This is an optimization exercise on Yosys and OpenROAD, whose aim is a short achievable clock period and few clock cycles, not a production implementation.
At most, simulation tests tie the RTL to the original design; equivalence was not proved.
Some runs may be left out. An edit can pass the tests and still lose a function that they never use.
The RTL of run 2 was laid out without a check of its function.

Fig. 1: run 1, critical path on the layout
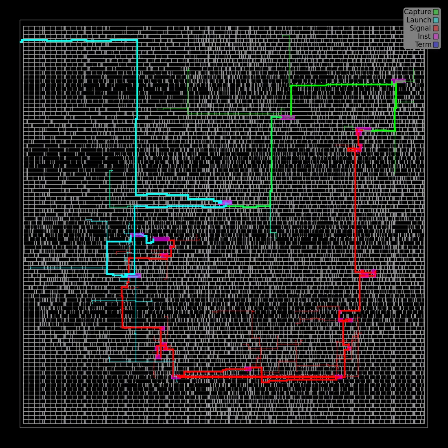
Fig. 2: run 1, placement view
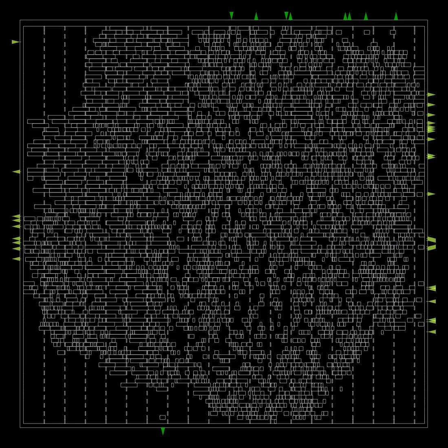
Fig. 3: run 1, clock network drawn from the DEF
(1.5 px per um)
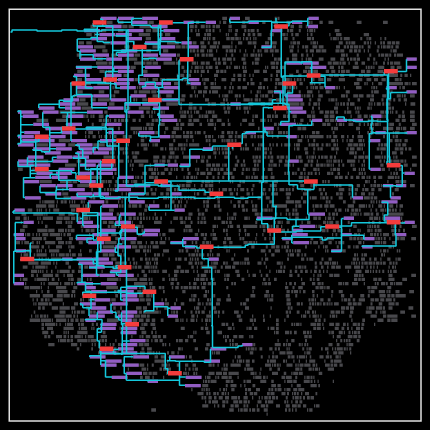
==> flow/run.sh <==
#!/bin/bash
# synth_recipe.tcl (not shown) runs the flow's synth.tcl, then flattens the netlist and writes it again
# the make line also repeats each setting of config.mk as NAME=value (left out here)
make -C /OpenROAD-flow-scripts/flow DESIGN_CONFIG=/design/flow/config.mk WORK_HOME=/design/flow/orfs CLKGATE_MAP_FILE= SYNTH_SCRIPT=/design/flow/synth_recipe.tcl finish
==> flow/config.mk <==
export PLATFORM = sky130hd
export DESIGN_NAME = as2650
export DESIGN_NICKNAME = as2650
export VERILOG_FILES = /design/flow/design.v
export SDC_FILE = /design/flow/constraint.sdc
export NUM_CORES = 4
export LEC_CHECK = 0
export CAP_MARGIN = 20
export CORE_MARGIN = 2
export CORE_UTILIZATION = 40
export SLEW_MARGIN = 20
==> flow/constraint.sdc <==
create_clock -name core_clock -period 8.0 [get_ports {clk}]
set_input_delay 1.6000 -clock core_clock [delete_from_list [all_inputs] [get_ports {clk}]]
set_output_delay 1.6000 -clock core_clock [all_outputs]
set_load 0.01 [all_outputs]
==> flow/design.v <==
`default_nettype none
module as2650(
	input reset,
	output [12:0] adr,
	input [7:0] dbus_in,
	output [7:0] dbus_out,
	output oeb,
	output rw,
	output opreq,
	output wrp,
	output m_io,
	output d_c,
	input sense,
	output flag,
	input clk
);
	reg [7:0] r0;
	reg [7:0] r123[2:0];
	reg [7:0] r123_2[2:0];
	reg [14:0] pc;
	reg [7:0] psu;
	reg [7:0] psl;
	reg [7:0] ins_reg;
	reg [14:0] stack[7:0];
	reg [7:0] cycle;
	reg halted;
	reg [7:0] holding_reg;
	reg [7:0] addr_buff;
	reg [1:0] idx_ctrl;
	assign flag = psu[6];
	reg r_opreq;
	assign opreq = r_opreq;
	reg r_rw;
	assign rw = r_rw;
	reg [12:0] r_addr;
	assign adr = r_addr;
	reg r_m_io;
	assign m_io = r_m_io;
	reg r_d_c;
	assign d_c = r_d_c;
	reg r_wrp;
	assign wrp = r_wrp;
	reg [7:0] b_buf;
	assign oeb = r_rw ? 0 : 1;
	assign dbus_out = b_buf;
	wire [7:0] instr_reg = ins_reg[1:0] == 0 ? r0 : (psl[4] ? r123_2[ins_reg[1:0] - 1] : r123[ins_reg[1:0] - 1]);
	wire [7:0] instr_reg_p1 = instr_reg + 1;
	wire [7:0] instr_reg_m1 = instr_reg - 1;
	wire [14:0] branch_addr = pc + (dbus_in[6:0] >= 64 ? -(64 - (dbus_in[6:0] - 64)) : dbus_in[6:0]);
	wire carry = psl[0];
	wire overflow = psl[2];
	wire [7:0] rrr = psl[3] ? {carry, instr_reg[7:1]} : {instr_reg[0], instr_reg[7:1]};
	wire [7:0] rrl = psl[3] ? {instr_reg[6:0], carry} : {instr_reg[6:0], instr_reg[7]};
	wire [7:0] input1 = ins_reg[3:2] == 0 ? holding_reg : instr_reg;
	wire [7:0] input2 = ins_reg[3:2] == 0 ? instr_reg : holding_reg;
	wire [7:0] alu_next = alu_step(input1, input2);
	wire [16:0] mul_res = r0 * (psl[4] ? r123_2[0] : r123[0]);
	always @(posedge clk) begin
		if(reset) begin
			pc <= 0;
			r0 <= 0;
			r123[0] <= 0;
			r123[1] <= 0;
			r123[2] <= 0;
			r123_2[0] <= 0;
			r123_2[1] <= 0;
			r123_2[2] <= 0;
			psu <= 0;
			psl <= 0;
			cycle <= 0;
			r_opreq <= 0;
			r_rw <= 0;
			r_addr <= 0;
			r_m_io <= 1;
			r_d_c <= 0;
			r_wrp <= 0;
			halted <= 0;
			idx_ctrl <= 0;
			b_buf <= 0;
		end else if(!halted) begin
			psu[7] <= sense;
			cycle <= cycle + 1;
			if(cycle == 0) begin  
				idx_ctrl <= 0;
				r_m_io <= 1;
				r_opreq <= 1;
				r_rw <= 0;
				r_addr <= pc[12:0];
				pc <= pc + 1;
			end else if(cycle == 1) begin  
				ins_reg <= dbus_in;
				r_opreq <= 0;
			end else begin
				if(ins_reg[4]) begin
					if(ins_reg[3]) begin
						if(ins_reg == 'h9B || ins_reg == 'hBB) begin
							if(cycle == 2) begin  
								pc <= pc + 1;
								r_addr <= pc[12:0];
								r_opreq <= 1;
								r_rw <= 0;
							end else if(cycle == 3) begin  
								if(dbus_in[7]) begin  
									r_addr <= branch_addr[12:0];
									r_opreq <= 1;
									r_rw <= 0;
									cycle <= 8;
									ins_reg <= ins_reg == 'h9B ? 'h1B : 'h3B;
								end else begin  
									pc <= {1'b0, 1'b0, branch_addr[12:0]};
									r_opreq <= 0;
									cycle <= 0;
								end
							end
						end else if(ins_reg == 'h9F || ins_reg == 'hBF) begin
							if(cycle == 2) begin
								pc <= pc + 1;
								r_addr <= pc;
								r_opreq <= 1;
								r_rw <= 0;
							end else if(cycle == 3) begin
								addr_buff <= dbus_in;
								pc <= pc + 1;
								r_addr <= pc;
							end else if(cycle == 4) begin
								if(ins_reg == 'hBF) begin
									stack[psu[2:0]] <= pc;
									psu[2:0] <= psu[2:0] + 1;
								end
								if(addr_buff[7]) begin  
									r_addr <= {addr_buff[4:0], dbus_in};
								end else begin  
									r_opreq <= 0;
									pc <= {addr_buff[4:0], dbus_in} + (psl[4] ? r123_2[2] : r123[2]);
									cycle <= 0;
								end
							end else if(cycle == 5) begin
								addr_buff <= dbus_in;
								r_addr <= r_addr + 1;
							end else if(cycle == 6) begin
								pc <= {addr_buff[6:0], dbus_in};
								r_opreq <= 0;
								cycle <= 0;
							end
						end else begin
							if(cycle == 2) begin
								if(ins_reg[7:4] == 'h5 || ins_reg[7:4] == 'h7 || ins_reg[7:4] == 'hD || ins_reg[7:4] == 'hF) begin
									write_reg(ins_reg[7:4] == 'hD ? instr_reg_p1 : (ins_reg[7:4] == 'hF ? instr_reg_m1 : instr_reg), ins_reg[1:0]);
									if((ins_reg[7:4] == 'hD ? instr_reg_p1 : (ins_reg[7:4] == 'hF ? instr_reg_m1 : instr_reg)) == 0) begin  
										pc <= pc + (ins_reg[2] ? 2 : 1);
										cycle <= 0;
									end else begin
										pc <= pc + 1;
										r_addr <= pc;
										r_opreq <= 1;
										r_rw <= 0;
									end
								end else begin
									if(
										((ins_reg[7:4] == 'h1 || ins_reg[7:4] == 'h3)
										&&
										(ins_reg[1:0] != 'b11 && ins_reg[1:0] != psl[7:6]))
										||
										((ins_reg[7:4] == 'h9 || ins_reg[7:4] == 'hB)
										&&
										(ins_reg[1:0] == psl[7:6]))
										) begin  
										pc <= pc + (ins_reg[2] ? 2 : 1);
										cycle <= 0;
									end else begin
										pc <= pc + 1;
										r_addr <= pc;
										r_opreq <= 1;
										r_rw <= 0;
									end
								end
							end else if(cycle == 3) begin
								if(!ins_reg[2]) begin  
									if(dbus_in[7]) begin  
										r_addr <= branch_addr[12:0];
										cycle <= 8;
									end else begin  
										push_stack();
										pc <= branch_addr[12:0];
										r_opreq <= 0;
										cycle <= 0;
									end
								end else begin  
									addr_buff <= dbus_in;
									pc <= pc + 1;
									r_addr <= pc;
								end
							end else if(cycle == 4) begin  
								if(addr_buff[7]) begin  
									r_addr <= {addr_buff[4:0], dbus_in};
									cycle <= 8;
								end else begin  
									push_stack();
									pc <= {addr_buff[6:0], dbus_in};
									r_opreq <= 0;
									cycle <= 0;
								end
							end else if(cycle == 8) begin  
								addr_buff <= dbus_in;
								r_addr <= r_addr + 1;
							end else if(cycle == 9) begin  
								push_stack();
								pc <= {dbus_in[4:0], addr_buff};
								r_opreq <= 0;
								cycle <= 0;
							end
						end
					end else begin
						if((ins_reg[7:4] == 'h1 || ins_reg[7:4] == 'h3) && ins_reg[2]) begin
							if(cycle == 2) begin
								if(ins_reg[1:0] == 'b11 || ins_reg[1:0] == psl[7:6]) begin  
									pc <= stack[psu[2:0] - 3'd1];
									psu[2:0] <= psu[2:0] - 1;
									if(ins_reg[7:4] == 'h3) begin  
										psu[5] <= 0;
									end
									cycle <= 0;
								end else begin  
									cycle <= 0;
								end
							end
						end else if((ins_reg[7:4] == 'h3 || ins_reg[7:4] == 'h7) && !ins_reg[2]) begin
							if(cycle == 2) begin
								r_opreq <= 1;
								r_rw <= 0;
								r_m_io <= 0;
								r_d_c <= ins_reg[7:4] == 'h7 ? 1 : 0;
							end else if(cycle == 3) begin
								set_cc_for(dbus_in);
								write_reg(dbus_in, ins_reg[1:0]);
								r_opreq <= 0;
								r_m_io <= 1;
								cycle <= 0;
							end
						end else if((ins_reg[7:4] == 'hB || ins_reg[7:4] == 'hF) && !ins_reg[2]) begin
							if(cycle == 2) begin
								r_opreq <= 1;
								r_rw <= 1;
								b_buf <= instr_reg;
								r_m_io <= 0;
								r_d_c <= ins_reg[7:4] == 'hF ? 1 : 0;
							end else if(cycle == 3) begin
								r_wrp <= 1;
							end else if(cycle == 4) begin
								r_wrp <= 0;
								r_opreq <= 0;
								r_rw <= 0;
								r_m_io <= 1;
								cycle <= 0;
							end
						end else if(ins_reg[7:4] == 'h5 && !ins_reg[2]) begin
							if(cycle == 2) begin
								if(psl[3]) begin
									psl[0] <= instr_reg[0];
									psl[5] <= instr_reg[6];
								end
								set_cc_for(rrr);
								write_reg(rrr, ins_reg[1:0]);
								cycle <= 0;
							end
						end else if(ins_reg[7:4] == 'hD && !ins_reg[2]) begin
							if(cycle == 2) begin
								if(psl[3]) begin
									psl[0] <= instr_reg[7];
									psl[5] <= instr_reg[4];
								end
								set_cc_for(rrl);
								write_reg(rrl, ins_reg[1:0]);
								cycle <= 0;
							end
						end else if(ins_reg[7:4] >= 'h94 && ins_reg[7:4] <= 'h97) begin  
							if(cycle == 2) begin
								write_reg(instr_reg + (psl[0] ? 0 : 'hA0) + (psl[5] ? 0 : 'h0A), ins_reg[1:0]);
								cycle <= 0;
							end
						end else begin
							if(cycle == 2) begin
								if(ins_reg == 'h90) begin  
									if(psl[4]) begin
										r123_2[1] <= mul_res[7:0];
										r123_2[2] <= mul_res[15:8];
									end else begin
										r123[1] <= mul_res[7:0];
										r123[2] <= mul_res[15:8];
									end
									cycle <= 0;
								end else if(ins_reg == 'h91) begin  
									if(psl[4]) begin
										r0 <= r123_2[0];
										r123_2[0] <= r0;
									end else begin
										r0 <= r123[0];
										r123[0] <= r0;
									end
									cycle <= 0;
								end else if(ins_reg == 'h10) begin  
									r0 <= stack[psu[2:0] - 3'd1][7:0];
									if(psl[4]) begin
										r123_2[0] <= stack[psu[2:0] - 3'd1][14:8];
									end else begin
										r123[0] <= stack[psu[2:0] - 3'd1][14:8];
									end
									psu[2:0] <= psu[2:0] - 1;
									cycle <= 0;
								end else if(ins_reg == 'h11) begin  
									stack[psu[2:0] - 3'd1][7:0] <= r0;
									if(psl[4]) begin
										stack[psu[2:0]][14:8] <= r123_2[0];
									end else begin
										stack[psu[2:0]][14:8] <= r123[0];
									end
									psu[2:0] <= psu[2:0] + 1;
									cycle <= 0;
								end else if(ins_reg == 'h12) begin
									r0 <= psu;
									set_cc_for(r0);
									cycle <= 0;
								end else if(ins_reg == 'h13) begin
									r0 <= psl;
									set_cc_for(r0);
									cycle <= 0;
								end else if(ins_reg == 'h92) begin
									psu <= r0;
								end else if(ins_reg == 'h93) begin
									psl <= r0;
								end else begin
									r_rw <= 0;
									r_opreq <= 1;
									pc <= pc + 1;
									r_addr <= pc;
								end
							end else if(cycle == 3) begin
								if(ins_reg == 'h74) begin
									psu <= psu & ~dbus_in;
								end else if(ins_reg == 'h75) begin
									psl <= psl & ~dbus_in;
								end else if(ins_reg == 'h76) begin
									psu <= psu | dbus_in;
								end else if(ins_reg == 'h77) begin
									psl <= psl | dbus_in;
								end else if(ins_reg == 'hB4 || ins_reg == 'hB6) begin
									psl[7:6] <= (psu & dbus_in) == dbus_in ? 0 : 2;
								end else if(ins_reg == 'hB5 || ins_reg == 'hB7) begin
									psl[7:6] <= (psl & dbus_in) == dbus_in ? 0 : 2;
								end else if(ins_reg >= 'hF4 && ins_reg <= 'hF7) begin  
									psl[7:6] <= (instr_reg & dbus_in) == dbus_in ? 0 : 2;
								end
								r_opreq <= 0;
								cycle <= 0;
							end
						end
					end
				end else begin
					if(cycle == 2) begin
						if(ins_reg == 'h40) begin  
							halted <= 1;
							cycle <= 0;
						end else if(ins_reg == 'hC0) begin  
							cycle <= 0;
						end else begin
							if(ins_reg[3:2] == 0) begin  
								if(ins_reg[7:4] == 0) begin  
									r0 <= instr_reg;
									set_cc_for(instr_reg);
									cycle <= 0;
								end else if(ins_reg[7:4] == 'hC && ins_reg[3:2] == 0) begin  
									write_reg(r0, ins_reg[1:0]);
									set_cc_for(r0);
									cycle <= 0;
								end else begin  
									holding_reg <= r0;
									cycle <= 4;
								end
							end else begin
								r_opreq <= 1;
								r_rw <= 0;
								r_addr <= pc[12:0];
								pc <= pc + 1;
								if(ins_reg[3:2] == 1) begin
									cycle <= 3;
								end else if(ins_reg[3:2] == 2) begin
									cycle <= 'b10_000000;
								end else if(ins_reg[3:2] == 3) begin
									cycle <= 'b11_000000;
								end
							end
						end
					end else if(cycle == 3) begin
						r_opreq <= 0;
						holding_reg <= dbus_in;
					end else if(cycle == 4) begin
						if(ins_reg[7:5] == 7) begin
							if(psl[1]) begin
								psl[7:6] <= input1 > input2 ? 'b01 : (input1 < input2 ? 'b10 : 'b00);
							end else begin
								psl[7:6] <= input1[7] == input2[7] ? (input1 > input2 ? 'b01 : (input1 < input2 ? 'b10 : 'b00)) : (input1[7] ? 'b10 : 'b01);
							end
						end else begin
							set_cc_for(alu_next);
							write_reg(alu_next, idx_ctrl != 0 || ins_reg[3:2] == 0 ? 0 : ins_reg[1:0]);
							if(ins_reg[7:5] == 4 || ins_reg[7:5] == 5) begin
								psl[5] <= alu_next[4];
								psl[2] <= input1[7] == input2[7] && alu_next[7] != input1[7];
								psl[0] <= alu_next < input1;
							end
						end
						r_opreq <= 0;
						cycle <= 0;
					end
					else if(cycle == 8) begin
						if(ins_reg >= 'hC4 && ins_reg <= 'hC7) begin
							cycle <= 0;
						end else begin
							r_wrp <= 1;
						end
					end else if(cycle == 9) begin
						r_rw <= 0;
						r_wrp <= 0;
						r_opreq <= 0;
						cycle <= 0;
					end
					else if(cycle == 'b10_000000) begin
						cycle <= dbus_in[7] ? 'b01_000000 : (ins_reg[7:5] == 6 ? 8 : 3);  
						r_addr <= pc[12:0] + 1 + (dbus_in[6:0] >= 64 ? -(64 - (dbus_in[6:0] - 64)) : dbus_in[6:0]);  
						if(!dbus_in[7]) begin
							setup_read();
						end
					end
					else if(cycle == 'b11_000000) begin
						addr_buff <= dbus_in;  
						r_addr <= r_addr + 1;  
						pc <= pc + 1;
					end else if(cycle == 'b11_000001) begin
						cycle <= addr_buff[7] ? 'b01_000000 : (ins_reg[7:5] == 6 ? 8 : 3);  
						idx_ctrl <= addr_buff[6:5];
						if(!addr_buff[7]) begin
							if(addr_buff[6:5] == 0) begin
								r_addr <= {addr_buff[4:0], dbus_in};
							end else begin
								r_addr <= {addr_buff[4:0], dbus_in} + (addr_buff[6:5] == 1 ? instr_reg_p1 : (addr_buff[6:5] == 2 ? instr_reg_m1 : instr_reg));
								write_reg(addr_buff[6:5] == 1 ? instr_reg_p1 : (addr_buff[6:5] == 2 ? instr_reg_m1 : instr_reg), ins_reg[1:0]);
							end
							setup_read();
						end else begin
							r_addr <= {addr_buff[4:0], dbus_in};
						end
					end
					else if(cycle == 'b01_000000) begin
						addr_buff <= dbus_in;  
						r_addr <= r_addr + 1;  
					end else if(cycle == 'b01_000001) begin
						if(idx_ctrl == 0) begin
							r_addr <= {addr_buff[4:0], dbus_in};
						end else begin
							r_addr <= {addr_buff[4:0], dbus_in} + (idx_ctrl[1:0] == 1 ? instr_reg_p1 : (idx_ctrl[1:0] == 2 ? instr_reg_m1 : instr_reg));
							write_reg(idx_ctrl[1:0] == 1 ? instr_reg_p1 : (idx_ctrl[1:0] == 2 ? instr_reg_m1 : instr_reg), ins_reg[1:0]);
						end
						cycle <= ins_reg[7:5] == 6 ? 8 : 3;  
						setup_read();
					end
				end
			end
		end
	end
	task write_reg(input [7:0] data, input [1:0] r_addr);
		begin
			if(r_addr == 0) begin
				r0 <= data;
			end else begin
				if(psl[4]) begin
					r123_2[r_addr - 1] <= data;
				end else begin
					r123[r_addr - 1] <= data;
				end
			end
		end
	endtask
	task push_stack();
		begin
			if(ins_reg[7:4] == 'h3 || ins_reg[7:4] == 'h7 || ins_reg[7:4] == 'hB) begin
				stack[psu[2:0]] <= pc;
				psu[2:0] <= psu[2:0] + 1;
			end
		end
	endtask
	task set_cc_for(input [7:0] val);
		begin
			psl[7:6] <= val > 127 ? 'b10 : (val != 0 ? 'b01 : 'b00);
		end
	endtask
	task setup_read();
		begin
			if(ins_reg[7:4] == 'hC) begin
				r_rw <= 1;
				b_buf <= addr_buff[6:5] != 0 ? r0 : instr_reg;  
				cycle <= 8;
			end
		end
	endtask
	function [7:0] alu_step(input [7:0] input1, input [7:0] input2);
		begin
			if(ins_reg[7:5] == 1) begin
				alu_step = input1 ^ input2;
			end else if(ins_reg[7:5] == 2) begin
				alu_step = input1 & input2;
			end else if(ins_reg[7:5] == 3) begin
				alu_step = input1 | input2;
			end else if(ins_reg[7:5] == 4) begin
				alu_step = input1 + input2 + (psl[3] && psl[0]);
			end else if(ins_reg[7:5] == 5) begin
				alu_step = input1 + ~input2 + (!psl[3] || psl[0]);
			end else begin
				alu_step = input2;
			end
		end
	endfunction
endmodule
==> results.txt, run 1 <==
# port buffers=38; Hold Path Class=flop to flop; Residual DRC=0; fmax=141 MHz; CTS resizes=0; die area=74800 um2; final WL=147000 um; startpoint types=flop; Multi-input gate area=19600 um2; DR vias=31.7k; outcome=timing/DRC/antenna clean; router iterations before antenna repair=8; hold_ws=494 ps; top cell type's share of synthesized area=21.5%; Slew Limit Headroom=18.8%; Antenna Cells=0; CP max stage delay=850 ps; Setup Fix Bufs, Post-CTS=0; post-synthesis sequential area ratio=26.7%; number of synthesized flops with an enable pin=208; # setup viols final=0; Synth Instances=3609; share of cells above drive strength 1=10.7%; H-tree depth=2; Post-Route Skew=31.0 ps; #FFs+latches synth=284; Compound-Gate Fraction of Synth Area=26.8%; Critical Path, Cell by Cell=inv_1, ha_1, buf_4, mux2i_1, o22ai_1, nor3_2, buf_4, inv_1, buf_4, ha_1, o311ai_2, nor3_1, a22oi_1, xnor2_1, inv_1, ha_1, inv_1, o21bai_1, a21oi_1, nor2_1, o221ai_1, nand3_1, a222oi_1, a211oi_1; routed length per instance=32.6 um; CP arrival=7520 ps; antenna-violating nets left=0; synth unique cells=100; Worst-Skew Late Latency=600 ps; cell family with most CP delay=compound AO/OA/AOI/OAI gates; leading area contributor after synthesis=edfxtp_1; Worst EP required=8450 ps; RePlAce Congestion=1.08; die height=273 um; core area=71700 um2; Synth warnings=1; Post-synth top flop=edfxtp_1; CP bufs+invs=7; RSZ-0062 raised after global routing=no; most common cell after layout, fill and taps aside=nand2_1; proportion of synthesized area in mux cells=9.27%; commonest cells after routing, fill and taps aside=nand2_1, nor2_1, a21oi_1; NumNets Final=3703; element type at the critical path end=flop
Testbench counts for the RTL of run 1, summed over its fixed seeds: cycles 45,937.
-- Fig. 1 (at the start) --
Core Util, Final: 44.6%
fin crit period: 7070 ps
post-route insts no fill: 4508
PnR worst setup slack: 932 ps
Fin Setup TNS: 0 ps

-- Fig. 2 (at the start) --
fillcell total: 7211
Tap Count: 950
Seq/total area: 24.3%

-- Fig. 3 (at the start) --
[clock wires] cyan | length: 5040 um
[clock drivers] red | count: 38
[flip-flops] purple | count: 284
routed clock nets	39

==> run 1: routing by layer <==
metal	global-route usage (%)	part of all wire (%)	wire length, um	vias to the layer above
met1	49.9	38	55300	15100
li1	-	-	-	13400
met5	0	0	0	-
met4	22.6	7.3	10700	0
met3	13.0	15	21400	624
met2	54.7	40	59400	2564
==> run 1: stage by stage <==
stage	std cells	utilization [%]	worst slack (ps)	area [um2]
global route	4508	44.6	712	32000
finish	4508	44.6	932	32000
global placement	4436	42.7	918	30700
floorplan	3609	-	1740	29000
detailed placement	4436	42.7	951	30700
CTS	4506	44.6	1190	32000
==> run 1: area by class of cell <==
cell class              count  area share, %
inverters                 179           2.10
clock inverters            21          0.926
clock buffers              49           3.16
repair buffers            190           4.74
multi-input cells        2835           61.1
flip-flops and latches    284           24.3
well taps                 950           3.71
==> run 1: path summary, 6_finish.rpt <==
check / cells after the start / startpoint / slack (ps) / end
hold / removal: 2 / b_buf[6] / 490 / b_buf[6]
setup / recovery: 24 / ins_reg[1] / 930 / r_addr[8]
setup reg to reg: 24 / ins_reg[1] / 930 / r_addr[8]
hold reg to reg: 2 / b_buf[6] / 490 / b_buf[6]
Fig. 4: run 1, placement by cell class
(3 px per um)
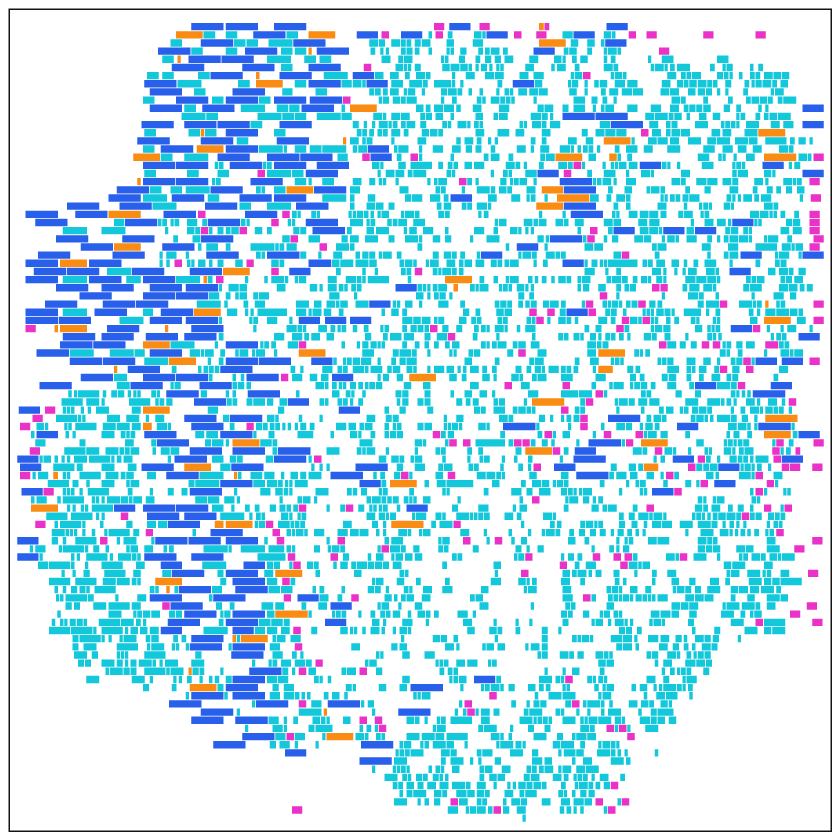

--- run 2 (changed files replaced; the others as in run 1) ---
==> flow/design.v <==
`default_nettype none
module as2650(
	input reset,
	output [12:0] adr,
	input [7:0] dbus_in,
	output [7:0] dbus_out,
	output oeb,
	output rw,
	output opreq,
	output wrp,
	output m_io,
	output d_c,
	input sense,
	output flag,
	input clk
);
	localparam F     = 0;   
	localparam OP1   = 1;   
	localparam REL1  = 2;   
	localparam ABSH  = 3;   
	localparam ABSL  = 4;   
	localparam INDH  = 5;   
	localparam INDL  = 6;   
	localparam DATA  = 7;   
	localparam WR    = 8;   
	localparam IOR   = 9;   
	localparam IOW   = 10;  
	localparam IOWL  = 11;  
	localparam MUL   = 12;  
	localparam RETL  = 13;  
	localparam BRT   = 14;  
	localparam BRL   = 15;  
	localparam BR2   = 16;  
	localparam BIND1 = 17;  
	localparam BIND2 = 18;  
	localparam BX1   = 19;  
	localparam BX2   = 20;  
	localparam BXI1  = 21;  
	localparam BXI2  = 22;  
	localparam HALT  = 23;
	localparam NPH   = 24;
	localparam EX_NONE = 3'd0;
	localparam EX_ALU  = 3'd1;  
	localparam EX_ROT  = 3'd2;
	localparam EX_MISC = 3'd3;  
	localparam EX_MUL  = 3'd4;
	reg [7:0] r0;
	reg [7:0] r1, r2, r3;
	reg [7:0] s1, s2, s3;
	reg [14:0] pc;
	reg [6:0] psu;
	reg psu7;
	reg [7:0] psl;
	reg [14:0] stack[7:0];
	reg [7:0] addr_buff;
	reg [1:0] idx_ctrl;
	reg [NPH-1:0] ph;
	reg [2:0] ex;
	reg [7:0] ir;
	reg [11:0] mp_lo;
	reg [11:0] mp_hi;
	reg [12:0] r_addr;
	reg r_opreq, r_rw, r_oeb, r_m_io, r_d_c, r_wrp;
	reg [7:0] b_buf;
	assign adr = r_addr;
	assign opreq = r_opreq;
	assign rw = r_rw;
	assign oeb = r_oeb;
	assign m_io = r_m_io;
	assign d_c = r_d_c;
	assign wrp = r_wrp;
	assign flag = psu[6];
	assign dbus_out = b_buf;
	wire [7:0] d = dbus_in;
	wire [7:0] psu_full = {psu7, psu};
	function [7:0] regsel(input [1:0] n);
		regsel = n == 0 ? r0 : (n == 1 ? r1 : (n == 2 ? r2 : r3));
	endfunction
	function [1:0] cc_for(input [7:0] v);
		cc_for = v[7] ? 2'b10 : (v != 0 ? 2'b01 : 2'b00);
	endfunction
	task write_reg(input [1:0] n, input [7:0] v);
		begin
			case(n)
				2'd0: r0 <= v;
				2'd1: r1 <= v;
				2'd2: r2 <= v;
				2'd3: r3 <= v;
			endcase
		end
	endtask
	wire [7:0] rn = regsel(ir[1:0]);
	wire [7:0] rn_p1 = rn + 8'd1;
	wire [7:0] rn_m1 = rn - 8'd1;
	wire [2:0] sp = psu[2:0];
	wire [2:0] sp_m1 = sp - 3'd1;
	wire [14:0] stk_top = stack[sp_m1];
	wire [14:0] pc_p1 = pc + 15'd1;
	wire [14:0] pc_p2 = pc + 15'd2;
	wire [14:0] pc_p3 = pc + 15'd3;
	function reg_nz(input [3:0] h, input [7:0] v);
		reg_nz = h == 4'hD ? (v != 8'hFF) : (h == 4'hF ? (v != 8'h01) : (v != 8'h00));
	endfunction
	function is_regbr(input [3:0] h);
		is_regbr = h == 4'h5 || h == 4'h7 || h == 4'hD || h == 4'hF;
	endfunction
	function cc_taken(input [3:0] h, input [1:0] c);
		cc_taken = (h == 4'h1 || h == 4'h3) ? (c == 2'b11 || c == psl[7:6]) : (c != psl[7:6]);
	endfunction
	function is_call(input [3:0] h);
		is_call = h == 4'h3 || h == 4'h7 || h == 4'hB;
	endfunction
	wire [3:0] hi = ir[7:4];
	wire br_taken = is_regbr(hi) ? reg_nz(hi, rn) : cc_taken(hi, ir[1:0]);
	wire ret_taken = ir[1:0] == 2'b11 || ir[1:0] == psl[7:6];
	wire [3:0] dhi = d[7:4];
	wire [7:0] rd = regsel(d[1:0]);
	wire [3:0] nz_any = {r3 != 8'h00, r2 != 8'h00, r1 != 8'h00, r0 != 8'h00};
	wire [3:0] nz_inc = {r3 != 8'hFF, r2 != 8'hFF, r1 != 8'hFF, r0 != 8'hFF};
	wire [3:0] nz_dec = {r3 != 8'h01, r2 != 8'h01, r1 != 8'h01, r0 != 8'h01};
	wire d_reg_nz = dhi == 4'hD ? nz_inc[d[1:0]] : (dhi == 4'hF ? nz_dec[d[1:0]] : nz_any[d[1:0]]);
	wire d_taken = is_regbr(dhi) ? d_reg_nz : cc_taken(dhi, d[1:0]);
	wire d_ret_taken = d[1:0] == 2'b11 || d[1:0] == psl[7:6];
	wire [7:0] rd_p1 = rd + 8'd1;
	wire [7:0] rd_m1 = rd - 8'd1;
	wire d_branch = d[4] && d[3];
	wire d_zbr = d == 8'h9B || d == 8'hBB;
	wire d_bxa = d == 8'h9F || d == 8'hBF;
	wire d_uncond = (dhi == 4'h1 || dhi == 4'h3) && d[1:0] == 2'b11;
	wire d_ret = d[4] && !d[3] && (dhi == 4'h1 || dhi == 4'h3) && d[2];
	wire d_red = d[4] && !d[3] && (dhi == 4'h3 || dhi == 4'h7) && !d[2];
	wire d_wrt = d[4] && !d[3] && (dhi == 4'hB || dhi == 4'hF) && !d[2];
	wire d_rot = d[4] && !d[3] && (dhi == 4'h5 || dhi == 4'hD) && !d[2];
	wire d_misc1 = d == 8'h10 || d == 8'h11 || d == 8'h12 || d == 8'h13 ||
		d == 8'h91 || d == 8'h92 || d == 8'h93;
	wire d_mul = d == 8'h90;
	wire e_pend = ex != EX_NONE;
	wire br_defer = !d_uncond && e_pend;
	wire ret_defer = ex == EX_MISC || (d[1:0] != 2'b11 && e_pend);
	function [12:0] rel_add(input [12:0] base, input [6:0] dd);
		reg [7:0] lo;
		reg [5:0] up;
		begin
			lo = {1'b0, base[6:0]} + {1'b0, dd};
			case({dd[6], lo[7]})
				2'b01: up = base[12:7] + 6'd1;
				2'b10: up = base[12:7] - 6'd1;
				default: up = base[12:7];
			endcase
			rel_add = {up, lo[6:0]};
		end
	endfunction
	wire [12:0] br_target = rel_add(pc_p1[12:0], d[6:0]);
	wire [12:0] rel_data = rel_add(pc_p2[12:0], d[6:0]);
	wire [12:0] abs_base = {addr_buff[4:0], d};
	function [7:0] idx_val(input [1:0] c);
		idx_val = c == 1 ? rn_p1 : (c == 2 ? rn_m1 : rn);
	endfunction
	wire [1:0] ind_idx = ir[3:2] == 2'b11 ? idx_ctrl : 2'b00;
	reg [7:0] idxv;
	wire [4:0] ab_p1 = addr_buff[4:0] + 5'd1;
	wire [8:0] idx_lo = {1'b0, d} + {1'b0, idxv};
	wire [12:0] idx_addr = {idx_lo[8] ? ab_p1 : addr_buff[4:0], idx_lo[7:0]};
	wire [12:0] abs_addr = addr_buff[6:5] != 0 ? idx_addr : abs_base;
	wire [12:0] ind_addr = ind_idx != 0 ? idx_addr : abs_base;
	wire [8:0] bxa_lo = {1'b0, d} + {1'b0, r3};
	wire [6:0] ab7_p1 = {2'b00, addr_buff[4:0]} + 7'd1;
	wire [14:0] bxa_target = {bxa_lo[8] ? ab7_p1 : {2'b00, addr_buff[4:0]}, bxa_lo[7:0]};
	wire is_store = ir[7:5] == 3'd6;
	wire [7:0] st_data = addr_buff[6:5] != 0 ? r0 : rn;
	wire push_early = is_call(hi) && ir != 8'hBB;
	wire [2:0] aop = ir[7:5];
	wire cin_add = psl[3] && psl[0];
	wire cin_sub = !psl[3] || psl[0];
	wire [8:0] a_add9 = {1'b0, rn} + {1'b0, d} + {8'd0, cin_add};
	wire [8:0] a_sub9 = {1'b0, rn} + {1'b0, ~d} + {8'd0, cin_sub};
	wire [7:0] a_add = a_add9[7:0];
	wire [7:0] a_sub = a_sub9[7:0];
	wire a_c = aop == 3'd4 ? (a_add9[8] && !(d == 8'hFF && cin_add)) : (a_sub9[8] && !(d == 8'h00 && cin_sub));
	reg [7:0] a_res;
	always @(*) begin
		case(aop)
			3'd1: a_res = rn ^ d;
			3'd2: a_res = rn & d;
			3'd3: a_res = rn | d;
			3'd4: a_res = a_add;
			3'd5: a_res = a_sub;
			default: a_res = d;
		endcase
	end
	wire [1:0] a_cmp = (psl[1] || rn[7] == d[7]) ?
		(rn > d ? 2'b01 : (rn < d ? 2'b10 : 2'b00)) : (rn[7] ? 2'b10 : 2'b01);
	wire [1:0] a_dest = (ir[3:2] == 2'b11 && idx_ctrl != 0) ? 2'd0 : ir[1:0];
	wire [8:0] z_add9 = {1'b0, r0} + {1'b0, rn} + {8'd0, cin_add};
	wire [8:0] z_sub9 = {1'b0, r0} + {1'b0, ~rn} + {8'd0, cin_sub};
	wire [7:0] z_add = z_add9[7:0];
	wire [7:0] z_sub = z_sub9[7:0];
	wire z_c = aop == 3'd4 ? (z_add9[8] && !(rn == 8'hFF && cin_add)) : (z_sub9[8] && !(rn == 8'h00 && cin_sub));
	reg [7:0] z_res;
	always @(*) begin
		case(aop)
			3'd1: z_res = r0 ^ rn;
			3'd2: z_res = r0 & rn;
			3'd3: z_res = r0 | rn;
			3'd4: z_res = z_add;
			3'd5: z_res = z_sub;
			default: z_res = rn;
		endcase
	end
	wire [1:0] z_cmp = (psl[1] || r0[7] == rn[7]) ?
		(r0 > rn ? 2'b01 : (r0 < rn ? 2'b10 : 2'b00)) : (r0[7] ? 2'b10 : 2'b01);
	wire [15:0] mul_res = {4'd0, mp_lo} + {mp_hi, 4'd0};
	wire [7:0] rrr = psl[3] ? {psl[0], rn[7:1]} : {rn[0], rn[7:1]};
	wire [7:0] rrl = psl[3] ? {rn[6:0], psl[0]} : {rn[6:0], rn[7]};
	task write_psl(input [7:0] v);
		begin
			psl <= v;
			if(v[4] != psl[4]) begin
				r1 <= s1; r2 <= s2; r3 <= s3;
				s1 <= r1; s2 <= r2; s3 <= r3;
			end
		end
	endtask
	task goto_f(input [14:0] a);
		begin
			pc <= a;
			r_addr <= a[12:0];
			ph <= 1 << F;
		end
	endtask
	task start_write(input [7:0] v);
		begin
			ph <= 1 << WR;
			r_rw <= 1;
			r_oeb <= 0;
			r_wrp <= 1;
			b_buf <= v;
		end
	endtask
	always @(posedge clk) begin
		if(reset) begin
			pc <= 0;
			r0 <= 0;
			r1 <= 0; r2 <= 0; r3 <= 0;
			s1 <= 0; s2 <= 0; s3 <= 0;
			psu <= 0;
			psu7 <= 0;
			psl <= 0;
			ph <= 1 << F;
			ex <= EX_NONE;
			r_addr <= 0;
			r_opreq <= 1;
			r_rw <= 0;
			r_oeb <= 1;
			r_m_io <= 1;
			r_d_c <= 0;
			r_wrp <= 0;
			b_buf <= 0;
			idx_ctrl <= 0;
		end else if(!ph[HALT]) begin
			psu7 <= sense;
			if(ph[F]) begin
				case(ex)
					EX_ALU: begin
						if(aop == 3'd7) begin
							psl[7:6] <= z_cmp;
						end else if(aop == 3'd6) begin  
							write_reg(ir[1:0], r0);
							psl[7:6] <= cc_for(r0);
						end else begin
							psl[7:6] <= cc_for(z_res);
							r0 <= z_res;
							if(aop == 3'd4 || aop == 3'd5) begin
								psl[5] <= z_res[4];
								psl[2] <= r0[7] == rn[7] && z_res[7] != r0[7];
								psl[0] <= z_c;
							end
						end
					end
					EX_ROT: begin
						if(!ir[7]) begin
							if(psl[3]) begin
								psl[0] <= rn[0];
								psl[5] <= rn[6];
							end
							psl[7:6] <= cc_for(rrr);
							write_reg(ir[1:0], rrr);
						end else begin
							if(psl[3]) begin
								psl[0] <= rn[7];
								psl[5] <= rn[4];
							end
							psl[7:6] <= cc_for(rrl);
							write_reg(ir[1:0], rrl);
						end
					end
					EX_MISC: begin
						if(ir == 8'h91) begin
							r0 <= r1;
							write_reg(2'd1, r0);
						end else if(ir == 8'h10) begin
							r0 <= stk_top[7:0];
							write_reg(2'd1, {1'b0, stk_top[14:8]});
							psu[2:0] <= sp_m1;
						end else if(ir == 8'h11) begin
							stack[sp_m1][7:0] <= r0;
							stack[sp][14:8] <= r1[6:0];
							psu[2:0] <= sp + 3'd1;
						end else if(ir == 8'h12) begin
							r0 <= psu_full;
							psl[7:6] <= cc_for(r0);
						end else if(ir == 8'h13) begin
							r0 <= psl;
							psl[7:6] <= cc_for(r0);
						end else if(ir == 8'h92) begin
							psu <= r0[6:0];
						end else begin  
							write_psl(r0);
						end
					end
					EX_MUL: begin
						write_reg(2'd2, mul_res[7:0]);
						write_reg(2'd3, mul_res[15:8]);
					end
					default: ;
				endcase
				ir <= d;
				ex <= EX_NONE;
				pc <= pc_p1;
				r_addr <= pc_p1[12:0];
				ph <= 1 << F;
				if(d == 8'h40) begin  
					ph <= 1 << HALT;
					r_opreq <= 0;
				end else if(d[4] == 0) begin
					if(d[3:2] == 2'b00) begin
						ex <= d == 8'hC0 ? EX_NONE : EX_ALU;
					end else if(d[3:2] == 2'b01) begin
						ph <= 1 << OP1;
					end else if(d[3:2] == 2'b10) begin
						ph <= 1 << REL1;
					end else begin
						ph <= 1 << ABSH;
					end
				end else if(d_branch) begin
					if(d_zbr) begin
						ph <= 1 << BRT;
					end else if(d_bxa) begin
						ph <= 1 << BX1;
					end else if(br_defer) begin
						ph <= 1 << BRL;
					end else begin
						if(dhi == 4'hD) write_reg(d[1:0], rd_p1);
						if(dhi == 4'hF) write_reg(d[1:0], rd_m1);
						if(d_taken) begin
							ph <= 1 << BRT;
						end else begin
							pc <= d[2] ? pc_p3 : pc_p2;
							r_addr <= d[2] ? pc_p3[12:0] : pc_p2[12:0];
						end
					end
				end else if(d_ret) begin
					if(ret_defer) begin
						ph <= 1 << RETL;
						r_opreq <= 0;
					end else if(d_ret_taken) begin
						pc <= stk_top;
						r_addr <= stk_top[12:0];
						psu[2:0] <= sp_m1;
						if(dhi == 4'h3) psu[5] <= 0;
					end
				end else if(d_red) begin
					ph <= 1 << IOR;
					r_m_io <= 0;
					r_d_c <= d[6];
				end else if(d_wrt) begin
					r_d_c <= d[6];
					if(e_pend) begin
						ph <= 1 << IOWL;
						r_opreq <= 0;
					end else begin
						ph <= 1 << IOW;
						r_m_io <= 0;
						r_rw <= 1;
						r_oeb <= 0;
						r_wrp <= 1;
						b_buf <= rd;
					end
				end else if(d_rot) begin
					ex <= EX_ROT;
				end else if(d_misc1) begin
					ex <= EX_MISC;
				end else if(d_mul) begin
					ph <= 1 << MUL;
					r_opreq <= 0;
				end else begin  
					ph <= 1 << OP1;
				end
			end
			if(ph[OP1]) begin
				goto_f(pc_p1);
				if(!ir[4]) begin  
					if(aop == 3'd7) begin
						psl[7:6] <= a_cmp;
					end else begin
						psl[7:6] <= cc_for(a_res);
						write_reg(ir[1:0], a_res);
						if(aop == 3'd4 || aop == 3'd5) begin
							psl[5] <= a_res[4];
							psl[2] <= rn[7] == d[7] && a_res[7] != rn[7];
							psl[0] <= a_c;
						end
					end
				end else begin
					case(ir)
						8'h74: psu <= psu & ~d[6:0];
						8'h75: write_psl(psl & ~d);
						8'h76: psu <= psu | d[6:0];
						8'h77: write_psl(psl | d);
						8'hB4, 8'hB6: psl[7:6] <= (psu_full & d) == d ? 2'b00 : 2'b10;
						8'hB5, 8'hB7: psl[7:6] <= (psl & d) == d ? 2'b00 : 2'b10;
						8'hF4, 8'hF5, 8'hF6, 8'hF7: psl[7:6] <= (rn & d) == d ? 2'b00 : 2'b10;
						default: ;
					endcase
				end
			end
			if(ph[DATA]) begin
				goto_f(pc);
				if(aop == 3'd7) begin
					psl[7:6] <= a_cmp;
				end else begin
					psl[7:6] <= cc_for(a_res);
					write_reg(a_dest, a_res);
					if(aop == 3'd4 || aop == 3'd5) begin
						psl[5] <= a_res[4];
						psl[2] <= rn[7] == d[7] && a_res[7] != rn[7];
						psl[0] <= a_c;
					end
				end
			end
			if(ph[IOR]) begin
				goto_f(pc);
				r_m_io <= 1;
				write_reg(ir[1:0], d);
				psl[7:6] <= cc_for(d);
			end
			if(ph[REL1]) begin
				pc <= pc_p1;
				r_addr <= rel_data;
				if(d[7]) begin
					ph <= 1 << INDH;
				end else if(is_store) begin
					start_write(st_data);
				end else begin
					ph <= 1 << DATA;
				end
			end
			if(ph[ABSH]) begin
				addr_buff <= d;
				idxv <= idx_val(d[6:5]);
				pc <= pc_p1;
				r_addr <= pc_p1[12:0];
				ph <= 1 << ABSL;
			end
			if(ph[ABSL]) begin
				pc <= pc_p1;
				idx_ctrl <= addr_buff[6:5];
				if(addr_buff[7]) begin
					r_addr <= abs_base;
					ph <= 1 << INDH;
				end else begin
					r_addr <= abs_addr;
					if(addr_buff[6:5] != 0) write_reg(ir[1:0], idxv);
					if(is_store) start_write(st_data);
					else ph <= 1 << DATA;
				end
			end
			if(ph[INDH]) begin
				addr_buff <= d;
				r_addr <= r_addr + 13'd1;
				ph <= 1 << INDL;
			end
			if(ph[INDL]) begin
				r_addr <= ind_addr;
				if(ind_idx != 0) write_reg(ir[1:0], idxv);
				if(is_store) start_write(st_data);
				else ph <= 1 << DATA;
			end
			if(ph[WR] || ph[IOW]) begin
				goto_f(pc);
				r_rw <= 0;
				r_oeb <= 1;
				r_wrp <= 0;
				r_m_io <= 1;
			end
			if(ph[IOWL]) begin
				ph <= 1 << IOW;
				r_opreq <= 1;
				r_m_io <= 0;
				r_rw <= 1;
				r_oeb <= 0;
				r_wrp <= 1;
				b_buf <= rn;
			end
			if(ph[MUL]) begin
				mp_lo <= r0 * r1[3:0];
				mp_hi <= r0 * r1[7:4];
				ex <= EX_MUL;
				goto_f(pc);
				r_opreq <= 1;
			end
			if(ph[RETL]) begin
				r_opreq <= 1;
				if(ret_taken) begin
					goto_f(stk_top);
					psu[2:0] <= sp_m1;
					if(hi == 4'h3) psu[5] <= 0;
				end else begin
					goto_f(pc);
				end
			end
			if(ph[BRL]) begin
				if(hi == 4'hD) write_reg(ir[1:0], rn_p1);
				if(hi == 4'hF) write_reg(ir[1:0], rn_m1);
				if(!br_taken) goto_f(ir[2] ? pc_p2 : pc_p1);
			end
			if(ph[BRT] || (ph[BRL] && br_taken)) begin
				if(!ir[2]) begin
					pc <= pc_p1;
					if(push_early) begin
						stack[sp] <= pc_p1;
						psu[2:0] <= sp + 3'd1;
					end
					if(d[7]) begin
						r_addr <= br_target;
						ph <= 1 << BIND1;
					end else begin
						goto_f({2'b00, br_target});
					end
				end else begin
					addr_buff <= d;
					pc <= pc_p1;
					r_addr <= pc_p1[12:0];
					ph <= 1 << BR2;
				end
			end
			if(ph[BR2]) begin
				if(is_call(hi)) begin
					stack[sp] <= pc_p1;
					psu[2:0] <= sp + 3'd1;
				end
				if(addr_buff[7]) begin
					pc <= pc_p1;
					r_addr <= abs_base;
					ph <= 1 << BIND1;
				end else begin
					pc <= {addr_buff[6:0], d};
					r_addr <= abs_base;
					ph <= 1 << F;
				end
			end
			if(ph[BIND1]) begin
				addr_buff <= d;
				r_addr <= r_addr + 13'd1;
				ph <= 1 << BIND2;
			end
			if(ph[BIND2]) begin
				if(ir == 8'hBB) begin
					stack[sp] <= pc;
					psu[2:0] <= sp + 3'd1;
				end
				goto_f({2'b00, d[4:0], addr_buff});
			end
			if(ph[BX1]) begin
				addr_buff <= d;
				pc <= pc_p1;
				r_addr <= pc_p1[12:0];
				ph <= 1 << BX2;
			end
			if(ph[BX2]) begin
				if(ir[5]) begin  
					stack[sp] <= pc_p1;
					psu[2:0] <= sp + 3'd1;
				end
				if(addr_buff[7]) begin
					pc <= pc_p1;
					r_addr <= abs_base;
					ph <= 1 << BXI1;
				end else begin
					goto_f(bxa_target);
				end
			end
			if(ph[BXI1]) begin
				addr_buff <= d;
				r_addr <= r_addr + 13'd1;
				ph <= 1 << BXI2;
			end
			if(ph[BXI2]) begin
				pc <= {addr_buff[6:0], d};
				r_addr <= abs_base;
				ph <= 1 << F;
			end
		end
	end
endmodule
==> flow/config.mk <==
export PLATFORM = sky130hd
export DESIGN_NAME = as2650
export DESIGN_NICKNAME = as2650
export VERILOG_FILES = /design/flow/design.v
export SDC_FILE = /design/flow/constraint.sdc
export NUM_CORES = 4
export LEC_CHECK = 0
export ABC_CLOCK_PERIOD_IN_PS = 3000
export CAP_MARGIN = 20
export CORE_MARGIN = 2
export CORE_UTILIZATION = 40
export SETUP_SLACK_MARGIN = 4.5
export SLEW_MARGIN = 20
Fig. 5: run 2, placement by cell class
(2 px per um)
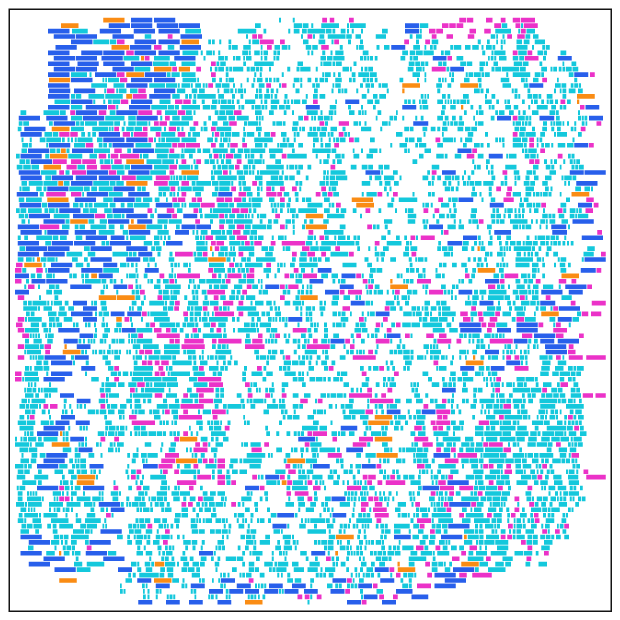
class	color	cells	share of their area
clock drivers and dummy loads	orange	75	3.2%
other buffers and delay cells	magenta	602	14%
combinational and other logic	cyan	4001	66%
flops	blue	311	17%
Core Util, Final: 54.8%
Seq/total area: 16.7%
Std-Cell Rows: 108
core area: 86900 um2
Final Cell Area: 47600 um2

==> run 2 against run 1 <==
- synthesized cell count grew 31%
- non-clock buffer count grew 412
- critical path depth shrank 6
- critical endpoint is now r_addr[12]
- largest cell class unchanged
==> results.txt, run 2 <==
# setup viols final=0 (unchanged); Compound-Gate Fraction of Synth Area=31.5% (was 26.8%); NumNets Final=5164 (was 3703); commonest cells after routing, fill and taps aside=nand2_1, nor2_1, buf_4 (was nand2_1, nor2_1, a21oi_1); CTS Root Cell=clkbuf_16 (unchanged); element type at the critical path end=flop (unchanged); Final clock-cell share=3.08% (was 4.09%); top cell type's share of synthesized area=14.4% (was 21.5%); die height=300 um (was 273 um); proportion of synthesized area in mux cells=6.40% (was 9.27%); H-tree depth=2 (unchanged); flop-to-flop setup slack=3520 ps (was 930 ps); CP max stage delay=420 ps (was 850 ps); leading area contributor after synthesis=edfxtp_1 (unchanged); Multi-input gate area=29600 um2 (was 19600 um2); Post-synth top flop=edfxtp_1 (unchanged); Seq cells=311 (was 284); Worst EP required=8550 ps (was 8450 ps); share of cells above drive strength 1=29.1% (was 10.7%); most common cell after layout, fill and taps aside=nand2_1 (unchanged); Hold Path Class=flop to flop (unchanged); # port buffers=38 (unchanged); Critical Path, Cell by Cell=buf_4, and3_4, xnor2_4, inv_2, ha_1, a21oi_2, o21bai_1, a21oi_1, ha_2, buf_12, ha_4, a21o_1, a31oi_2, xnor2_2, nand2_1, a32o_1, or4_4, o211a_1 (was inv_1, ha_1, buf_4, mux2i_1, o22ai_1, nor3_2, buf_4, inv_1, buf_4, ha_1, o311ai_2, nor3_1, a22oi_1, xnor2_1, inv_1, ha_1, inv_1, o21bai_1, a21oi_1, nor2_1, o221ai_1, nand3_1, a222oi_1, a211oi_1); #FFs+latches synth=311 (was 284); CP arrival=5040 ps (was 7520 ps); RSZ-0062 raised after global routing=yes (was no); startpoint types=flop (unchanged); Non-CTS buffers=602 (was 190); die area=90100 um2 (was 74800 um2); CP bufs+invs=3 (was 7); Residual DRC=0 (unchanged); Slew Limit Headroom=13.4% (was 18.8%); fillcell total=8024 (was 7211); Synth Instances=4726 (was 3609); Synth warnings=1 (unchanged); multi-input combinational area share=62.1% (was 61.1%); post-synthesis sequential area ratio=22.5% (was 26.7%); outcome=timing/DRC/antenna clean (unchanged); crit share post-route=56.0% (was 88.3%); #MultiIn Comb=3846 (was 2835); routed length per instance=37.4 um (was 32.6 um); router iterations before antenna repair=14 (was 8); antenna-violating nets left=0 (unchanged); CTS resizes=699 (was 0); cell family with most CP delay=compound AO/OA/AOI/OAI gates (unchanged); Setup Fix Bufs, Post-CTS=267 (was 0); Tap Count=1155 (was 950); fmax=223 MHz (was 141 MHz); final WL=230000 um (was 147000 um); number of synthesized flops with an enable pin=168 (was 208); buffering overhead=13.5% (was 4.74%); Antenna Cells=15 (was 0); hold_ws=473 ps (was 494 ps); largest class=multi-input combinational cells (unchanged); Area after DPL=37700 um2 (was 30700 um2); synth unique cells=103 (was 100); DR vias=45.5k (was 31.7k)
Fig. 6: run 2, clock network drawn from the DEF
(1.5 px per um)
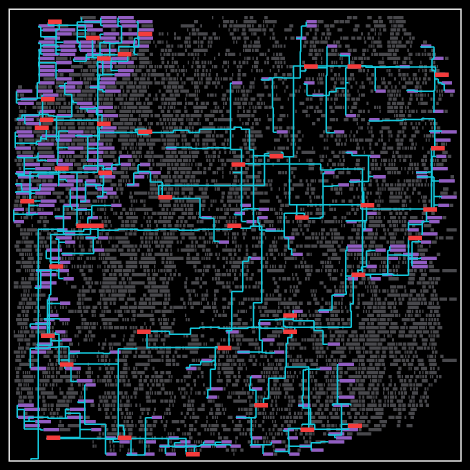
[clock wires] cyan | length: 6180 um
[clock drivers] red | count: 41
[flip-flops] purple | count: 311
routed clock nets	42
Post-Route Skew: 37.6 ps
Worst-Skew Late Latency: 660 ps

[run 2: final timing paths]
check,to,cells after the start,start
worst min-delay path,r_rw,1,r_rw
worst max register to register,r_addr[12],18,pc[3]
worst max-delay path,r_addr[12],18,pc[3]
worst min register to register,r_rw,1,r_rw
[run 2: through the flow]
stage / setup WS, ps / cells / utilization [%]
floorplan: 3330 / 4726 / -
global placement: 2080 / 5683 / 43.4
detailed placement: 2040 / 5683 / 43.4
CTS: 3530 / 6052 / 51.9
global route: 3390 / 6145 / 54.8
finish: 3520 / 6159 / 54.8
[run 2: routing by layer]
metal  track usage [%]  vias up  share of wire [%]
li1                  -    18200                  -
met1              62.5    21800                 37
met2              63.9     4367                 37
met3              24.5     1220                 18
met4              29.2       24                8.1
met5              2.01        -               0.14
Fig. 7: run 2, supply network
(1.5 px per um) Pins as bars on the die edge. Tap cells in gray.
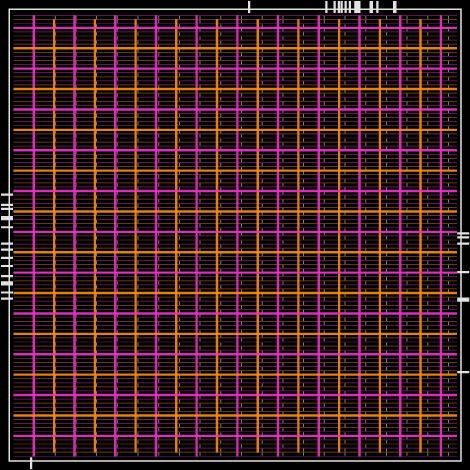

==> run 3: a larger rewrite; changed files in full <==
==> flow/design.v <==
`default_nettype none
module as2650(
	input reset,
	output [12:0] adr,
	input [7:0] dbus_in,
	output [7:0] dbus_out,
	output oeb,
	output rw,
	output opreq,
	output wrp,
	output m_io,
	output d_c,
	input sense,
	output flag,
	input clk
);
	localparam F     = 5'd0;   
	localparam OP1   = 5'd1;   
	localparam REL1  = 5'd2;   
	localparam ABSH  = 5'd3;   
	localparam ABSL  = 5'd4;   
	localparam INDH  = 5'd5;   
	localparam INDL  = 5'd6;   
	localparam DATA  = 5'd7;   
	localparam WR    = 5'd8;   
	localparam IOR   = 5'd9;   
	localparam IOW   = 5'd10;  
	localparam IOWL  = 5'd11;  
	localparam MUL   = 5'd12;  
	localparam RETL  = 5'd13;  
	localparam BRT   = 5'd14;  
	localparam BRL   = 5'd15;  
	localparam BR2   = 5'd16;  
	localparam BIND1 = 5'd17;  
	localparam BIND2 = 5'd18;  
	localparam BX1   = 5'd19;  
	localparam BX2   = 5'd20;  
	localparam BXI1  = 5'd21;  
	localparam BXI2  = 5'd22;  
	localparam HALT  = 5'd23;
	localparam EX_NONE = 3'd0;
	localparam EX_ALU  = 3'd1;  
	localparam EX_ROT  = 3'd2;
	localparam EX_MISC = 3'd3;  
	localparam EX_MUL  = 3'd4;
	reg [7:0] r0;
	reg [7:0] r1, r2, r3;
	reg [7:0] s1, s2, s3;
	reg [14:0] pc;
	reg [6:0] psu;
	reg psu7;
	reg [7:0] psl;
	reg [14:0] stack[7:0];
	reg [7:0] addr_buff;
	reg [1:0] idx_ctrl;
	reg [4:0] ph;
	reg [2:0] ex;
	reg [7:0] ir;
	reg [11:0] mp_lo;
	reg [11:0] mp_hi;
	reg [12:0] r_addr;
	reg r_opreq, r_rw, r_oeb, r_m_io, r_d_c, r_wrp;
	reg [7:0] b_buf;
	assign adr = r_addr;
	assign opreq = r_opreq;
	assign rw = r_rw;
	assign oeb = r_oeb;
	assign m_io = r_m_io;
	assign d_c = r_d_c;
	assign wrp = r_wrp;
	assign flag = psu[6];
	assign dbus_out = b_buf;
	wire [7:0] d = dbus_in;
	wire [7:0] psu_full = {psu7, psu};
	function [7:0] regsel(input [1:0] n);
		regsel = n == 0 ? r0 : (n == 1 ? r1 : (n == 2 ? r2 : r3));
	endfunction
	function [1:0] cc_for(input [7:0] v);
		cc_for = v[7] ? 2'b10 : (v != 0 ? 2'b01 : 2'b00);
	endfunction
	task write_reg(input [1:0] n, input [7:0] v);
		begin
			case(n)
				2'd0: r0 <= v;
				2'd1: r1 <= v;
				2'd2: r2 <= v;
				2'd3: r3 <= v;
			endcase
		end
	endtask
	function [8:0] add8(input [7:0] a, input [7:0] b, input cin);
		reg [7:0] p, g, gg, pp, gn, pn;
		reg [8:0] c;
		integer i, l;
		begin
			p = a ^ b;
			g = a & b;
			gg = g;
			pp = p;
			for(l = 0; l < 3; l = l + 1) begin
				gn = gg;
				pn = pp;
				for(i = 0; i < 8; i = i + 1) begin
					if(i >= (1 << l)) begin
						gn[i] = gg[i] | (pp[i] & gg[i - (1 << l)]);
						pn[i] = pp[i] & pp[i - (1 << l)];
					end
				end
				gg = gn;
				pp = pn;
			end
			c[0] = cin;
			for(i = 0; i < 8; i = i + 1) c[i + 1] = gg[i] | (pp[i] & cin);
			add8 = {c[8], p ^ c[7:0]};
		end
	endfunction
	function [14:0] inc15(input [14:0] a);
		reg [14:0] c;
		integer i;
		begin
			for(i = 0; i < 15; i = i + 1) c[i] = &(a | ~((15'd1 << i) - 15'd1));
			inc15 = a ^ c;
		end
	endfunction
	function [14:0] dec15(input [14:0] a);
		reg [14:0] c;
		integer i;
		begin
			for(i = 0; i < 15; i = i + 1) c[i] = ~|(a & ((15'd1 << i) - 15'd1));
			dec15 = a ^ c;
		end
	endfunction
	reg [3:0] irs;
	wire [7:0] rn = ({8{irs[0]}} & r0) | ({8{irs[1]}} & r1) | ({8{irs[2]}} & r2) | ({8{irs[3]}} & r3);
	wire [14:0] r0_p1w = inc15({7'd0, r0});
	wire [14:0] r1_p1w = inc15({7'd0, r1});
	wire [14:0] r2_p1w = inc15({7'd0, r2});
	wire [14:0] r3_p1w = inc15({7'd0, r3});
	wire [14:0] r0_m1w = dec15({7'd0, r0});
	wire [14:0] r1_m1w = dec15({7'd0, r1});
	wire [14:0] r2_m1w = dec15({7'd0, r2});
	wire [14:0] r3_m1w = dec15({7'd0, r3});
	task step_reg(input [1:0] n, input up);
		begin
			case(n)
				2'd0: r0 <= up ? r0_p1w[7:0] : r0_m1w[7:0];
				2'd1: r1 <= up ? r1_p1w[7:0] : r1_m1w[7:0];
				2'd2: r2 <= up ? r2_p1w[7:0] : r2_m1w[7:0];
				2'd3: r3 <= up ? r3_p1w[7:0] : r3_m1w[7:0];
			endcase
		end
	endtask
	wire [14:0] rn_p1_w = inc15({7'd0, rn});
	wire [14:0] rn_m1_w = dec15({7'd0, rn});
	wire [7:0] rn_p1 = rn_p1_w[7:0];
	wire [7:0] rn_m1 = rn_m1_w[7:0];
	wire [2:0] sp = psu[2:0];
	wire [2:0] sp_m1 = sp - 3'd1;
	wire [14:0] stk_top = stack[sp_m1];
	wire [14:0] pc_p1 = inc15(pc);
	wire [14:0] pc_h1 = inc15({1'b0, pc[14:1]});
	wire [14:0] pc_p2 = {pc_h1[13:0], pc[0]};
	wire [14:0] pc_h3 = inc15({1'b0, pc_p1[14:1]});
	wire [14:0] pc_p3 = {pc_h3[13:0], pc_p1[0]};
	function reg_nz(input [3:0] h, input [7:0] v);
		reg_nz = h == 4'hD ? (v != 8'hFF) : (h == 4'hF ? (v != 8'h01) : (v != 8'h00));
	endfunction
	function is_regbr(input [3:0] h);
		is_regbr = h == 4'h5 || h == 4'h7 || h == 4'hD || h == 4'hF;
	endfunction
	function cc_taken(input [3:0] h, input [1:0] c);
		cc_taken = (h == 4'h1 || h == 4'h3) ? (c == 2'b11 || c == psl[7:6]) : (c != psl[7:6]);
	endfunction
	function is_call(input [3:0] h);
		is_call = h == 4'h3 || h == 4'h7 || h == 4'hB;
	endfunction
	wire [3:0] hi = ir[7:4];
	wire [3:0] nz_any = {r3 != 8'h00, r2 != 8'h00, r1 != 8'h00, r0 != 8'h00};
	wire [3:0] nz_inc = {r3 != 8'hFF, r2 != 8'hFF, r1 != 8'hFF, r0 != 8'hFF};
	wire [3:0] nz_dec = {r3 != 8'h01, r2 != 8'h01, r1 != 8'h01, r0 != 8'h01};
	wire ir_reg_nz = hi == 4'hD ? nz_inc[ir[1:0]] : (hi == 4'hF ? nz_dec[ir[1:0]] : nz_any[ir[1:0]]);
	wire br_taken = is_regbr(hi) ? ir_reg_nz : cc_taken(hi, ir[1:0]);
	wire ret_taken = ir[1:0] == 2'b11 || ir[1:0] == psl[7:6];
	wire [3:0] dhi = d[7:4];
	wire [7:0] rd = regsel(d[1:0]);
	wire d_reg_nz = dhi == 4'hD ? nz_inc[d[1:0]] : (dhi == 4'hF ? nz_dec[d[1:0]] : nz_any[d[1:0]]);
	wire d_taken = is_regbr(dhi) ? d_reg_nz : cc_taken(dhi, d[1:0]);
	wire d_ret_taken = d[1:0] == 2'b11 || d[1:0] == psl[7:6];
	wire d_branch = d[4] && d[3];
	wire d_zbr = d == 8'h9B || d == 8'hBB;
	wire d_bxa = d == 8'h9F || d == 8'hBF;
	wire d_uncond = (dhi == 4'h1 || dhi == 4'h3) && d[1:0] == 2'b11;
	wire d_ret = d[4] && !d[3] && (dhi == 4'h1 || dhi == 4'h3) && d[2];
	wire d_red = d[4] && !d[3] && (dhi == 4'h3 || dhi == 4'h7) && !d[2];
	wire d_wrt = d[4] && !d[3] && (dhi == 4'hB || dhi == 4'hF) && !d[2];
	wire d_rot = d[4] && !d[3] && (dhi == 4'h5 || dhi == 4'hD) && !d[2];
	wire d_misc1 = d == 8'h10 || d == 8'h11 || d == 8'h12 || d == 8'h13 ||
		d == 8'h91 || d == 8'h92 || d == 8'h93;
	wire d_mul = d == 8'h90;
	wire e_pend = ex != EX_NONE;
	wire br_defer = !d_uncond && e_pend;
	wire ret_defer = ex == EX_MISC || (d[1:0] != 2'b11 && e_pend);
	function [12:0] rel_add(input [12:0] base, input [6:0] dd);
		reg [8:0] lo;
		reg [14:0] upi, upd;
		reg [5:0] up;
		begin
			lo = add8({1'b0, base[6:0]}, {1'b0, dd}, 1'b0);
			upi = inc15({9'd0, base[12:7]});
			upd = dec15({9'd0, base[12:7]});
			case({dd[6], lo[7]})
				2'b01: up = upi[5:0];
				2'b10: up = upd[5:0];
				default: up = base[12:7];
			endcase
			rel_add = {up, lo[6:0]};
		end
	endfunction
	wire [12:0] br_target = rel_add(pc_p1[12:0], d[6:0]);
	wire [12:0] rel_data = rel_add(pc_p2[12:0], d[6:0]);
	wire [12:0] abs_base = {addr_buff[4:0], d};
	wire [14:0] r_addr_p1_w = inc15({2'b00, r_addr});
	wire [12:0] r_addr_p1 = r_addr_p1_w[12:0];
	function [7:0] idx_val(input [1:0] c);
		idx_val = c == 1 ? rn_p1 : (c == 2 ? rn_m1 : rn);
	endfunction
	wire [1:0] ind_idx = ir[3:2] == 2'b11 ? idx_ctrl : 2'b00;
	reg [7:0] idxv;
	wire [14:0] ab_p1_w = inc15({10'd0, addr_buff[4:0]});
	wire [4:0] ab_p1 = ab_p1_w[4:0];
	wire [8:0] idx_lo = add8(d, idxv, 1'b0);
	wire [12:0] idx_addr = {idx_lo[8] ? ab_p1 : addr_buff[4:0], idx_lo[7:0]};
	wire [12:0] abs_addr = addr_buff[6:5] != 0 ? idx_addr : abs_base;
	wire [12:0] ind_addr = ind_idx != 0 ? idx_addr : abs_base;
	wire [8:0] bxa_lo = add8(d, r3, 1'b0);
	wire [6:0] ab7_p1 = ab_p1_w[6:0];
	wire [14:0] bxa_target = {bxa_lo[8] ? ab7_p1 : {2'b00, addr_buff[4:0]}, bxa_lo[7:0]};
	wire is_store = ir[7:5] == 3'd6;
	wire [7:0] st_data = addr_buff[6:5] != 0 ? r0 : rn;
	wire push_early = is_call(hi) && ir != 8'hBB;
	wire [2:0] aop = ir[7:5];
	wire cin_add = psl[3] && psl[0];
	wire cin_sub = !psl[3] || psl[0];
	wire [8:0] a_add9 = add8(rn, d, cin_add);
	wire [8:0] a_sub9 = add8(rn, ~d, cin_sub);
	wire [8:0] a_cmp9 = add8(rn, ~d, 1'b1);
	wire [7:0] a_add = a_add9[7:0];
	wire [7:0] a_sub = a_sub9[7:0];
	wire a_c = aop == 3'd4 ? (a_add9[8] && !(d == 8'hFF && cin_add)) : (a_sub9[8] && !(d == 8'h00 && cin_sub));
	reg [7:0] a_res;
	always @(*) begin
		case(aop)
			3'd1: a_res = rn ^ d;
			3'd2: a_res = rn & d;
			3'd3: a_res = rn | d;
			3'd4: a_res = a_add;
			3'd5: a_res = a_sub;
			default: a_res = d;
		endcase
	end
	wire [1:0] a_cmp = (psl[1] || rn[7] == d[7]) ?
		(!a_cmp9[8] ? 2'b10 : (rn != d ? 2'b01 : 2'b00)) : (rn[7] ? 2'b10 : 2'b01);
	wire [1:0] a_dest = (ir[3:2] == 2'b11 && idx_ctrl != 0) ? 2'd0 : ir[1:0];
	wire [8:0] z_add9 = add8(r0, rn, cin_add);
	wire [8:0] z_sub9 = add8(r0, ~rn, cin_sub);
	wire [8:0] z_cmp9 = add8(r0, ~rn, 1'b1);
	wire [7:0] z_add = z_add9[7:0];
	wire [7:0] z_sub = z_sub9[7:0];
	wire z_c = aop == 3'd4 ? (z_add9[8] && !(rn == 8'hFF && cin_add)) : (z_sub9[8] && !(rn == 8'h00 && cin_sub));
	reg [7:0] z_res;
	always @(*) begin
		case(aop)
			3'd1: z_res = r0 ^ rn;
			3'd2: z_res = r0 & rn;
			3'd3: z_res = r0 | rn;
			3'd4: z_res = z_add;
			3'd5: z_res = z_sub;
			default: z_res = rn;
		endcase
	end
	wire [1:0] z_cmp = (psl[1] || r0[7] == rn[7]) ?
		(!z_cmp9[8] ? 2'b10 : (r0 != rn ? 2'b01 : 2'b00)) : (r0[7] ? 2'b10 : 2'b01);
	wire [8:0] mul_mid = add8(mp_lo[11:4], mp_hi[7:0], 1'b0);
	wire [14:0] mul_top1 = inc15({11'd0, mp_hi[11:8]});
	wire [15:0] mul_res = {mul_mid[8] ? mul_top1[3:0] : mp_hi[11:8], mul_mid[7:0], mp_lo[3:0]};
	wire [7:0] rrr = psl[3] ? {psl[0], rn[7:1]} : {rn[0], rn[7:1]};
	wire [7:0] rrl = psl[3] ? {rn[6:0], psl[0]} : {rn[6:0], rn[7]};
	task write_psl(input [7:0] v);
		begin
			psl <= v;
			if(v[4] != psl[4]) begin
				r1 <= s1; r2 <= s2; r3 <= s3;
				s1 <= r1; s2 <= r2; s3 <= r3;
			end
		end
	endtask
	task goto_f(input [14:0] a);
		begin
			pc <= a;
			r_addr <= a[12:0];
			ph <= F;
		end
	endtask
	task start_write(input [7:0] v);
		begin
			ph <= WR;
			r_rw <= 1;
			r_oeb <= 0;
			r_wrp <= 1;
			b_buf <= v;
		end
	endtask
	task branch_taken;
		begin
			if(!ir[2]) begin
				pc <= pc_p1;
				if(push_early) begin
					stack[sp] <= pc_p1;
					psu[2:0] <= sp + 3'd1;
				end
				if(d[7]) begin
					r_addr <= br_target;
					ph <= BIND1;
				end else begin
					goto_f({2'b00, br_target});
				end
			end else begin
				addr_buff <= d;
				pc <= pc_p1;
				r_addr <= pc_p1[12:0];
				ph <= BR2;
			end
		end
	endtask
	always @(posedge clk) begin
		if(reset) begin
			pc <= 0;
			r0 <= 0;
			r1 <= 0; r2 <= 0; r3 <= 0;
			s1 <= 0; s2 <= 0; s3 <= 0;
			psu <= 0;
			psu7 <= 0;
			psl <= 0;
			ph <= F;
			ex <= EX_NONE;
			r_addr <= 0;
			r_opreq <= 1;
			r_rw <= 0;
			r_oeb <= 1;
			r_m_io <= 1;
			r_d_c <= 0;
			r_wrp <= 0;
			b_buf <= 0;
			idx_ctrl <= 0;
		end else if(ph != HALT) begin
			psu7 <= sense;
			case(ph)
			F: begin
				case(ex)
					EX_ALU: begin
						if(aop == 3'd7) begin
							psl[7:6] <= z_cmp;
						end else if(aop == 3'd6) begin  
							write_reg(ir[1:0], r0);
							psl[7:6] <= cc_for(r0);
						end else begin
							psl[7:6] <= cc_for(z_res);
							r0 <= z_res;
							if(aop == 3'd4 || aop == 3'd5) begin
								psl[5] <= z_res[4];
								psl[2] <= r0[7] == rn[7] && z_res[7] != r0[7];
								psl[0] <= z_c;
							end
						end
					end
					EX_ROT: begin
						if(!ir[7]) begin
							if(psl[3]) begin
								psl[0] <= rn[0];
								psl[5] <= rn[6];
							end
							psl[7:6] <= cc_for(rrr);
							write_reg(ir[1:0], rrr);
						end else begin
							if(psl[3]) begin
								psl[0] <= rn[7];
								psl[5] <= rn[4];
							end
							psl[7:6] <= cc_for(rrl);
							write_reg(ir[1:0], rrl);
						end
					end
					EX_MISC: begin
						if(ir == 8'h91) begin
							r0 <= r1;
							write_reg(2'd1, r0);
						end else if(ir == 8'h10) begin
							r0 <= stk_top[7:0];
							write_reg(2'd1, {1'b0, stk_top[14:8]});
							psu[2:0] <= sp_m1;
						end else if(ir == 8'h11) begin
							stack[sp_m1][7:0] <= r0;
							stack[sp][14:8] <= r1[6:0];
							psu[2:0] <= sp + 3'd1;
						end else if(ir == 8'h12) begin
							r0 <= psu_full;
							psl[7:6] <= cc_for(r0);
						end else if(ir == 8'h13) begin
							r0 <= psl;
							psl[7:6] <= cc_for(r0);
						end else if(ir == 8'h92) begin
							psu <= r0[6:0];
						end else begin  
							write_psl(r0);
						end
					end
					EX_MUL: begin
						write_reg(2'd2, mul_res[7:0]);
						write_reg(2'd3, mul_res[15:8]);
					end
					default: ;
				endcase
				ir <= d;
				irs <= 4'b0001 << d[1:0];
				ex <= EX_NONE;
				pc <= pc_p1;
				r_addr <= pc_p1[12:0];
				ph <= F;
				if(d == 8'h40) begin  
					ph <= HALT;
					r_opreq <= 0;
				end else if(d[4] == 0) begin
					if(d[3:2] == 2'b00) begin
						ex <= d == 8'hC0 ? EX_NONE : EX_ALU;
					end else if(d[3:2] == 2'b01) begin
						ph <= OP1;
					end else if(d[3:2] == 2'b10) begin
						ph <= REL1;
					end else begin
						ph <= ABSH;
					end
				end else if(d_branch) begin
					if(d_zbr) begin
						ph <= BRT;
					end else if(d_bxa) begin
						ph <= BX1;
					end else if(br_defer) begin
						ph <= BRL;
					end else begin
						if(dhi == 4'hD || dhi == 4'hF) step_reg(d[1:0], !d[5]);
						if(d_taken) begin
							ph <= BRT;
						end else begin
							pc <= d[2] ? pc_p3 : pc_p2;
							r_addr <= d[2] ? pc_p3[12:0] : pc_p2[12:0];
						end
					end
				end else if(d_ret) begin
					if(ret_defer) begin
						ph <= RETL;
						r_opreq <= 0;
					end else if(d_ret_taken) begin
						pc <= stk_top;
						r_addr <= stk_top[12:0];
						psu[2:0] <= sp_m1;
						if(dhi == 4'h3) psu[5] <= 0;
					end
				end else if(d_red) begin
					ph <= IOR;
					r_m_io <= 0;
					r_d_c <= d[6];
				end else if(d_wrt) begin
					r_d_c <= d[6];
					if(e_pend) begin
						ph <= IOWL;
						r_opreq <= 0;
					end else begin
						ph <= IOW;
						r_m_io <= 0;
						r_rw <= 1;
						r_oeb <= 0;
						r_wrp <= 1;
						b_buf <= rd;
					end
				end else if(d_rot) begin
					ex <= EX_ROT;
				end else if(d_misc1) begin
					ex <= EX_MISC;
				end else if(d_mul) begin
					ph <= MUL;
					r_opreq <= 0;
				end else begin  
					ph <= OP1;
				end
			end
			OP1: begin
				goto_f(pc_p1);
				if(!ir[4]) begin  
					if(aop == 3'd7) begin
						psl[7:6] <= a_cmp;
					end else begin
						psl[7:6] <= cc_for(a_res);
						write_reg(ir[1:0], a_res);
						if(aop == 3'd4 || aop == 3'd5) begin
							psl[5] <= a_res[4];
							psl[2] <= rn[7] == d[7] && a_res[7] != rn[7];
							psl[0] <= a_c;
						end
					end
				end else begin
					case(ir)
						8'h74: psu <= psu & ~d[6:0];
						8'h75: write_psl(psl & ~d);
						8'h76: psu <= psu | d[6:0];
						8'h77: write_psl(psl | d);
						8'hB4, 8'hB6: psl[7:6] <= (psu_full & d) == d ? 2'b00 : 2'b10;
						8'hB5, 8'hB7: psl[7:6] <= (psl & d) == d ? 2'b00 : 2'b10;
						8'hF4, 8'hF5, 8'hF6, 8'hF7: psl[7:6] <= (rn & d) == d ? 2'b00 : 2'b10;
						default: ;
					endcase
				end
			end
			DATA: begin
				goto_f(pc);
				if(aop == 3'd7) begin
					psl[7:6] <= a_cmp;
				end else begin
					psl[7:6] <= cc_for(a_res);
					write_reg(a_dest, a_res);
					if(aop == 3'd4 || aop == 3'd5) begin
						psl[5] <= a_res[4];
						psl[2] <= rn[7] == d[7] && a_res[7] != rn[7];
						psl[0] <= a_c;
					end
				end
			end
			IOR: begin
				goto_f(pc);
				r_m_io <= 1;
				write_reg(ir[1:0], d);
				psl[7:6] <= cc_for(d);
			end
			REL1: begin
				pc <= pc_p1;
				r_addr <= rel_data;
				if(d[7]) begin
					ph <= INDH;
				end else if(is_store) begin
					start_write(st_data);
				end else begin
					ph <= DATA;
				end
			end
			ABSH: begin
				addr_buff <= d;
				idxv <= idx_val(d[6:5]);
				pc <= pc_p1;
				r_addr <= pc_p1[12:0];
				ph <= ABSL;
			end
			ABSL: begin
				pc <= pc_p1;
				idx_ctrl <= addr_buff[6:5];
				if(addr_buff[7]) begin
					r_addr <= abs_base;
					ph <= INDH;
				end else begin
					r_addr <= abs_addr;
					if(addr_buff[6:5] != 0) write_reg(ir[1:0], idxv);
					if(is_store) start_write(st_data);
					else ph <= DATA;
				end
			end
			INDH: begin
				addr_buff <= d;
				r_addr <= r_addr_p1;
				ph <= INDL;
			end
			INDL: begin
				r_addr <= ind_addr;
				if(ind_idx != 0) write_reg(ir[1:0], idxv);
				if(is_store) start_write(st_data);
				else ph <= DATA;
			end
			WR, IOW: begin
				goto_f(pc);
				r_rw <= 0;
				r_oeb <= 1;
				r_wrp <= 0;
				r_m_io <= 1;
			end
			IOWL: begin
				ph <= IOW;
				r_opreq <= 1;
				r_m_io <= 0;
				r_rw <= 1;
				r_oeb <= 0;
				r_wrp <= 1;
				b_buf <= rn;
			end
			MUL: begin
				mp_lo <= r0 * r1[3:0];
				mp_hi <= r0 * r1[7:4];
				ex <= EX_MUL;
				goto_f(pc);
				r_opreq <= 1;
			end
			RETL: begin
				r_opreq <= 1;
				if(ret_taken) begin
					goto_f(stk_top);
					psu[2:0] <= sp_m1;
					if(hi == 4'h3) psu[5] <= 0;
				end else begin
					goto_f(pc);
				end
			end
			BRL: begin
				if(hi == 4'hD || hi == 4'hF) step_reg(ir[1:0], !ir[5]);
				if(!br_taken) goto_f(ir[2] ? pc_p2 : pc_p1);
				else branch_taken;
			end
			BRT: begin
				branch_taken;
			end
			BR2: begin
				if(is_call(hi)) begin
					stack[sp] <= pc_p1;
					psu[2:0] <= sp + 3'd1;
				end
				if(addr_buff[7]) begin
					pc <= pc_p1;
					r_addr <= abs_base;
					ph <= BIND1;
				end else begin
					pc <= {addr_buff[6:0], d};
					r_addr <= abs_base;
					ph <= F;
				end
			end
			BIND1: begin
				addr_buff <= d;
				r_addr <= r_addr_p1;
				ph <= BIND2;
			end
			BIND2: begin
				if(ir == 8'hBB) begin
					stack[sp] <= pc;
					psu[2:0] <= sp + 3'd1;
				end
				goto_f({2'b00, d[4:0], addr_buff});
			end
			BX1: begin
				addr_buff <= d;
				pc <= pc_p1;
				r_addr <= pc_p1[12:0];
				ph <= BX2;
			end
			BX2: begin
				if(ir[5]) begin  
					stack[sp] <= pc_p1;
					psu[2:0] <= sp + 3'd1;
				end
				if(addr_buff[7]) begin
					pc <= pc_p1;
					r_addr <= abs_base;
					ph <= BXI1;
				end else begin
					goto_f(bxa_target);
				end
			end
			BXI1: begin
				addr_buff <= d;
				r_addr <= r_addr_p1;
				ph <= BXI2;
			end
			BXI2: begin
				pc <= {addr_buff[6:0], d};
				r_addr <= abs_base;
				ph <= F;
			end
			default: ;
			endcase
		end
	end
endmodule
Fig. 8: run 3, supply network
(1.5 px per um) Pins as bars on the die edge. Tap cells in gray.
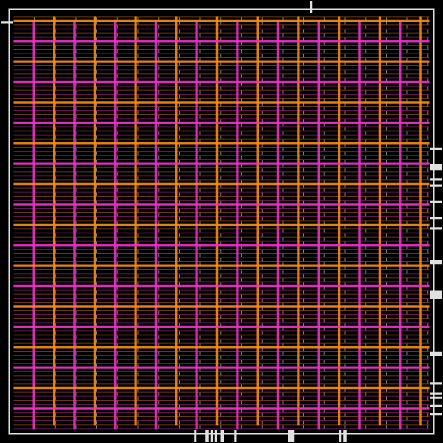
net	color
VSS	magenta
VDD	orange
signal pins	39
met5 straps	20
core area: 76200 um2
die height: 282 um

==> run 3 against run 2 <==
- synthesized cell count down 20%
- worst hold slack worse by 14 ps
- register-to-register slack better by 230 ps
- die area down 12%
- critical endpoint is now r_addr[12]
==> results.txt, run 3 <==
outcome=timing/DRC/antenna clean (unchanged); largest net degree at the start of global routing=50 (was 56); met1 Usage GRT=51.0% (was 62.5%); Hold Vio Cnt, Final=0 (unchanged); metal3 WL=27900 um (was 40800 um); cell family with most CP delay=simple AND/OR/NAND/NOR gates (was compound AO/OA/AOI/OAI gates); Top Usage Layer GRT=met2 (unchanged); post-synthesis adder-cell area fraction=9.87% (was 7.82%); Residual DRC=0 (unchanged); Critical Path, Cell by Cell=nor3_1, a31oi_2, nor2_2, inv_1, nor4_1, nor4_2, a311o_1, or2_1, nor4bb_1 (was buf_4, and3_4, xnor2_4, inv_2, ha_1, a21oi_2, o21bai_1, a21oi_1, ha_2, buf_12, ha_4, a21o_1, a31oi_2, xnor2_2, nand2_1, a32o_1, or4_4, o211a_1); H-tree depth=2 (unchanged); post-synthesis async set-or-reset flop share=0% (unchanged); highest routed metal layer=met5 (unchanged); r2r endpoint=r_addr[12] (unchanged); number of synthesized flops with an enable pin=172 (was 168); Post-Synth XOR/XNOR Area=4.53% (was 4.83%); first-pass GRT wire length=236000 um (was 315000 um); RR Startpoint=ex[0] (was pc[3]); proportion of synthesized area in mux cells=7.21% (was 6.40%); post-route insts no fill=5122 (was 6159); fmax=235 MHz (was 223 MHz); share of cells above drive strength 1=30.3% (was 29.1%); crit path from=ex[0] (was pc[3]); wl on met1=60800 um (was 84800 um); CTS clk-pin slew, worst paths=60 ps (was 70 ps); die width=282 um (was 300 um); Synth Instances=3790 (was 4726); Area after DPL=32700 um2 (was 37700 um2); CTS Root Cell=clkbuf_16 (unchanged); CP arrival=4710 ps (was 5040 ps); hold_ws=459 ps (was 473 ps); Synth warnings=1 (unchanged); dominant combinational cell family by area after synthesis=compound AO/OA/AOI/OAI gates (unchanged); startpoint types=flop (unchanged); Setup CP Type=flop to flop (unchanged); synth unique cells=118 (was 103); CTS tree=built (unchanged); leading area contributor after synthesis=edfxtp_1 (unchanged); fin crit period=4250 ps (was 4480 ps); Critical Path Fanout Max=16 (was 20); final global-route overflow total=0 (unchanged); routed length per instance=33.3 um (was 37.4 um); die area=79500 um2 (was 90100 um2); flop-to-flop setup slack=3750 ps (was 3520 ps); CP max stage delay=1180 ps (was 420 ps); crit share post-route=53.2% (was 56.0%); GR Util met2=56.1% (was 63.9%); Hold Path Class=flop to flop (unchanged); post-synthesis sequential area ratio=24.7% (was 22.5%); Std-Cell Rows=101 (was 108); Slew @ Worst Pin=1350 ps (was 1290 ps); most common cell after layout, fill and taps aside=buf_4 (was nand2_1); final WL=170000 um (was 230000 um); #FFs+latches synth=296 (was 311); DR vias=37.1k (was 45.5k); WL met2=66300 um (was 85400 um); top cell type's share of synthesized area=16.7% (was 14.4%); CP bufs+invs=1 (was 3); Max Buffers Root-to-Sink=3 (unchanged); DR vias/cell=7.25 (was 7.39); most numerous cell in the Yosys netlist=nor2_1 (was nand2_1); top post-synthesis cells by count=nor2_1, a21oi_1, nand2_1, o21ai_0, clkbuf_1 (was nand2_1, a21oi_1, nor2_1, o21ai_0, clkbuf_1); Crit path depth=9 (was 18); GR met3 Demand/Resource=17.3% (was 24.5%); RePlAce Congestion=1.04 (was 1.08); simple-gate share of the synthesized area=18.1% (was 20.5%); # setup viols final=0 (unchanged); Placed Instances=4657 (was 5683); Final Cell Area=42100 um2 (was 47600 um2); Post-synth top flop=edfxtp_1 (unchanged); Compound-Gate Fraction of Synth Area=29.6% (was 31.5%); element type at the critical path end=flop (unchanged); Post-Place Setup Slack=2440 ps (was 2040 ps); worst setup path end=r_addr[12] (unchanged); Max-Cap Viols=0 (unchanged); Core Util, Final=55.2% (was 54.8%); NumNets Final=4290 (was 5164); Fin Setup TNS=0 ps (unchanged); # port buffers=38 (unchanged); Worst Reg2Reg Path Length in Cells=9 (was 18); io pins=39 (unchanged); router iterations before antenna repair=10 (was 14); # hold bufs at CTS=0 (unchanged); Starting Density=40.6% (was 40.4%); Slew Limit Headroom=9.20% (was 13.4%); Worst EP required=8450 ps (was 8550 ps); PnR worst setup slack=3750 ps (was 3520 ps); RSZ-0062 raised after global routing=yes (unchanged); commonest cells after routing, fill and taps aside=buf_4, nor2_1, nand2_1 (was nand2_1, nor2_1, buf_4); antenna-violating nets left=0 (unchanged)
Testbench counts for the RTL of run 3, summed over its fixed seeds: cycles 21,264.
Fig. 9: run 3, clock network drawn from the DEF
(1.5 px per um)
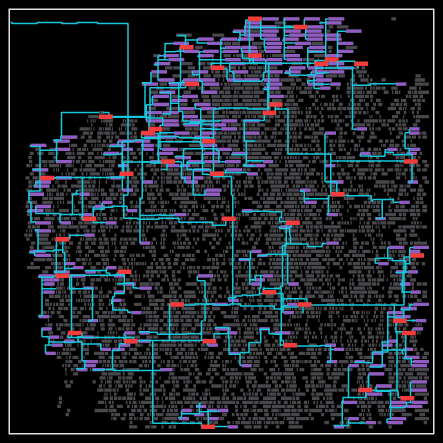
[clock wires] cyan | length: 5610 um
[flip-flops] purple | count: 296
[clock drivers] red | count: 40
flops lie	widely spread
Post-Route Skew: 29.0 ps
Worst-Skew Late Latency: 600 ps

## run 3: cell count changes after synthesis, sizes merged, moves of 54 or more
| cell | change |
|---|---|
| a21oi | -133 |
| a2bb2oi | +56 |
| clkbuf | -102 |
| nand2 | -291 |
| nor2 | -61 |
| nor3 | -54 |
| o21ai | -173 |
## run 3: cell type report
type / count / area, um2
fill: 6754 / 34100
multi-input combinational: 3041 / 25200
sequential: 296 / 7720
timing repair buffer: 540 / 5870
tap: 1030 / 1290
clock buffer: 48 / 1080
inverter: 136 / 669
clock inverter: 24 / 245
antenna: 7 / 17.5
## run 3: repair_timing
item	CTS	global route
setup buffers	225	143
setup endpoints to repair	370	332
pin swaps	147	206
gates cloned	15	3
resized for setup	505	369
## run 3: worst min path at each step
stage | from | to | cells after the start
2_1_floorplan | idx_ctrl[0] | idx_ctrl[0] | 2
3_5_place_dp | idx_ctrl[0] | idx_ctrl[0] | 2
4_1_cts | idx_ctrl[0] | idx_ctrl[0] | 2
5_1_grt | idx_ctrl[0] | idx_ctrl[0] | 2
6_report | idx_ctrl[0] | idx_ctrl[0] | 2
3_3_place_gp | idx_ctrl[0] | idx_ctrl[0] | 2
Fig. 10: run 3, critical path on the layout
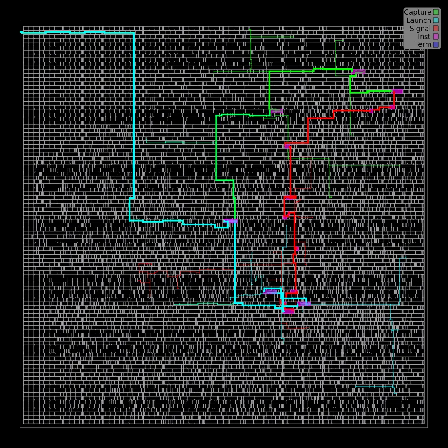

--- run 4: outline of the changes from run 3 ---
flow/design.v: 686 -> 769 lines; modules unchanged: 0
  as2650: edited, 685 -> 734 lines
  as2650_add8: new, 34 lines
==> module as2650_add8 as of run 4 <==
module as2650_add8(
	input [7:0] a,
	input [7:0] b,
	input ci,
	output [8:0] s
);
	function [8:0] add8(input [7:0] a, input [7:0] b, input cin);
		reg [7:0] p, g, gg, pp, gn, pn;
		reg [8:0] c;
		integer i, l;
		begin
			p = a ^ b;
			g = a & b;
			gg = g;
			pp = p;
			for(l = 0; l < 3; l = l + 1) begin
				gn = gg;
				pn = pp;
				for(i = 0; i < 8; i = i + 1) begin
					if(i >= (1 << l)) begin
						gn[i] = gg[i] | (pp[i] & gg[i - (1 << l)]);
						pn[i] = pp[i] & pp[i - (1 << l)];
					end
				end
				gg = gn;
				pp = pn;
			end
			c[0] = cin;
			for(i = 0; i < 8; i = i + 1) c[i + 1] = gg[i] | (pp[i] & cin);
			add8 = {c[8], p ^ c[7:0]};
		end
	endfunction
	assign s = add8(a, b, ci);
endmodule
--- a/flow/config.mk
+++ b/flow/config.mk
@@ -12,2 +12,3 @@
 export SETUP_SLACK_MARGIN = 4.5
 export SLEW_MARGIN = 20
+export SYNTH_HIERARCHICAL = 1
Fig. 11: run 4, critical path on the layout
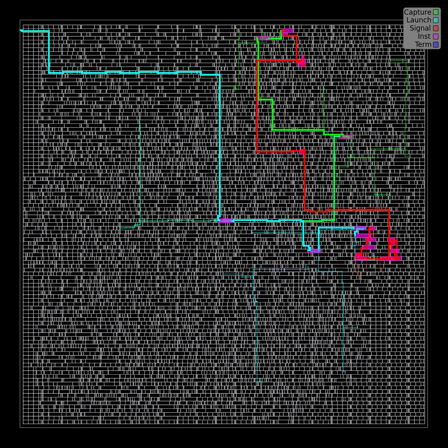
post-route insts no fill: 5487
PnR worst setup slack: 4000 ps
fin crit period: 4000 ps

==> run 4 against run 3 <==
- still clean
- global-route usage rose by 2.4 points
- worst setup slack improved by 250 ps
- via count rose by 6.0%
- final cell count rose by 7.1%
- core utilization fell by 3.3 points
- largest cell class unchanged
==> results.txt, run 4 <==
flop-to-flop setup slack=4000 ps (was 3750 ps); Final clock-cell share=3.97% (was 3.15%); largest class=multi-input combinational cells (unchanged); Non-CTS buffers=502 (was 540); largest net degree at the start of global routing=58 (was 50); DR vias/cell=7.17 (was 7.25); Max Buffers Root-to-Sink=3 (unchanged); Core Util, Final=51.9% (was 55.2%); element type at the critical path end=flop (unchanged); antenna-violating nets left=0 (unchanged); Crit path depth=16 (was 9); leading area contributor after synthesis=edfxtp_1 (unchanged); r2r endpoint=pc[3] (was r_addr[12]); first-pass GRT wire length=266000 um (was 236000 um); GR Util met2=57.5% (was 56.1%); Multi-input gate area=24400 um2 (was 25200 um2); simple-gate share of the synthesized area=20.0% (was 18.1%); post-synthesis adder-cell area fraction=7.58% (was 9.87%); Hold Vio Cnt, Final=0 (unchanged); io pins=39 (unchanged); Post-synth top flop=edfxtp_1 (unchanged); Hold Crit Start=r_oeb (was idx_ctrl[0]); die area=85200 um2 (was 79500 um2); Residual DRC=0 (unchanged); Critical Path Fanout Max=3 (was 16); Antenna Cells=12 (was 7); # port buffers=38 (unchanged); most numerous cell in the Yosys netlist=nand2_1 (was nor2_1); #MultiIn Comb=3296 (was 3041); fmax=250 MHz (was 235 MHz); Synth warnings=8 (was 1); Seq cells=361 (was 296); WL met2=73400 um (was 66300 um); CTS Root Cell=clkbuf_16 (unchanged); Top Usage Layer GRT=met2 (unchanged); Compound-Gate Fraction of Synth Area=26.9% (was 29.6%); crit share post-route=50.0% (was 53.2%); Post-Route Skew=28.9 ps (was 29.0 ps); initial antenna violation count=12 (was 7); highest routed metal layer=met5 (unchanged); proportion of synthesized area in mux cells=7.12% (was 7.21%); outcome=timing/DRC/antenna clean (unchanged); router iterations before antenna repair=13 (was 10); multi-input combinational area share=57.1% (was 59.9%); Mapped Area=33100 um2 (was 30900 um2); cell family with most CP delay=compound AO/OA/AOI/OAI gates (was simple AND/OR/NAND/NOR gates); NumNets Final=4565 (was 4290); H-tree depth=2 (unchanged); post-synthesis async set-or-reset flop share=0% (unchanged); Worst EP required=8530 ps (was 8450 ps); Slew Limit Headroom=19.6% (was 9.20%); number of synthesized flops with an enable pin=226 (was 172); worst setup path end=pc[3] (was r_addr[12]); # setup viols final=0 (unchanged); final WL=191000 um (was 170000 um); wl on met1=69500 um (was 60800 um); worst hold endpoint=r_oeb (was idx_ctrl[0]); sequential cell area=9550 um2 (was 7720 um2); RSZ-0062 raised after global routing=yes (unchanged); worst hold path depth=2 (unchanged); met1 Usage GRT=54.5% (was 51.0%); Fin Setup TNS=0 ps (unchanged); most common cell after layout, fill and taps aside=nand2_1 (was buf_4); initial detailed-routing violation count=7126 (was 7037); share of cells above drive strength 1=24.9% (was 30.3%); crit path from=addr_buff[7] (was ex[0]); # hold bufs at CTS=0 (unchanged); Max-Cap Viols=0 (unchanged); commonest cells after routing, fill and taps aside=nand2_1, nor2_1, buf_4 (was buf_4, nor2_1, nand2_1); DR vias=39.3k (was 37.1k); synth unique cells=101 (was 118); CTS tree=built (unchanged); Slew @ Worst Pin=1200 ps (was 1350 ps); Synth Instances=4164 (was 3790); final global-route overflow total=0 (unchanged); Worst-Skew Late Latency=660 ps (was 600 ps); hold_ws=445 ps (was 459 ps); buffering overhead=11.6% (was 13.9%); post-synthesis sequential area ratio=28.6% (was 24.7%); die width=292 um (was 282 um); Post-Synth XOR/XNOR Area=3.88% (was 4.53%); top post-synthesis cells by count=nand2_1, nor2_1, a21oi_1, o21ai_0, clkbuf_1 (was nor2_1, a21oi_1, nand2_1, o21ai_0, clkbuf_1); die height=292 um (was 282 um); Setup CP Type=flop to flop (unchanged); Synth area leaders=edfxtp_1, dfxtp_1, ha_1 (unchanged); vias in the first global route=36.0k (was 33.1k); GR met3 Demand/Resource=18.6% (was 17.3%); top cell type's share of synthesized area=20.5% (was 16.7%); CTS clk-pin slew, worst paths=60 ps (about the same); Worst Reg2Reg Path Length in Cells=16 (was 9); Critical Path, Cell by Cell=buf_4, o21bai_4, mux2i_4, buf_6, nand2_2, o21ai_4, ha_4, a21oi_4, and2b_2, o21ai_2, a21oi_4, a222oi_1, o221ai_1, nor2_1, o31ai_2, a32o_1 (was nor3_1, a31oi_2, nor2_2, inv_1, nor4_1, nor4_2, a311o_1, or2_1, nor4bb_1); CLK BUF=59 (was 48); RR Startpoint=addr_buff[7] (was ex[0]); Inverters=161 (was 136); CP bufs+invs=2 (was 1); RePlAce Congestion=1.10 (was 1.04); startpoint types=flop (unchanged); Hold Path Class=flop to flop (unchanged); CP max stage delay=880 ps (was 1180 ps); Starting Density=40.4% (was 40.6%); dominant combinational cell family by area after synthesis=compound AO/OA/AOI/OAI gates (unchanged); #FFs+latches synth=361 (was 296); CP arrival=4530 ps (was 4710 ps); routed length per instance=34.9 um (was 33.3 um); Post-Place Setup Slack=2290 ps (was 2440 ps); metal3 WL=30700 um (was 27900 um)
Testbench counts for the RTL of run 4, summed over its fixed seeds: cycles 21,343.
Fig. 12: run 4, placement view
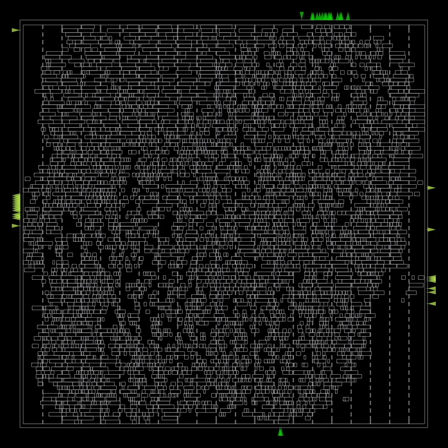
fillcell total: 7580
Tap Count: 1070
core area: 82100 um2
Seq/total area: 22.4%
Std-Cell Rows: 105

## run 4: cell types whose count changed after synthesis, moves of 49 or more
cell,delta
nand2_1,+155
edfxtp_1,+54
nor3_1,+53
buf_2,-49
clkbuf_1,+86
o21ai_0,+91
a2bb2oi_1,-60
## run 4: modules after synthesis (local to each module, per instance)
module       area [um2]  flops+latches  times used  cells
as2650            31900            361           1   4020
as2650_add8         305              0           4     36
## run 4: stage by stage
stage                     cell area, um2  std cells
after floorplan                    33800       4165
after global placement             35200       5082
after detailed placement           35200       5082
after CTS                          40400       5360
after global routing               42600       5479
final                              42700       5487
## run 4: timing repair
| item | in CTS | in global routing |
|---|---|---|
| pin swaps | 108 | 158 |
| hold endpoints to repair | 0 | 0 |
| buffers inserted | 182 | 112 |
| setup endpoints to repair | 407 | 318 |
| gates resized for setup | 404 | 307 |
| cloned | 11 | 2 |
## run 4: worst min-delay path, cell delays in order, from the launching register on
cell     delay, ps
dfxtp_1        310
nand2_1         50
nand2_1         40
Fig. 13: run 4, register map, names as in the netlist
(2 px per um)
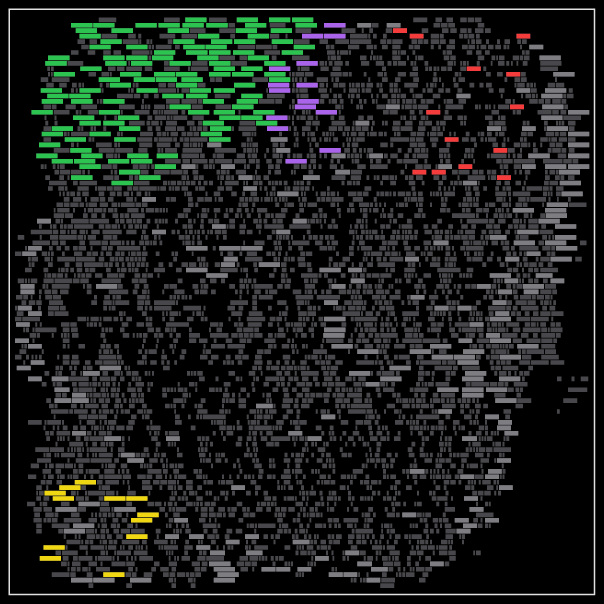

==> run 4 -> run 5 <==
--- a/flow/design.v
+++ b/flow/design.v
@@ -191,3 +191,6 @@
 	wire d_reg_nz = dhi == 4'hD ? nz_inc[d[1:0]] : (dhi == 4'hF ? nz_dec[d[1:0]] : nz_any[d[1:0]]);
-	wire d_taken = is_regbr(dhi) ? d_reg_nz : cc_taken(dhi, d[1:0]);
+	wire [3:0] cc_eq = {psl[7:6] == 2'd3, psl[7:6] == 2'd2, psl[7:6] == 2'd1, psl[7:6] == 2'd0};
+	wire [3:0] cc_t = cc_eq | 4'b1000;
+	wire d_taken = d[6] ? (d[7] ? (d[5] ? nz_dec[d[1:0]] : nz_inc[d[1:0]]) : nz_any[d[1:0]]) :
+		(d[7] ? !cc_eq[d[1:0]] : cc_t[d[1:0]]);
 	wire d_ret_taken = d[1:0] == 2'b11 || d[1:0] == psl[7:6];
@@ -303,4 +306,4 @@
 	wire rel_mode = pho[REL1] || pho[BRT] || pho[BRL];
-	wire x_idx = pho[ABSL] ? (!addr_buff[7] && addr_buff[6:5] != 0) : (pho[INDL] && ind_idx != 0);
-	wire [7:0] x_lo = x_idx ? idxv : ((pho[BX2] && !addr_buff[7]) ? r3 : (rel_mode ? {1'b0, ob_lo} : 8'd0));
+	reg [7:0] xlo_r;
+	wire [7:0] x_lo = xlo_r;
 	wire [7:0] d_lo = rel_mode ? {1'b0, d[6:0]} : d;
@@ -409,2 +412,3 @@
 			psu7 <= sense;
+			xlo_r <= 8'd0;
 			pc <= pc_nx;
@@ -478,2 +482,3 @@
 				ob_lo <= pc_p2[6:0];
+				xlo_r <= {1'b0, pc_p2[6:0]};
 				ob_hi <= pc_p2[12:7];
@@ -595,2 +600,3 @@
 			ABSH: begin
+				xlo_r <= (d[7] || d[6:5] == 2'b00) ? 8'd0 : idx_val(d[6:5]);
 				addr_buff <= d;
@@ -611,2 +617,3 @@
 			INDH: begin
+				xlo_r <= ind_idx != 0 ? idxv : 8'd0;
 				addr_buff <= d;
@@ -685,2 +692,3 @@
 			BX1: begin
+				xlo_r <= d[7] ? 8'd0 : r3;
 				addr_buff <= d;
Fig. 14: run 5, register map, names as in the netlist
(2 px per um)
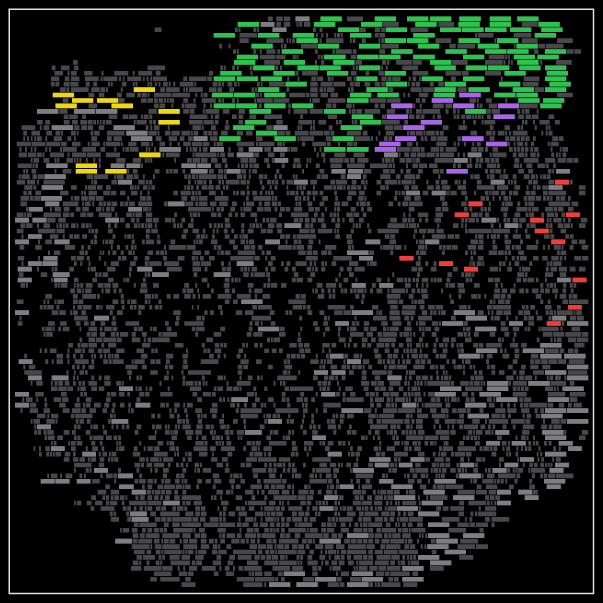
name in the netlist	color	flops
`mp_lo`	yellow	12
`r_addr`	red	13
`stack`	green	120
`ret_r`	purple	15
not colored	202
sequential cell area: 9590 um2
Seq/total area: 22.4%
Core Util, Final: 52.2%

Fig. 15: run 5, clock network drawn from the DEF
(1.5 px per um)
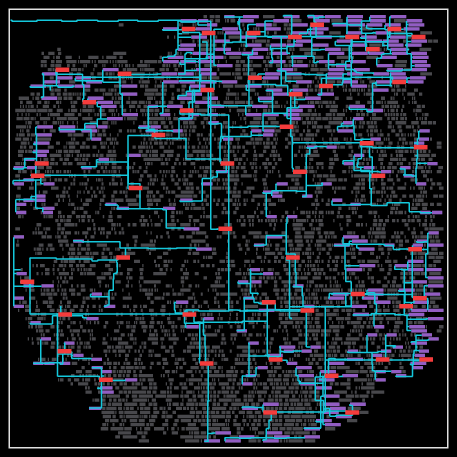
[clock drivers] red | count: 49
[clock wires] cyan | length: 6550 um
[flip-flops] purple | count: 362
routed clock nets	50
Post-Route Skew: 29.4 ps

==> run 5 against run 4 <==
- first-iteration DRC count is 6.0% lower
- routed wire length is 1.0% higher
- fmax is 8.5% higher
- clock skew hardly changed
- global-route usage is 0.41 points higher
- final area is 0.23% higher
- via count is 1.6% lower
- worst setup slack better by 310 ps
- non-clock buffer count is 41 lower
- critical path type is now input port to flop
==> results.txt, run 5 <==
Top Usage Layer GRT=met2 (unchanged); CLK BUF=66 (was 59); io pins=39 (unchanged); outcome=timing/DRC/antenna clean (unchanged); Worst-Skew Late Latency=650 ps (was 660 ps); number of synthesized flops with an enable pin=227 (was 226); commonest cells after routing, fill and taps aside=nand2_1, nor2_1, buf_4 (unchanged); Fin Setup TNS=0 ps (unchanged); Slew Limit Headroom=23.6% (was 19.6%); largest net degree at the start of global routing=56 (was 58); cell family with most CP delay=compound AO/OA/AOI/OAI gates (unchanged); Slew @ Worst Pin=1140 ps (was 1200 ps); RSZ-0062 raised after global routing=yes (unchanged); post-synthesis async set-or-reset flop share=0% (unchanged); top cell type's share of synthesized area=20.6% (was 20.5%); core area=82000 um2 (was 82100 um2); Std-Cell Rows=105 (unchanged); synth unique cells=102 (was 101); element type at the critical path end=flop (unchanged); antenna-violating nets left=0 (unchanged); Hold Vio Cnt, Final=0 (unchanged); WL met2=76400 um (was 73400 um); die area=84900 um2 (was 85200 um2); Max-Cap Viols=0 (unchanged); first-pass GRT wire length=267000 um (was 266000 um); crit share post-route=46.1% (was 50.0%); Antenna Cells=8 (was 12); CTS tree=built (unchanged); Synth area leaders=edfxtp_1, dfxtp_1, ha_1 (unchanged); CTS resizes=346 (was 404); fillcell total=7679 (was 7580); worst hold path depth=2 (unchanged); Non-CTS buffers=461 (was 502); Post-synth top flop=edfxtp_1 (unchanged); Placed Instances=5010 (was 5082); leading area contributor after synthesis=edfxtp_1 (unchanged); Crit path depth=15 (was 16); Mapped Area=33000 um2 (was 33100 um2); NumNets Final=4475 (was 4565); Setup CP Type=input port to flop (was flop to flop); CTS Root Cell=clkbuf_16 (unchanged); CP bufs+invs=5 (was 2); final WL=193000 um (was 191000 um); CTS clk-pin slew, worst paths=60 ps (about the same); buffering overhead=11.6% (about the same); Multi-input gate area=24500 um2 (was 24400 um2); Hold Crit Start=pho[4] (was r_oeb); #FFs+latches synth=362 (was 361); share of cells above drive strength 1=24.6% (was 24.9%); die width=291 um (was 292 um); CP arrival=4200 ps (was 4530 ps); crit path from=dbus_in[0] (was addr_buff[7]); Hold Path Class=flop to flop (unchanged); flop-to-flop setup slack=4330 ps (was 4000 ps); worst hold endpoint=pho[4] (was r_oeb); # port buffers=38 (unchanged); DR vias/cell=7.20 (was 7.17); Inverters=153 (was 161); GR Util met2=60.9% (was 57.5%); router iterations before antenna repair=10 (was 13); most common cell after layout, fill and taps aside=nand2_1 (unchanged); Synth Instances=4080 (was 4164); Worst Reg2Reg Path Length in Cells=13 (was 16); startpoint types=input port (was flop); Critical Path, Cell by Cell=buf_12, buf_12, buf_12, ha_4, and3_4, a21o_1, a21oi_4, nor2b_4, buf_6, a21o_4, buf_4, mux2i_1, mux2i_1, a221oi_1, a21oi_1 (was buf_4, o21bai_4, mux2i_4, buf_6, nand2_2, o21ai_4, ha_4, a21oi_4, and2b_2, o21ai_2, a21oi_4, a222oi_1, o221ai_1, nor2_1, o31ai_2, a32o_1); CP max stage delay=310 ps (was 880 ps); worst setup path end=r_addr[1] (was pc[3]); Max Buffers Root-to-Sink=3 (unchanged); largest class=multi-input combinational cells (unchanged); post-synthesis sequential area ratio=28.8% (was 28.6%); routed length per instance=36.0 um (was 34.9 um); Residual DRC=0 (unchanged); H-tree depth=2 (unchanged); multi-input combinational area share=57.3% (was 57.1%); Tap Count=1070 (unchanged); RR Startpoint=r3[4] (was addr_buff[7]); Final clock-cell share=3.89% (was 3.97%); top post-synthesis cells by count=nand2_1, nor2_1, o21ai_0, a21oi_1, clkbuf_1 (was nand2_1, nor2_1, a21oi_1, o21ai_0, clkbuf_1); highest routed metal layer=met5 (unchanged); P&R area growth vs syn=29.4% (was 28.7%); RePlAce Congestion=1.08 (was 1.10); DR vias=38.7k (was 39.3k); # hold bufs at CTS=0 (unchanged); vias in the first global route=35.3k (was 36.0k); r2r endpoint=r0[4] (was pc[3]); die height=291 um (was 292 um); post-route insts no fill=5372 (was 5487); Critical Path Fanout Max=7 (was 3); initial detailed-routing violation count=6701 (was 7126); fin crit period=3690 ps (was 4000 ps); GR met3 Demand/Resource=15.7% (was 18.6%); fmax=271 MHz (was 250 MHz); wl on met1=68200 um (was 69500 um); #MultiIn Comb=3227 (was 3296); # setup viols final=0 (unchanged); Starting Density=40.3% (was 40.4%); metal3 WL=29300 um (was 30700 um); Worst EP required=8520 ps (was 8530 ps)
Testbench counts for the RTL of run 5, summed over its fixed seeds: cycles 21,343.
run 5: per-module statistics from Yosys, one instance, submodules excluded:
module	flops+latches	copies in the design	cells inside	area, um2
as2650	362	1	3936	31800
as2650_add8	0	4	36	305
run 5: stage by stage:
stage	hold WS (ps)	cell area [um2]	utilization, %	setup WS, ps
6_report	458	42800	52.2	4310
5_1_grt	478	42700	52.1	4210
4_1_cts	457	40200	49.1	4320
3_5_place_dp	450	35500	43.3	2200
3_3_place_gp	442	35500	43.3	2270
2_1_floorplan	432	34400	-	4090
run 5: worst register-to-register path, stage by stage (launching register included):
cell and delay (ps):
dfxtp_2 690, a22oi_2 290, nand2_2 130, buf_6 220, clkinvlp_4 150, buf_4 170
ha_1 280, o211ai_1 240, o21ai_0 140, mux2_2 320, a221oi_1 400, o221ai_1 150
o21ai_0 170, o22ai_1 150
run 5: logic make-up (layout without fill, tap and decap cells):
family	Yosys count	in the layout	synth area share (%)
AO/OA/AOI/OAI	1347	1349	27.4
XOR/XNOR	150	150	3.98
adder cells (fa/ha/maj)	210	210	8.59
buffers and inverters	494	705	5.82
flip-flops	362	362	28.8
multiplexers	175	175	6.49
other	1	10	0.0114
AND/OR/NAND/NOR	1341	1341	18.9
Fig. 16: run 5, placement by cell class
(3 px per um)
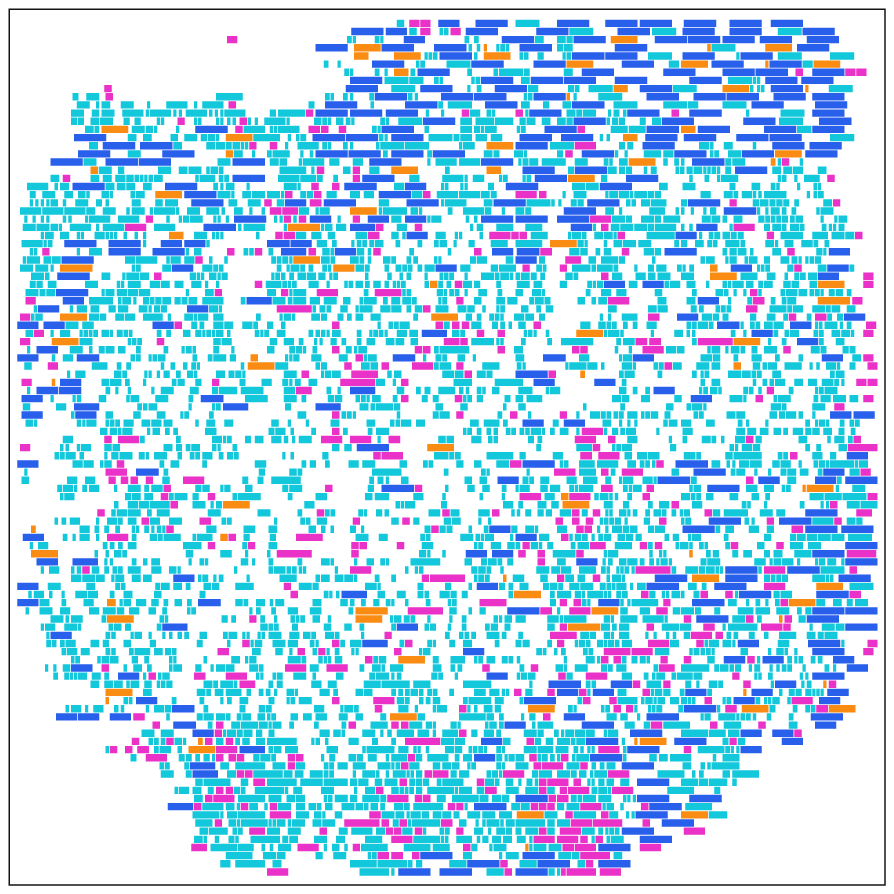

==> run 5 -> run 6 <==
--- a/flow/design.v
+++ b/flow/design.v
@@ -40,2 +40,3 @@
 	localparam HALT  = 5'd23;
+	localparam MUL2  = 5'd24;  
 	localparam EX_NONE = 3'd0;
@@ -57,3 +58,3 @@
 	reg [4:0] ph;
-	reg [23:0] pho;  
+	reg [24:0] pho;  
 	reg [2:0] ex;
@@ -63,2 +64,3 @@
 	reg [14:0] ret_r;
+	reg [9:0] pp0, pp1, pp2, pp3;
 	reg [11:0] mp_lo;
@@ -293,3 +295,3 @@
 			ph <= p;
-			pho <= 24'd1 << p;
+			pho <= 25'd1 << p;
 		end
@@ -318,20 +320,23 @@
 	wire brt_now = pho[BRT] || (pho[BRL] && br_taken);
-	wire sel_sum = pho[REL1] || pho[ABSL] || pho[INDL] || pho[BR2] || pho[BX2] || pho[BXI2] || (brt_now && !ir[2]);
+	wire sel_sum = pho[REL1] || pho[ABSL] || pho[INDL] || pho[BX2] || pho[BXI2] || (brt_now && !ir[2]);
 	wire f_skip = d_branch && !d_zbr && !d_bxa && !br_defer && !d_taken;
 	wire f_ret = d_ret && !ret_defer && d_ret_taken;
-	wire [14:0] f_pc = f_ret ? stk_top : (f_skip ? (d[2] ? pc_p3 : pc_p2) : pc_p1);
-	reg [14:0] pc_nx;
+	wire [14:0] f_pc = ({15{f_ret}} & stk_top) | ({15{f_skip && d[2]}} & pc_p3) |
+		({15{f_skip && !d[2]}} & pc_p2) | ({15{!f_ret && !f_skip}} & pc_p1);
+	reg [7:0] hi_tmp;
+	wire sel_pc_sum = (brt_now && !ir[2] && !d[7]) || (pho[BX2] && !addr_buff[7]);
+	wire [14:0] pc_sum = rel_mode ? {2'b00, rel_addr} : abs_sum;
+	wire sel_pc_cat = (pho[BR2] && !hi_tmp[7]) || pho[BXI2];
+	wire [14:0] pc_cat = pho[BR2] ? {hi_tmp[6:0], d} : {addr_buff[6:0], d};
+	reg [14:0] pc_early;
 	reg [12:0] r_addr_early;
 	always @(*) begin
-		pc_nx = pc;
+		pc_early = pc;
 		r_addr_early = r_addr;
 		case(ph)
-			F: begin
-				pc_nx = f_pc;
-			end
 			OP1, ABSH, BX1, REL1, ABSL: begin
-				pc_nx = pc_p1;
+				pc_early = pc_p1;
 				r_addr_early = pc_p1[12:0];
 			end
-			DATA, IOR, WR, IOW, MUL: begin
+			DATA, IOR, WR, IOW, MUL, MUL2: begin
 				r_addr_early = pc[12:0];
@@ -342,3 +347,3 @@
 			RETL: begin
-				pc_nx = ret_taken ? stk_top : pc;
+				pc_early = ret_taken ? stk_top : pc;
 				r_addr_early = ret_taken ? stk_top[12:0] : pc[12:0];
@@ -347,6 +352,6 @@
 				if(pho[BRL] && !br_taken) begin
-					pc_nx = ir[2] ? pc_p2 : pc_p1;
+					pc_early = ir[2] ? pc_p2 : pc_p1;
 					r_addr_early = ir[2] ? pc_p2[12:0] : pc_p1[12:0];
 				end else begin
-					pc_nx = (ir[2] || d[7]) ? pc_p1 : {2'b00, rel_addr};
+					pc_early = pc_p1;
 					r_addr_early = pc_p1[12:0];
@@ -354,13 +359,4 @@
 			end
-			BR2: begin
-				pc_nx = addr_buff[7] ? pc_p1 : cat_pc;
-			end
-			BIND2: begin
-				pc_nx = {2'b00, d[4:0], addr_buff};
-			end
-			BX2: begin
-				pc_nx = addr_buff[7] ? pc_p1 : abs_sum;
-			end
-			BXI2: begin
-				pc_nx = cat_pc;
+			BR2, BX2: begin
+				pc_early = pc_p1;
 			end
@@ -369,3 +365,31 @@
 	end
-	wire [12:0] r_addr_nx = sel_sum ? sum_addr : (pho[BIND2] ? {d[4:0], addr_buff} : (pho[F] ? f_pc[12:0] : r_addr_early));
+	wire pc_sel_rest = !(pho[F] || sel_pc_sum || sel_pc_cat || pho[BIND2]);
+	wire [14:0] pc_nx = ({15{pho[F]}} & f_pc) | ({15{sel_pc_sum}} & pc_sum) | ({15{sel_pc_cat}} & pc_cat) |
+		({15{pho[BIND2]}} & {2'b00, d[4:0], addr_buff}) | ({15{pc_sel_rest}} & pc_early);
+	wire ra_sel_rest = !(pho[F] || sel_sum || pho[BIND2] || pho[BR2]);
+	wire [12:0] r_addr_nx = ({13{pho[F]}} & f_pc[12:0]) | ({13{sel_sum}} & sum_addr) |
+		({13{pho[BIND2]}} & {d[4:0], addr_buff}) | ({13{pho[BR2]}} & {hi_tmp[4:0], d}) |
+		({13{ra_sel_rest}} & r_addr_early);
+	wire e_zalu = pho[F] && ex == EX_ALU;
+	wire e_halu = pho[F] && ex == EX_HALU;
+	wire cc_r0 = (e_zalu && aop == 3'd6) || (pho[F] && ex == EX_MISC && (ir == 8'h12 || ir == 8'h13));
+	wire cc_zl = e_zalu && !z_arith && aop != 3'd6;
+	wire cc_zc = e_zalu && aop == 3'd7;
+	wire cc_za = e_zalu && z_arith && aop != 3'd7;
+	wire cc_rot = pho[F] && ex == EX_ROT;
+	wire cc_hc = e_halu && aop == 3'd7;
+	wire cc_ha = e_halu && aop != 3'd7;
+	wire cc_al = ((pho[OP1] && !ir[4]) || pho[DATA]) && !a_arith;
+	wire cc_tu = pho[OP1] && (ir == 8'hB4 || ir == 8'hB6);
+	wire cc_tl = pho[OP1] && (ir == 8'hB5 || ir == 8'hB7);
+	wire cc_tm = pho[OP1] && ir[7:2] == 6'b111101;
+	wire cc_io = pho[IOR];
+	wire cc_we = cc_r0 || cc_zl || cc_zc || cc_za || cc_rot || cc_hc || cc_ha || cc_al || cc_tu || cc_tl || cc_tm || cc_io;
+	wire [1:0] cc_nx = ({2{cc_r0}} & cc_for(r0)) | ({2{cc_zl}} & cc_for(z_logic)) | ({2{cc_zc}} & z_cmp) |
+		({2{cc_za}} & z_cc) | ({2{cc_rot}} & cc_for(ir[7] ? rrl : rrr)) | ({2{cc_hc}} & h_cmp) |
+		({2{cc_ha}} & h_cc) | ({2{cc_al}} & cc_for(a_res)) |
+		({2{cc_tu}} & ((psu_full & d) == d ? 2'b00 : 2'b10)) |
+		({2{cc_tl}} & ((psl & d) == d ? 2'b00 : 2'b10)) |
+		({2{cc_tm}} & ((rn & d) == d ? 2'b00 : 2'b10)) |
+		({2{cc_io}} & cc_for(d));
 	task branch_taken;
@@ -383,4 +407,2 @@
 			end else begin
-				addr_buff <= d;
-				ab_p1_r <= d_p1_w[6:0];
 				go(BR2);
@@ -413,2 +435,3 @@
 			xlo_r <= 8'd0;
+			hi_tmp <= d;
 			pc <= pc_nx;
@@ -416,6 +439,3 @@
 			push_pend <= 0;
-			if(push_pend) begin
-				stack[sp] <= ret_r;
-				psu[2:0] <= sp + 3'd1;
-			end
+			if(push_pend) psu[2:0] <= sp + 3'd1;
 			case(ph)
@@ -426,5 +446,5 @@
 							write_reg(ir[1:0], r0);
-							psl[7:6] <= cc_for(r0);
+							;  
 						end else if(!z_arith) begin
-							psl[7:6] <= cc_for(z_logic);
+							;  
 							r0 <= z_logic;
@@ -438,3 +458,3 @@
 							end
-							psl[7:6] <= cc_for(rrr);
+							;  
 							write_reg(ir[1:0], rrr);
@@ -445,3 +465,3 @@
 							end
-							psl[7:6] <= cc_for(rrl);
+							;  
 							write_reg(ir[1:0], rrl);
@@ -458,4 +478,2 @@
 						end else if(ir == 8'h11) begin
-							stack[sp_m1][7:0] <= r0;
-							stack[sp][14:8] <= r1[6:0];
 							psu[2:0] <= sp + 3'd1;
@@ -463,6 +481,6 @@
 							r0 <= psu_full;
-							psl[7:6] <= cc_for(r0);
+							;  
 						end else if(ir == 8'h13) begin
 							r0 <= psl;
-							psl[7:6] <= cc_for(r0);
+							;  
 						end else if(ir == 8'h92) begin
@@ -558,3 +576,3 @@
 					end else begin
-						psl[7:6] <= cc_for(a_res);
+						;  
 						write_reg(ir[1:0], a_res);
@@ -567,5 +585,5 @@
 						8'h77: write_psl(psl | d);
-						8'hB4, 8'hB6: psl[7:6] <= (psu_full & d) == d ? 2'b00 : 2'b10;
-						8'hB5, 8'hB7: psl[7:6] <= (psl & d) == d ? 2'b00 : 2'b10;
-						8'hF4, 8'hF5, 8'hF6, 8'hF7: psl[7:6] <= (rn & d) == d ? 2'b00 : 2'b10;
+						8'hB4, 8'hB6: ;  
+						8'hB5, 8'hB7: ;  
+						8'hF4, 8'hF5, 8'hF6, 8'hF7: ;  
 						default: ;
@@ -580,3 +598,3 @@
 				end else begin
-					psl[7:6] <= cc_for(a_res);
+					;  
 					write_reg(a_dest, a_res);
@@ -588,3 +606,3 @@
 				write_reg(ir[1:0], d);
-				psl[7:6] <= cc_for(d);
+				;  
 			end
@@ -644,4 +662,11 @@
 			MUL: begin
-				mp_lo <= r0 * r1[3:0];
-				mp_hi <= r0 * r1[7:4];
+				pp0 <= r0 * r1[1:0];
+				pp1 <= r0 * r1[3:2];
+				pp2 <= r0 * r1[5:4];
+				pp3 <= r0 * r1[7:6];
+				go(MUL2);
+			end
+			MUL2: begin
+				mp_lo <= {2'b00, pp0} + {pp1, 2'b00};
+				mp_hi <= {2'b00, pp2} + {pp3, 2'b00};
 				ex <= EX_MUL;
@@ -669,7 +694,8 @@
 			BR2: begin
+				addr_buff <= hi_tmp;
 				if(is_call(hi)) begin
-					stack[sp] <= pc_p1;
-					psu[2:0] <= sp + 3'd1;
+					push_pend <= 1;
+					ret_r <= pc_p1;
 				end
-				if(addr_buff[7]) begin
+				if(hi_tmp[7]) begin
 					go(BIND1);
@@ -686,4 +712,4 @@
 				if(ir == 8'hBB) begin
-					stack[sp] <= pc;
-					psu[2:0] <= sp + 3'd1;
+					push_pend <= 1;
+					ret_r <= pc;
 				end
@@ -699,4 +725,4 @@
 				if(ir[5]) begin  
-					stack[sp] <= pc_p1;
-					psu[2:0] <= sp + 3'd1;
+					push_pend <= 1;
+					ret_r <= pc_p1;
 				end
@@ -718,7 +744,8 @@
 			endcase
+			if(cc_we) psl[7:6] <= cc_nx;
 			if(pho[F] && ex == EX_ALU && z_arith) begin
 				if(aop == 3'd7) begin
-					psl[7:6] <= z_cmp;
+					;  
 				end else begin
-					psl[7:6] <= z_cc;
+					;  
 					r0 <= z9[7:0];
@@ -731,5 +758,5 @@
 				if(aop == 3'd7) begin
-					psl[7:6] <= h_cmp;
+					;  
 				end else begin
-					psl[7:6] <= h_cc;
+					;  
 					write_reg(a_dest, h_res);
@@ -741,2 +768,10 @@
 		end
+	end
+	wire e_push = pho[F] && ex == EX_MISC && ir == 8'h11;
+	always @(posedge clk) begin
+		if(push_pend) stack[sp] <= ret_r;
+		if(e_push) begin
+			stack[sp_m1][7:0] <= r0;
+			stack[sp][14:8] <= r1[6:0];
+		end
 	end
Fig. 17: run 6, placement by cell class
(2 px per um)
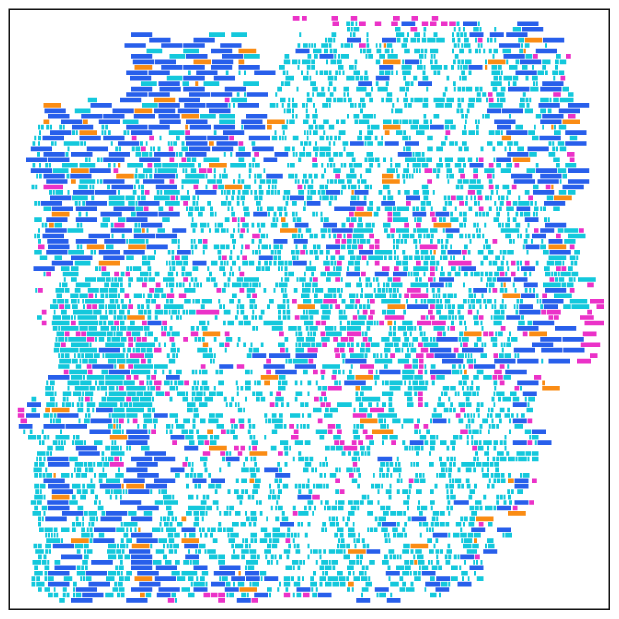
Std-Cell Rows: 108
Final Cell Area: 42000 um2

==> run 6 against run 5 <==
- routed wire length decreased by 7.7%
- core utilization decreased by 3.6 points
- non-clock buffer count decreased by 92
- first-iteration DRC count decreased by 7.1%
- worst setup slack improved by 44 ps
- largest cell class unchanged
- critical path depth decreased by 1
- final area decreased by 1.7%
==> results.txt, run 6 <==
Setup Fix Bufs, Post-CTS=85 (was 128); cell family with most CP delay=compound AO/OA/AOI/OAI gates (unchanged); first-pass GRT wire length=249000 um (was 267000 um); DR vias/cell=6.85 (was 7.20); met1 Usage GRT=50.5% (was 54.0%); CP max stage delay=400 ps (was 310 ps); Seq cells=412 (was 362); startpoint types=input port (unchanged); Final clock-cell share=4.05% (was 3.89%); buffering overhead=7.99% (was 11.6%); largest net degree at the start of global routing=49 (was 56); wl on met1=68100 um (was 68200 um); Critical Path, Cell by Cell=buf_12, buf_12, ha_4, and3_4, a221o_1, xor2_2, buf_4, buf_6, mux2i_1, nand2_1, a21oi_1, a21oi_1, a22oi_1, a311oi_1 (was buf_12, buf_12, buf_12, ha_4, and3_4, a21o_1, a21oi_4, nor2b_4, buf_6, a21o_4, buf_4, mux2i_1, mux2i_1, a221oi_1, a21oi_1); DP HPWL=123000 um (was 128000 um); Mapped Area=34900 um2 (was 33000 um2); io pins=39 (unchanged); antenna-violating nets left=0 (unchanged); Slew @ Worst Pin=1310 ps (was 1140 ps); Starting Density=40.3% (about the same); Seq/total area=26.2% (was 22.4%); Worst-Skew Late Latency=660 ps (was 650 ps); NumNets Final=4472 (was 4475); outcome=timing/DRC/antenna clean (unchanged); leading area contributor after synthesis=edfxtp_1 (unchanged); H-tree depth=2 (unchanged); WL met2=71000 um (was 76400 um); Area after DPL=36700 um2 (was 35500 um2); # hold bufs at CTS=0 (unchanged); simple-gate share of the synthesized area=17.9% (was 18.9%); Setup CP Type=input port to flop (unchanged); Synth Instances=4167 (was 4080); Post-synth top flop=edfxtp_1 (unchanged); DR vias=37.4k (was 38.7k); fin crit period=3640 ps (was 3690 ps); CTS tree=built (unchanged); top cell type's share of synthesized area=23.6% (was 20.6%); fmax=274 MHz (was 271 MHz); #MultiIn Comb=3265 (was 3227); GR met3 Demand/Resource=14.0% (was 15.7%); final WL=178000 um (was 193000 um); Compound-Gate Fraction of Synth Area=25.4% (was 27.4%); RePlAce Congestion=1.05 (was 1.08); # setup viols final=0 (unchanged); post-route insts no fill=5462 (was 5372); post-synthesis sequential area ratio=31.5% (was 28.8%); hold_ws=417 ps (was 458 ps); initial detailed-routing violation count=6226 (was 6701); multi-input combinational area share=56.7% (was 57.3%); Max Buffers Root-to-Sink=3 (unchanged); router iterations before antenna repair=12 (was 10); Post-Route Skew=48.9 ps (was 29.4 ps); final global-route overflow total=0 (unchanged); top post-synthesis cells by count=nand2_1, nor2_1, o21ai_0, edfxtp_1, a21oi_1 (was nand2_1, nor2_1, o21ai_0, a21oi_1, clkbuf_1); Top Usage Layer GRT=met2 (unchanged); element type at the critical path end=flop (unchanged); Multi-input gate area=23800 um2 (was 24500 um2); Worst EP required=8500 ps (was 8520 ps); initial antenna violation count=12 (was 14); Tap Count=1155 (was 1070); Critical Path Fanout Max=6 (was 7); #FFs+latches synth=412 (was 362); post-synthesis adder-cell area fraction=7.50% (was 8.59%); CTS resizes=263 (was 346); Fin Setup TNS=0 ps (unchanged); Slew Limit Headroom=11.8% (was 23.6%); largest class=multi-input combinational cells (unchanged); CP bufs+invs=4 (was 5); most numerous cell in the Yosys netlist=nand2_1 (unchanged); Inverters=157 (was 153); number of synthesized flops with an enable pin=274 (was 227); # port buffers=38 (unchanged); metal3 WL=26000 um (was 29300 um); Hold Path Class=flop to flop (unchanged); PnR worst setup slack=4360 ps (was 4310 ps); P&R area growth vs syn=20.5% (was 29.4%); die area=89600 um2 (was 84900 um2); sequential cell area=11000 um2 (was 9590 um2); Post-Place Setup Slack=2800 ps (was 2200 ps); Max-Cap Viols=0 (unchanged); dominant combinational cell family by area after synthesis=compound AO/OA/AOI/OAI gates (unchanged); Core Util, Final=48.5% (was 52.2%); GR Util met2=53.4% (was 60.9%); synth unique cells=122 (was 102); CP arrival=4150 ps (was 4200 ps); highest routed metal layer=met5 (unchanged); share of cells above drive strength 1=19.7% (was 24.6%); fillcell total=8261 (was 7679); post-synthesis async set-or-reset flop share=0% (unchanged); Antenna Cells=4 (was 8); Placed Instances=5185 (was 5010); Post-Synth XOR/XNOR Area=4.54% (was 3.98%); Hold Vio Cnt, Final=0 (unchanged); CTS clk-pin slew, worst paths=60 ps (about the same); commonest cells after routing, fill and taps aside=nand2_1, nor2_1, o21ai_0 (was nand2_1, nor2_1, buf_4)
Testbench counts for the RTL of run 6, summed over its fixed seeds: cycles 21,388.
Fig. 18: run 6, supply network
(1.5 px per um) Pins as bars on the die edge. Tap cells in gray.
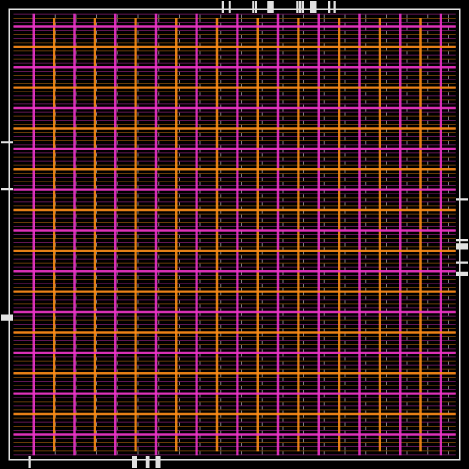
die height: 299 um
core area: 86600 um2
die width: 299 um

[run 6: cell types whose count changed in the layout (fill, tap and decap cells not counted), moves of 19 or more]
cell / before / now
buf_4: 301 / 279
ha_1: 148 / 167
nand2_1: 395 / 437
edfxtp_1: 227 / 274
a21oi_2: 42 / 10
nor2_1: 345 / 398
o21ai_0: 271 / 325
mux2_2: 13 / 34
o211ai_1: 76 / 51
and3_1: 46 / 21
buf_12: 62 / 17
[run 6: final timing paths]
kind | startpoint | end | slack (ps) | cells after the start
worst min register to register | pp2[0] | mp_hi[0] | 420 | 0
worst min-delay path | pp2[0] | mp_hi[0] | 420 | 0
worst max register to register | ir[3] | r0[2] | 4370 | 9
worst max-delay path | dbus_in[4] | r_addr[12] | 4360 | 14
[run 6: logic make-up (layout without fill, tap and decap cells)]
kind of cell             count (synthesis)  in the layout
XOR/XNOR                               177            178
flip-flops                             412            412
multiplexers                           215            215
other                                    1              6
adder cells (fa/ha/maj)                203            203
AO/OA/AOI/OAI                         1326           1326
buffers and inverters                  493            626
AND/OR/NAND/NOR                       1340           1341

-- re-timing with driven ports --
How much do the figures lean on ideal ports? The routed layouts below were timed once more, with nothing changed but the port constraints.
Step 1, drivers: a clkbuf_16 drives clk and a buf_2 each remaining input, both assumed.
Step 2 also shifts input and output timing later by t, the mid clock arrival at the registers, as if the neighbouring blocks saw the same clock.
Three values: ideal ports, drivers, drivers and shift; two values: the first two.
run | t (ns) | setup WS [ns] | hold slack, ns | worst setup path at the end | clock arrival spread, ns
run 1 | 0.651 | 0.932 / 0.932 / 0.683 | 0.494 / 0.494 / 0.494 | input to register | 0.031 / 0.031
run 2 | 0.724 | 3.517 / 3.509 / 2.785 | 0.473 / 0.473 / 0.473 | input to register | 0.038 / 0.038
run 3 | 0.659 | 3.747 / 3.747 / 3.096 | 0.459 / 0.459 / 0.459 | input to register | 0.029 / 0.029
run 4 | 0.713 | 4.000 / 4.000 / 3.370 | 0.445 / 0.445 / 0.445 | input to register | 0.029 / 0.030
run 5 | 0.702 | 4.312 / 4.282 / 3.579 | 0.458 / 0.458 / 0.458 | input to register | 0.030 / 0.029
run 6 | 0.709 | 4.356 / 4.366 / 3.670 | 0.417 / 0.417 / 0.417 | input to register | 0.052 / 0.052
After both steps every run listed still meets setup and hold. The setup slack of run 5, which loses most, moves by -0.030 ns with the drivers and by -0.733 ns with both steps.
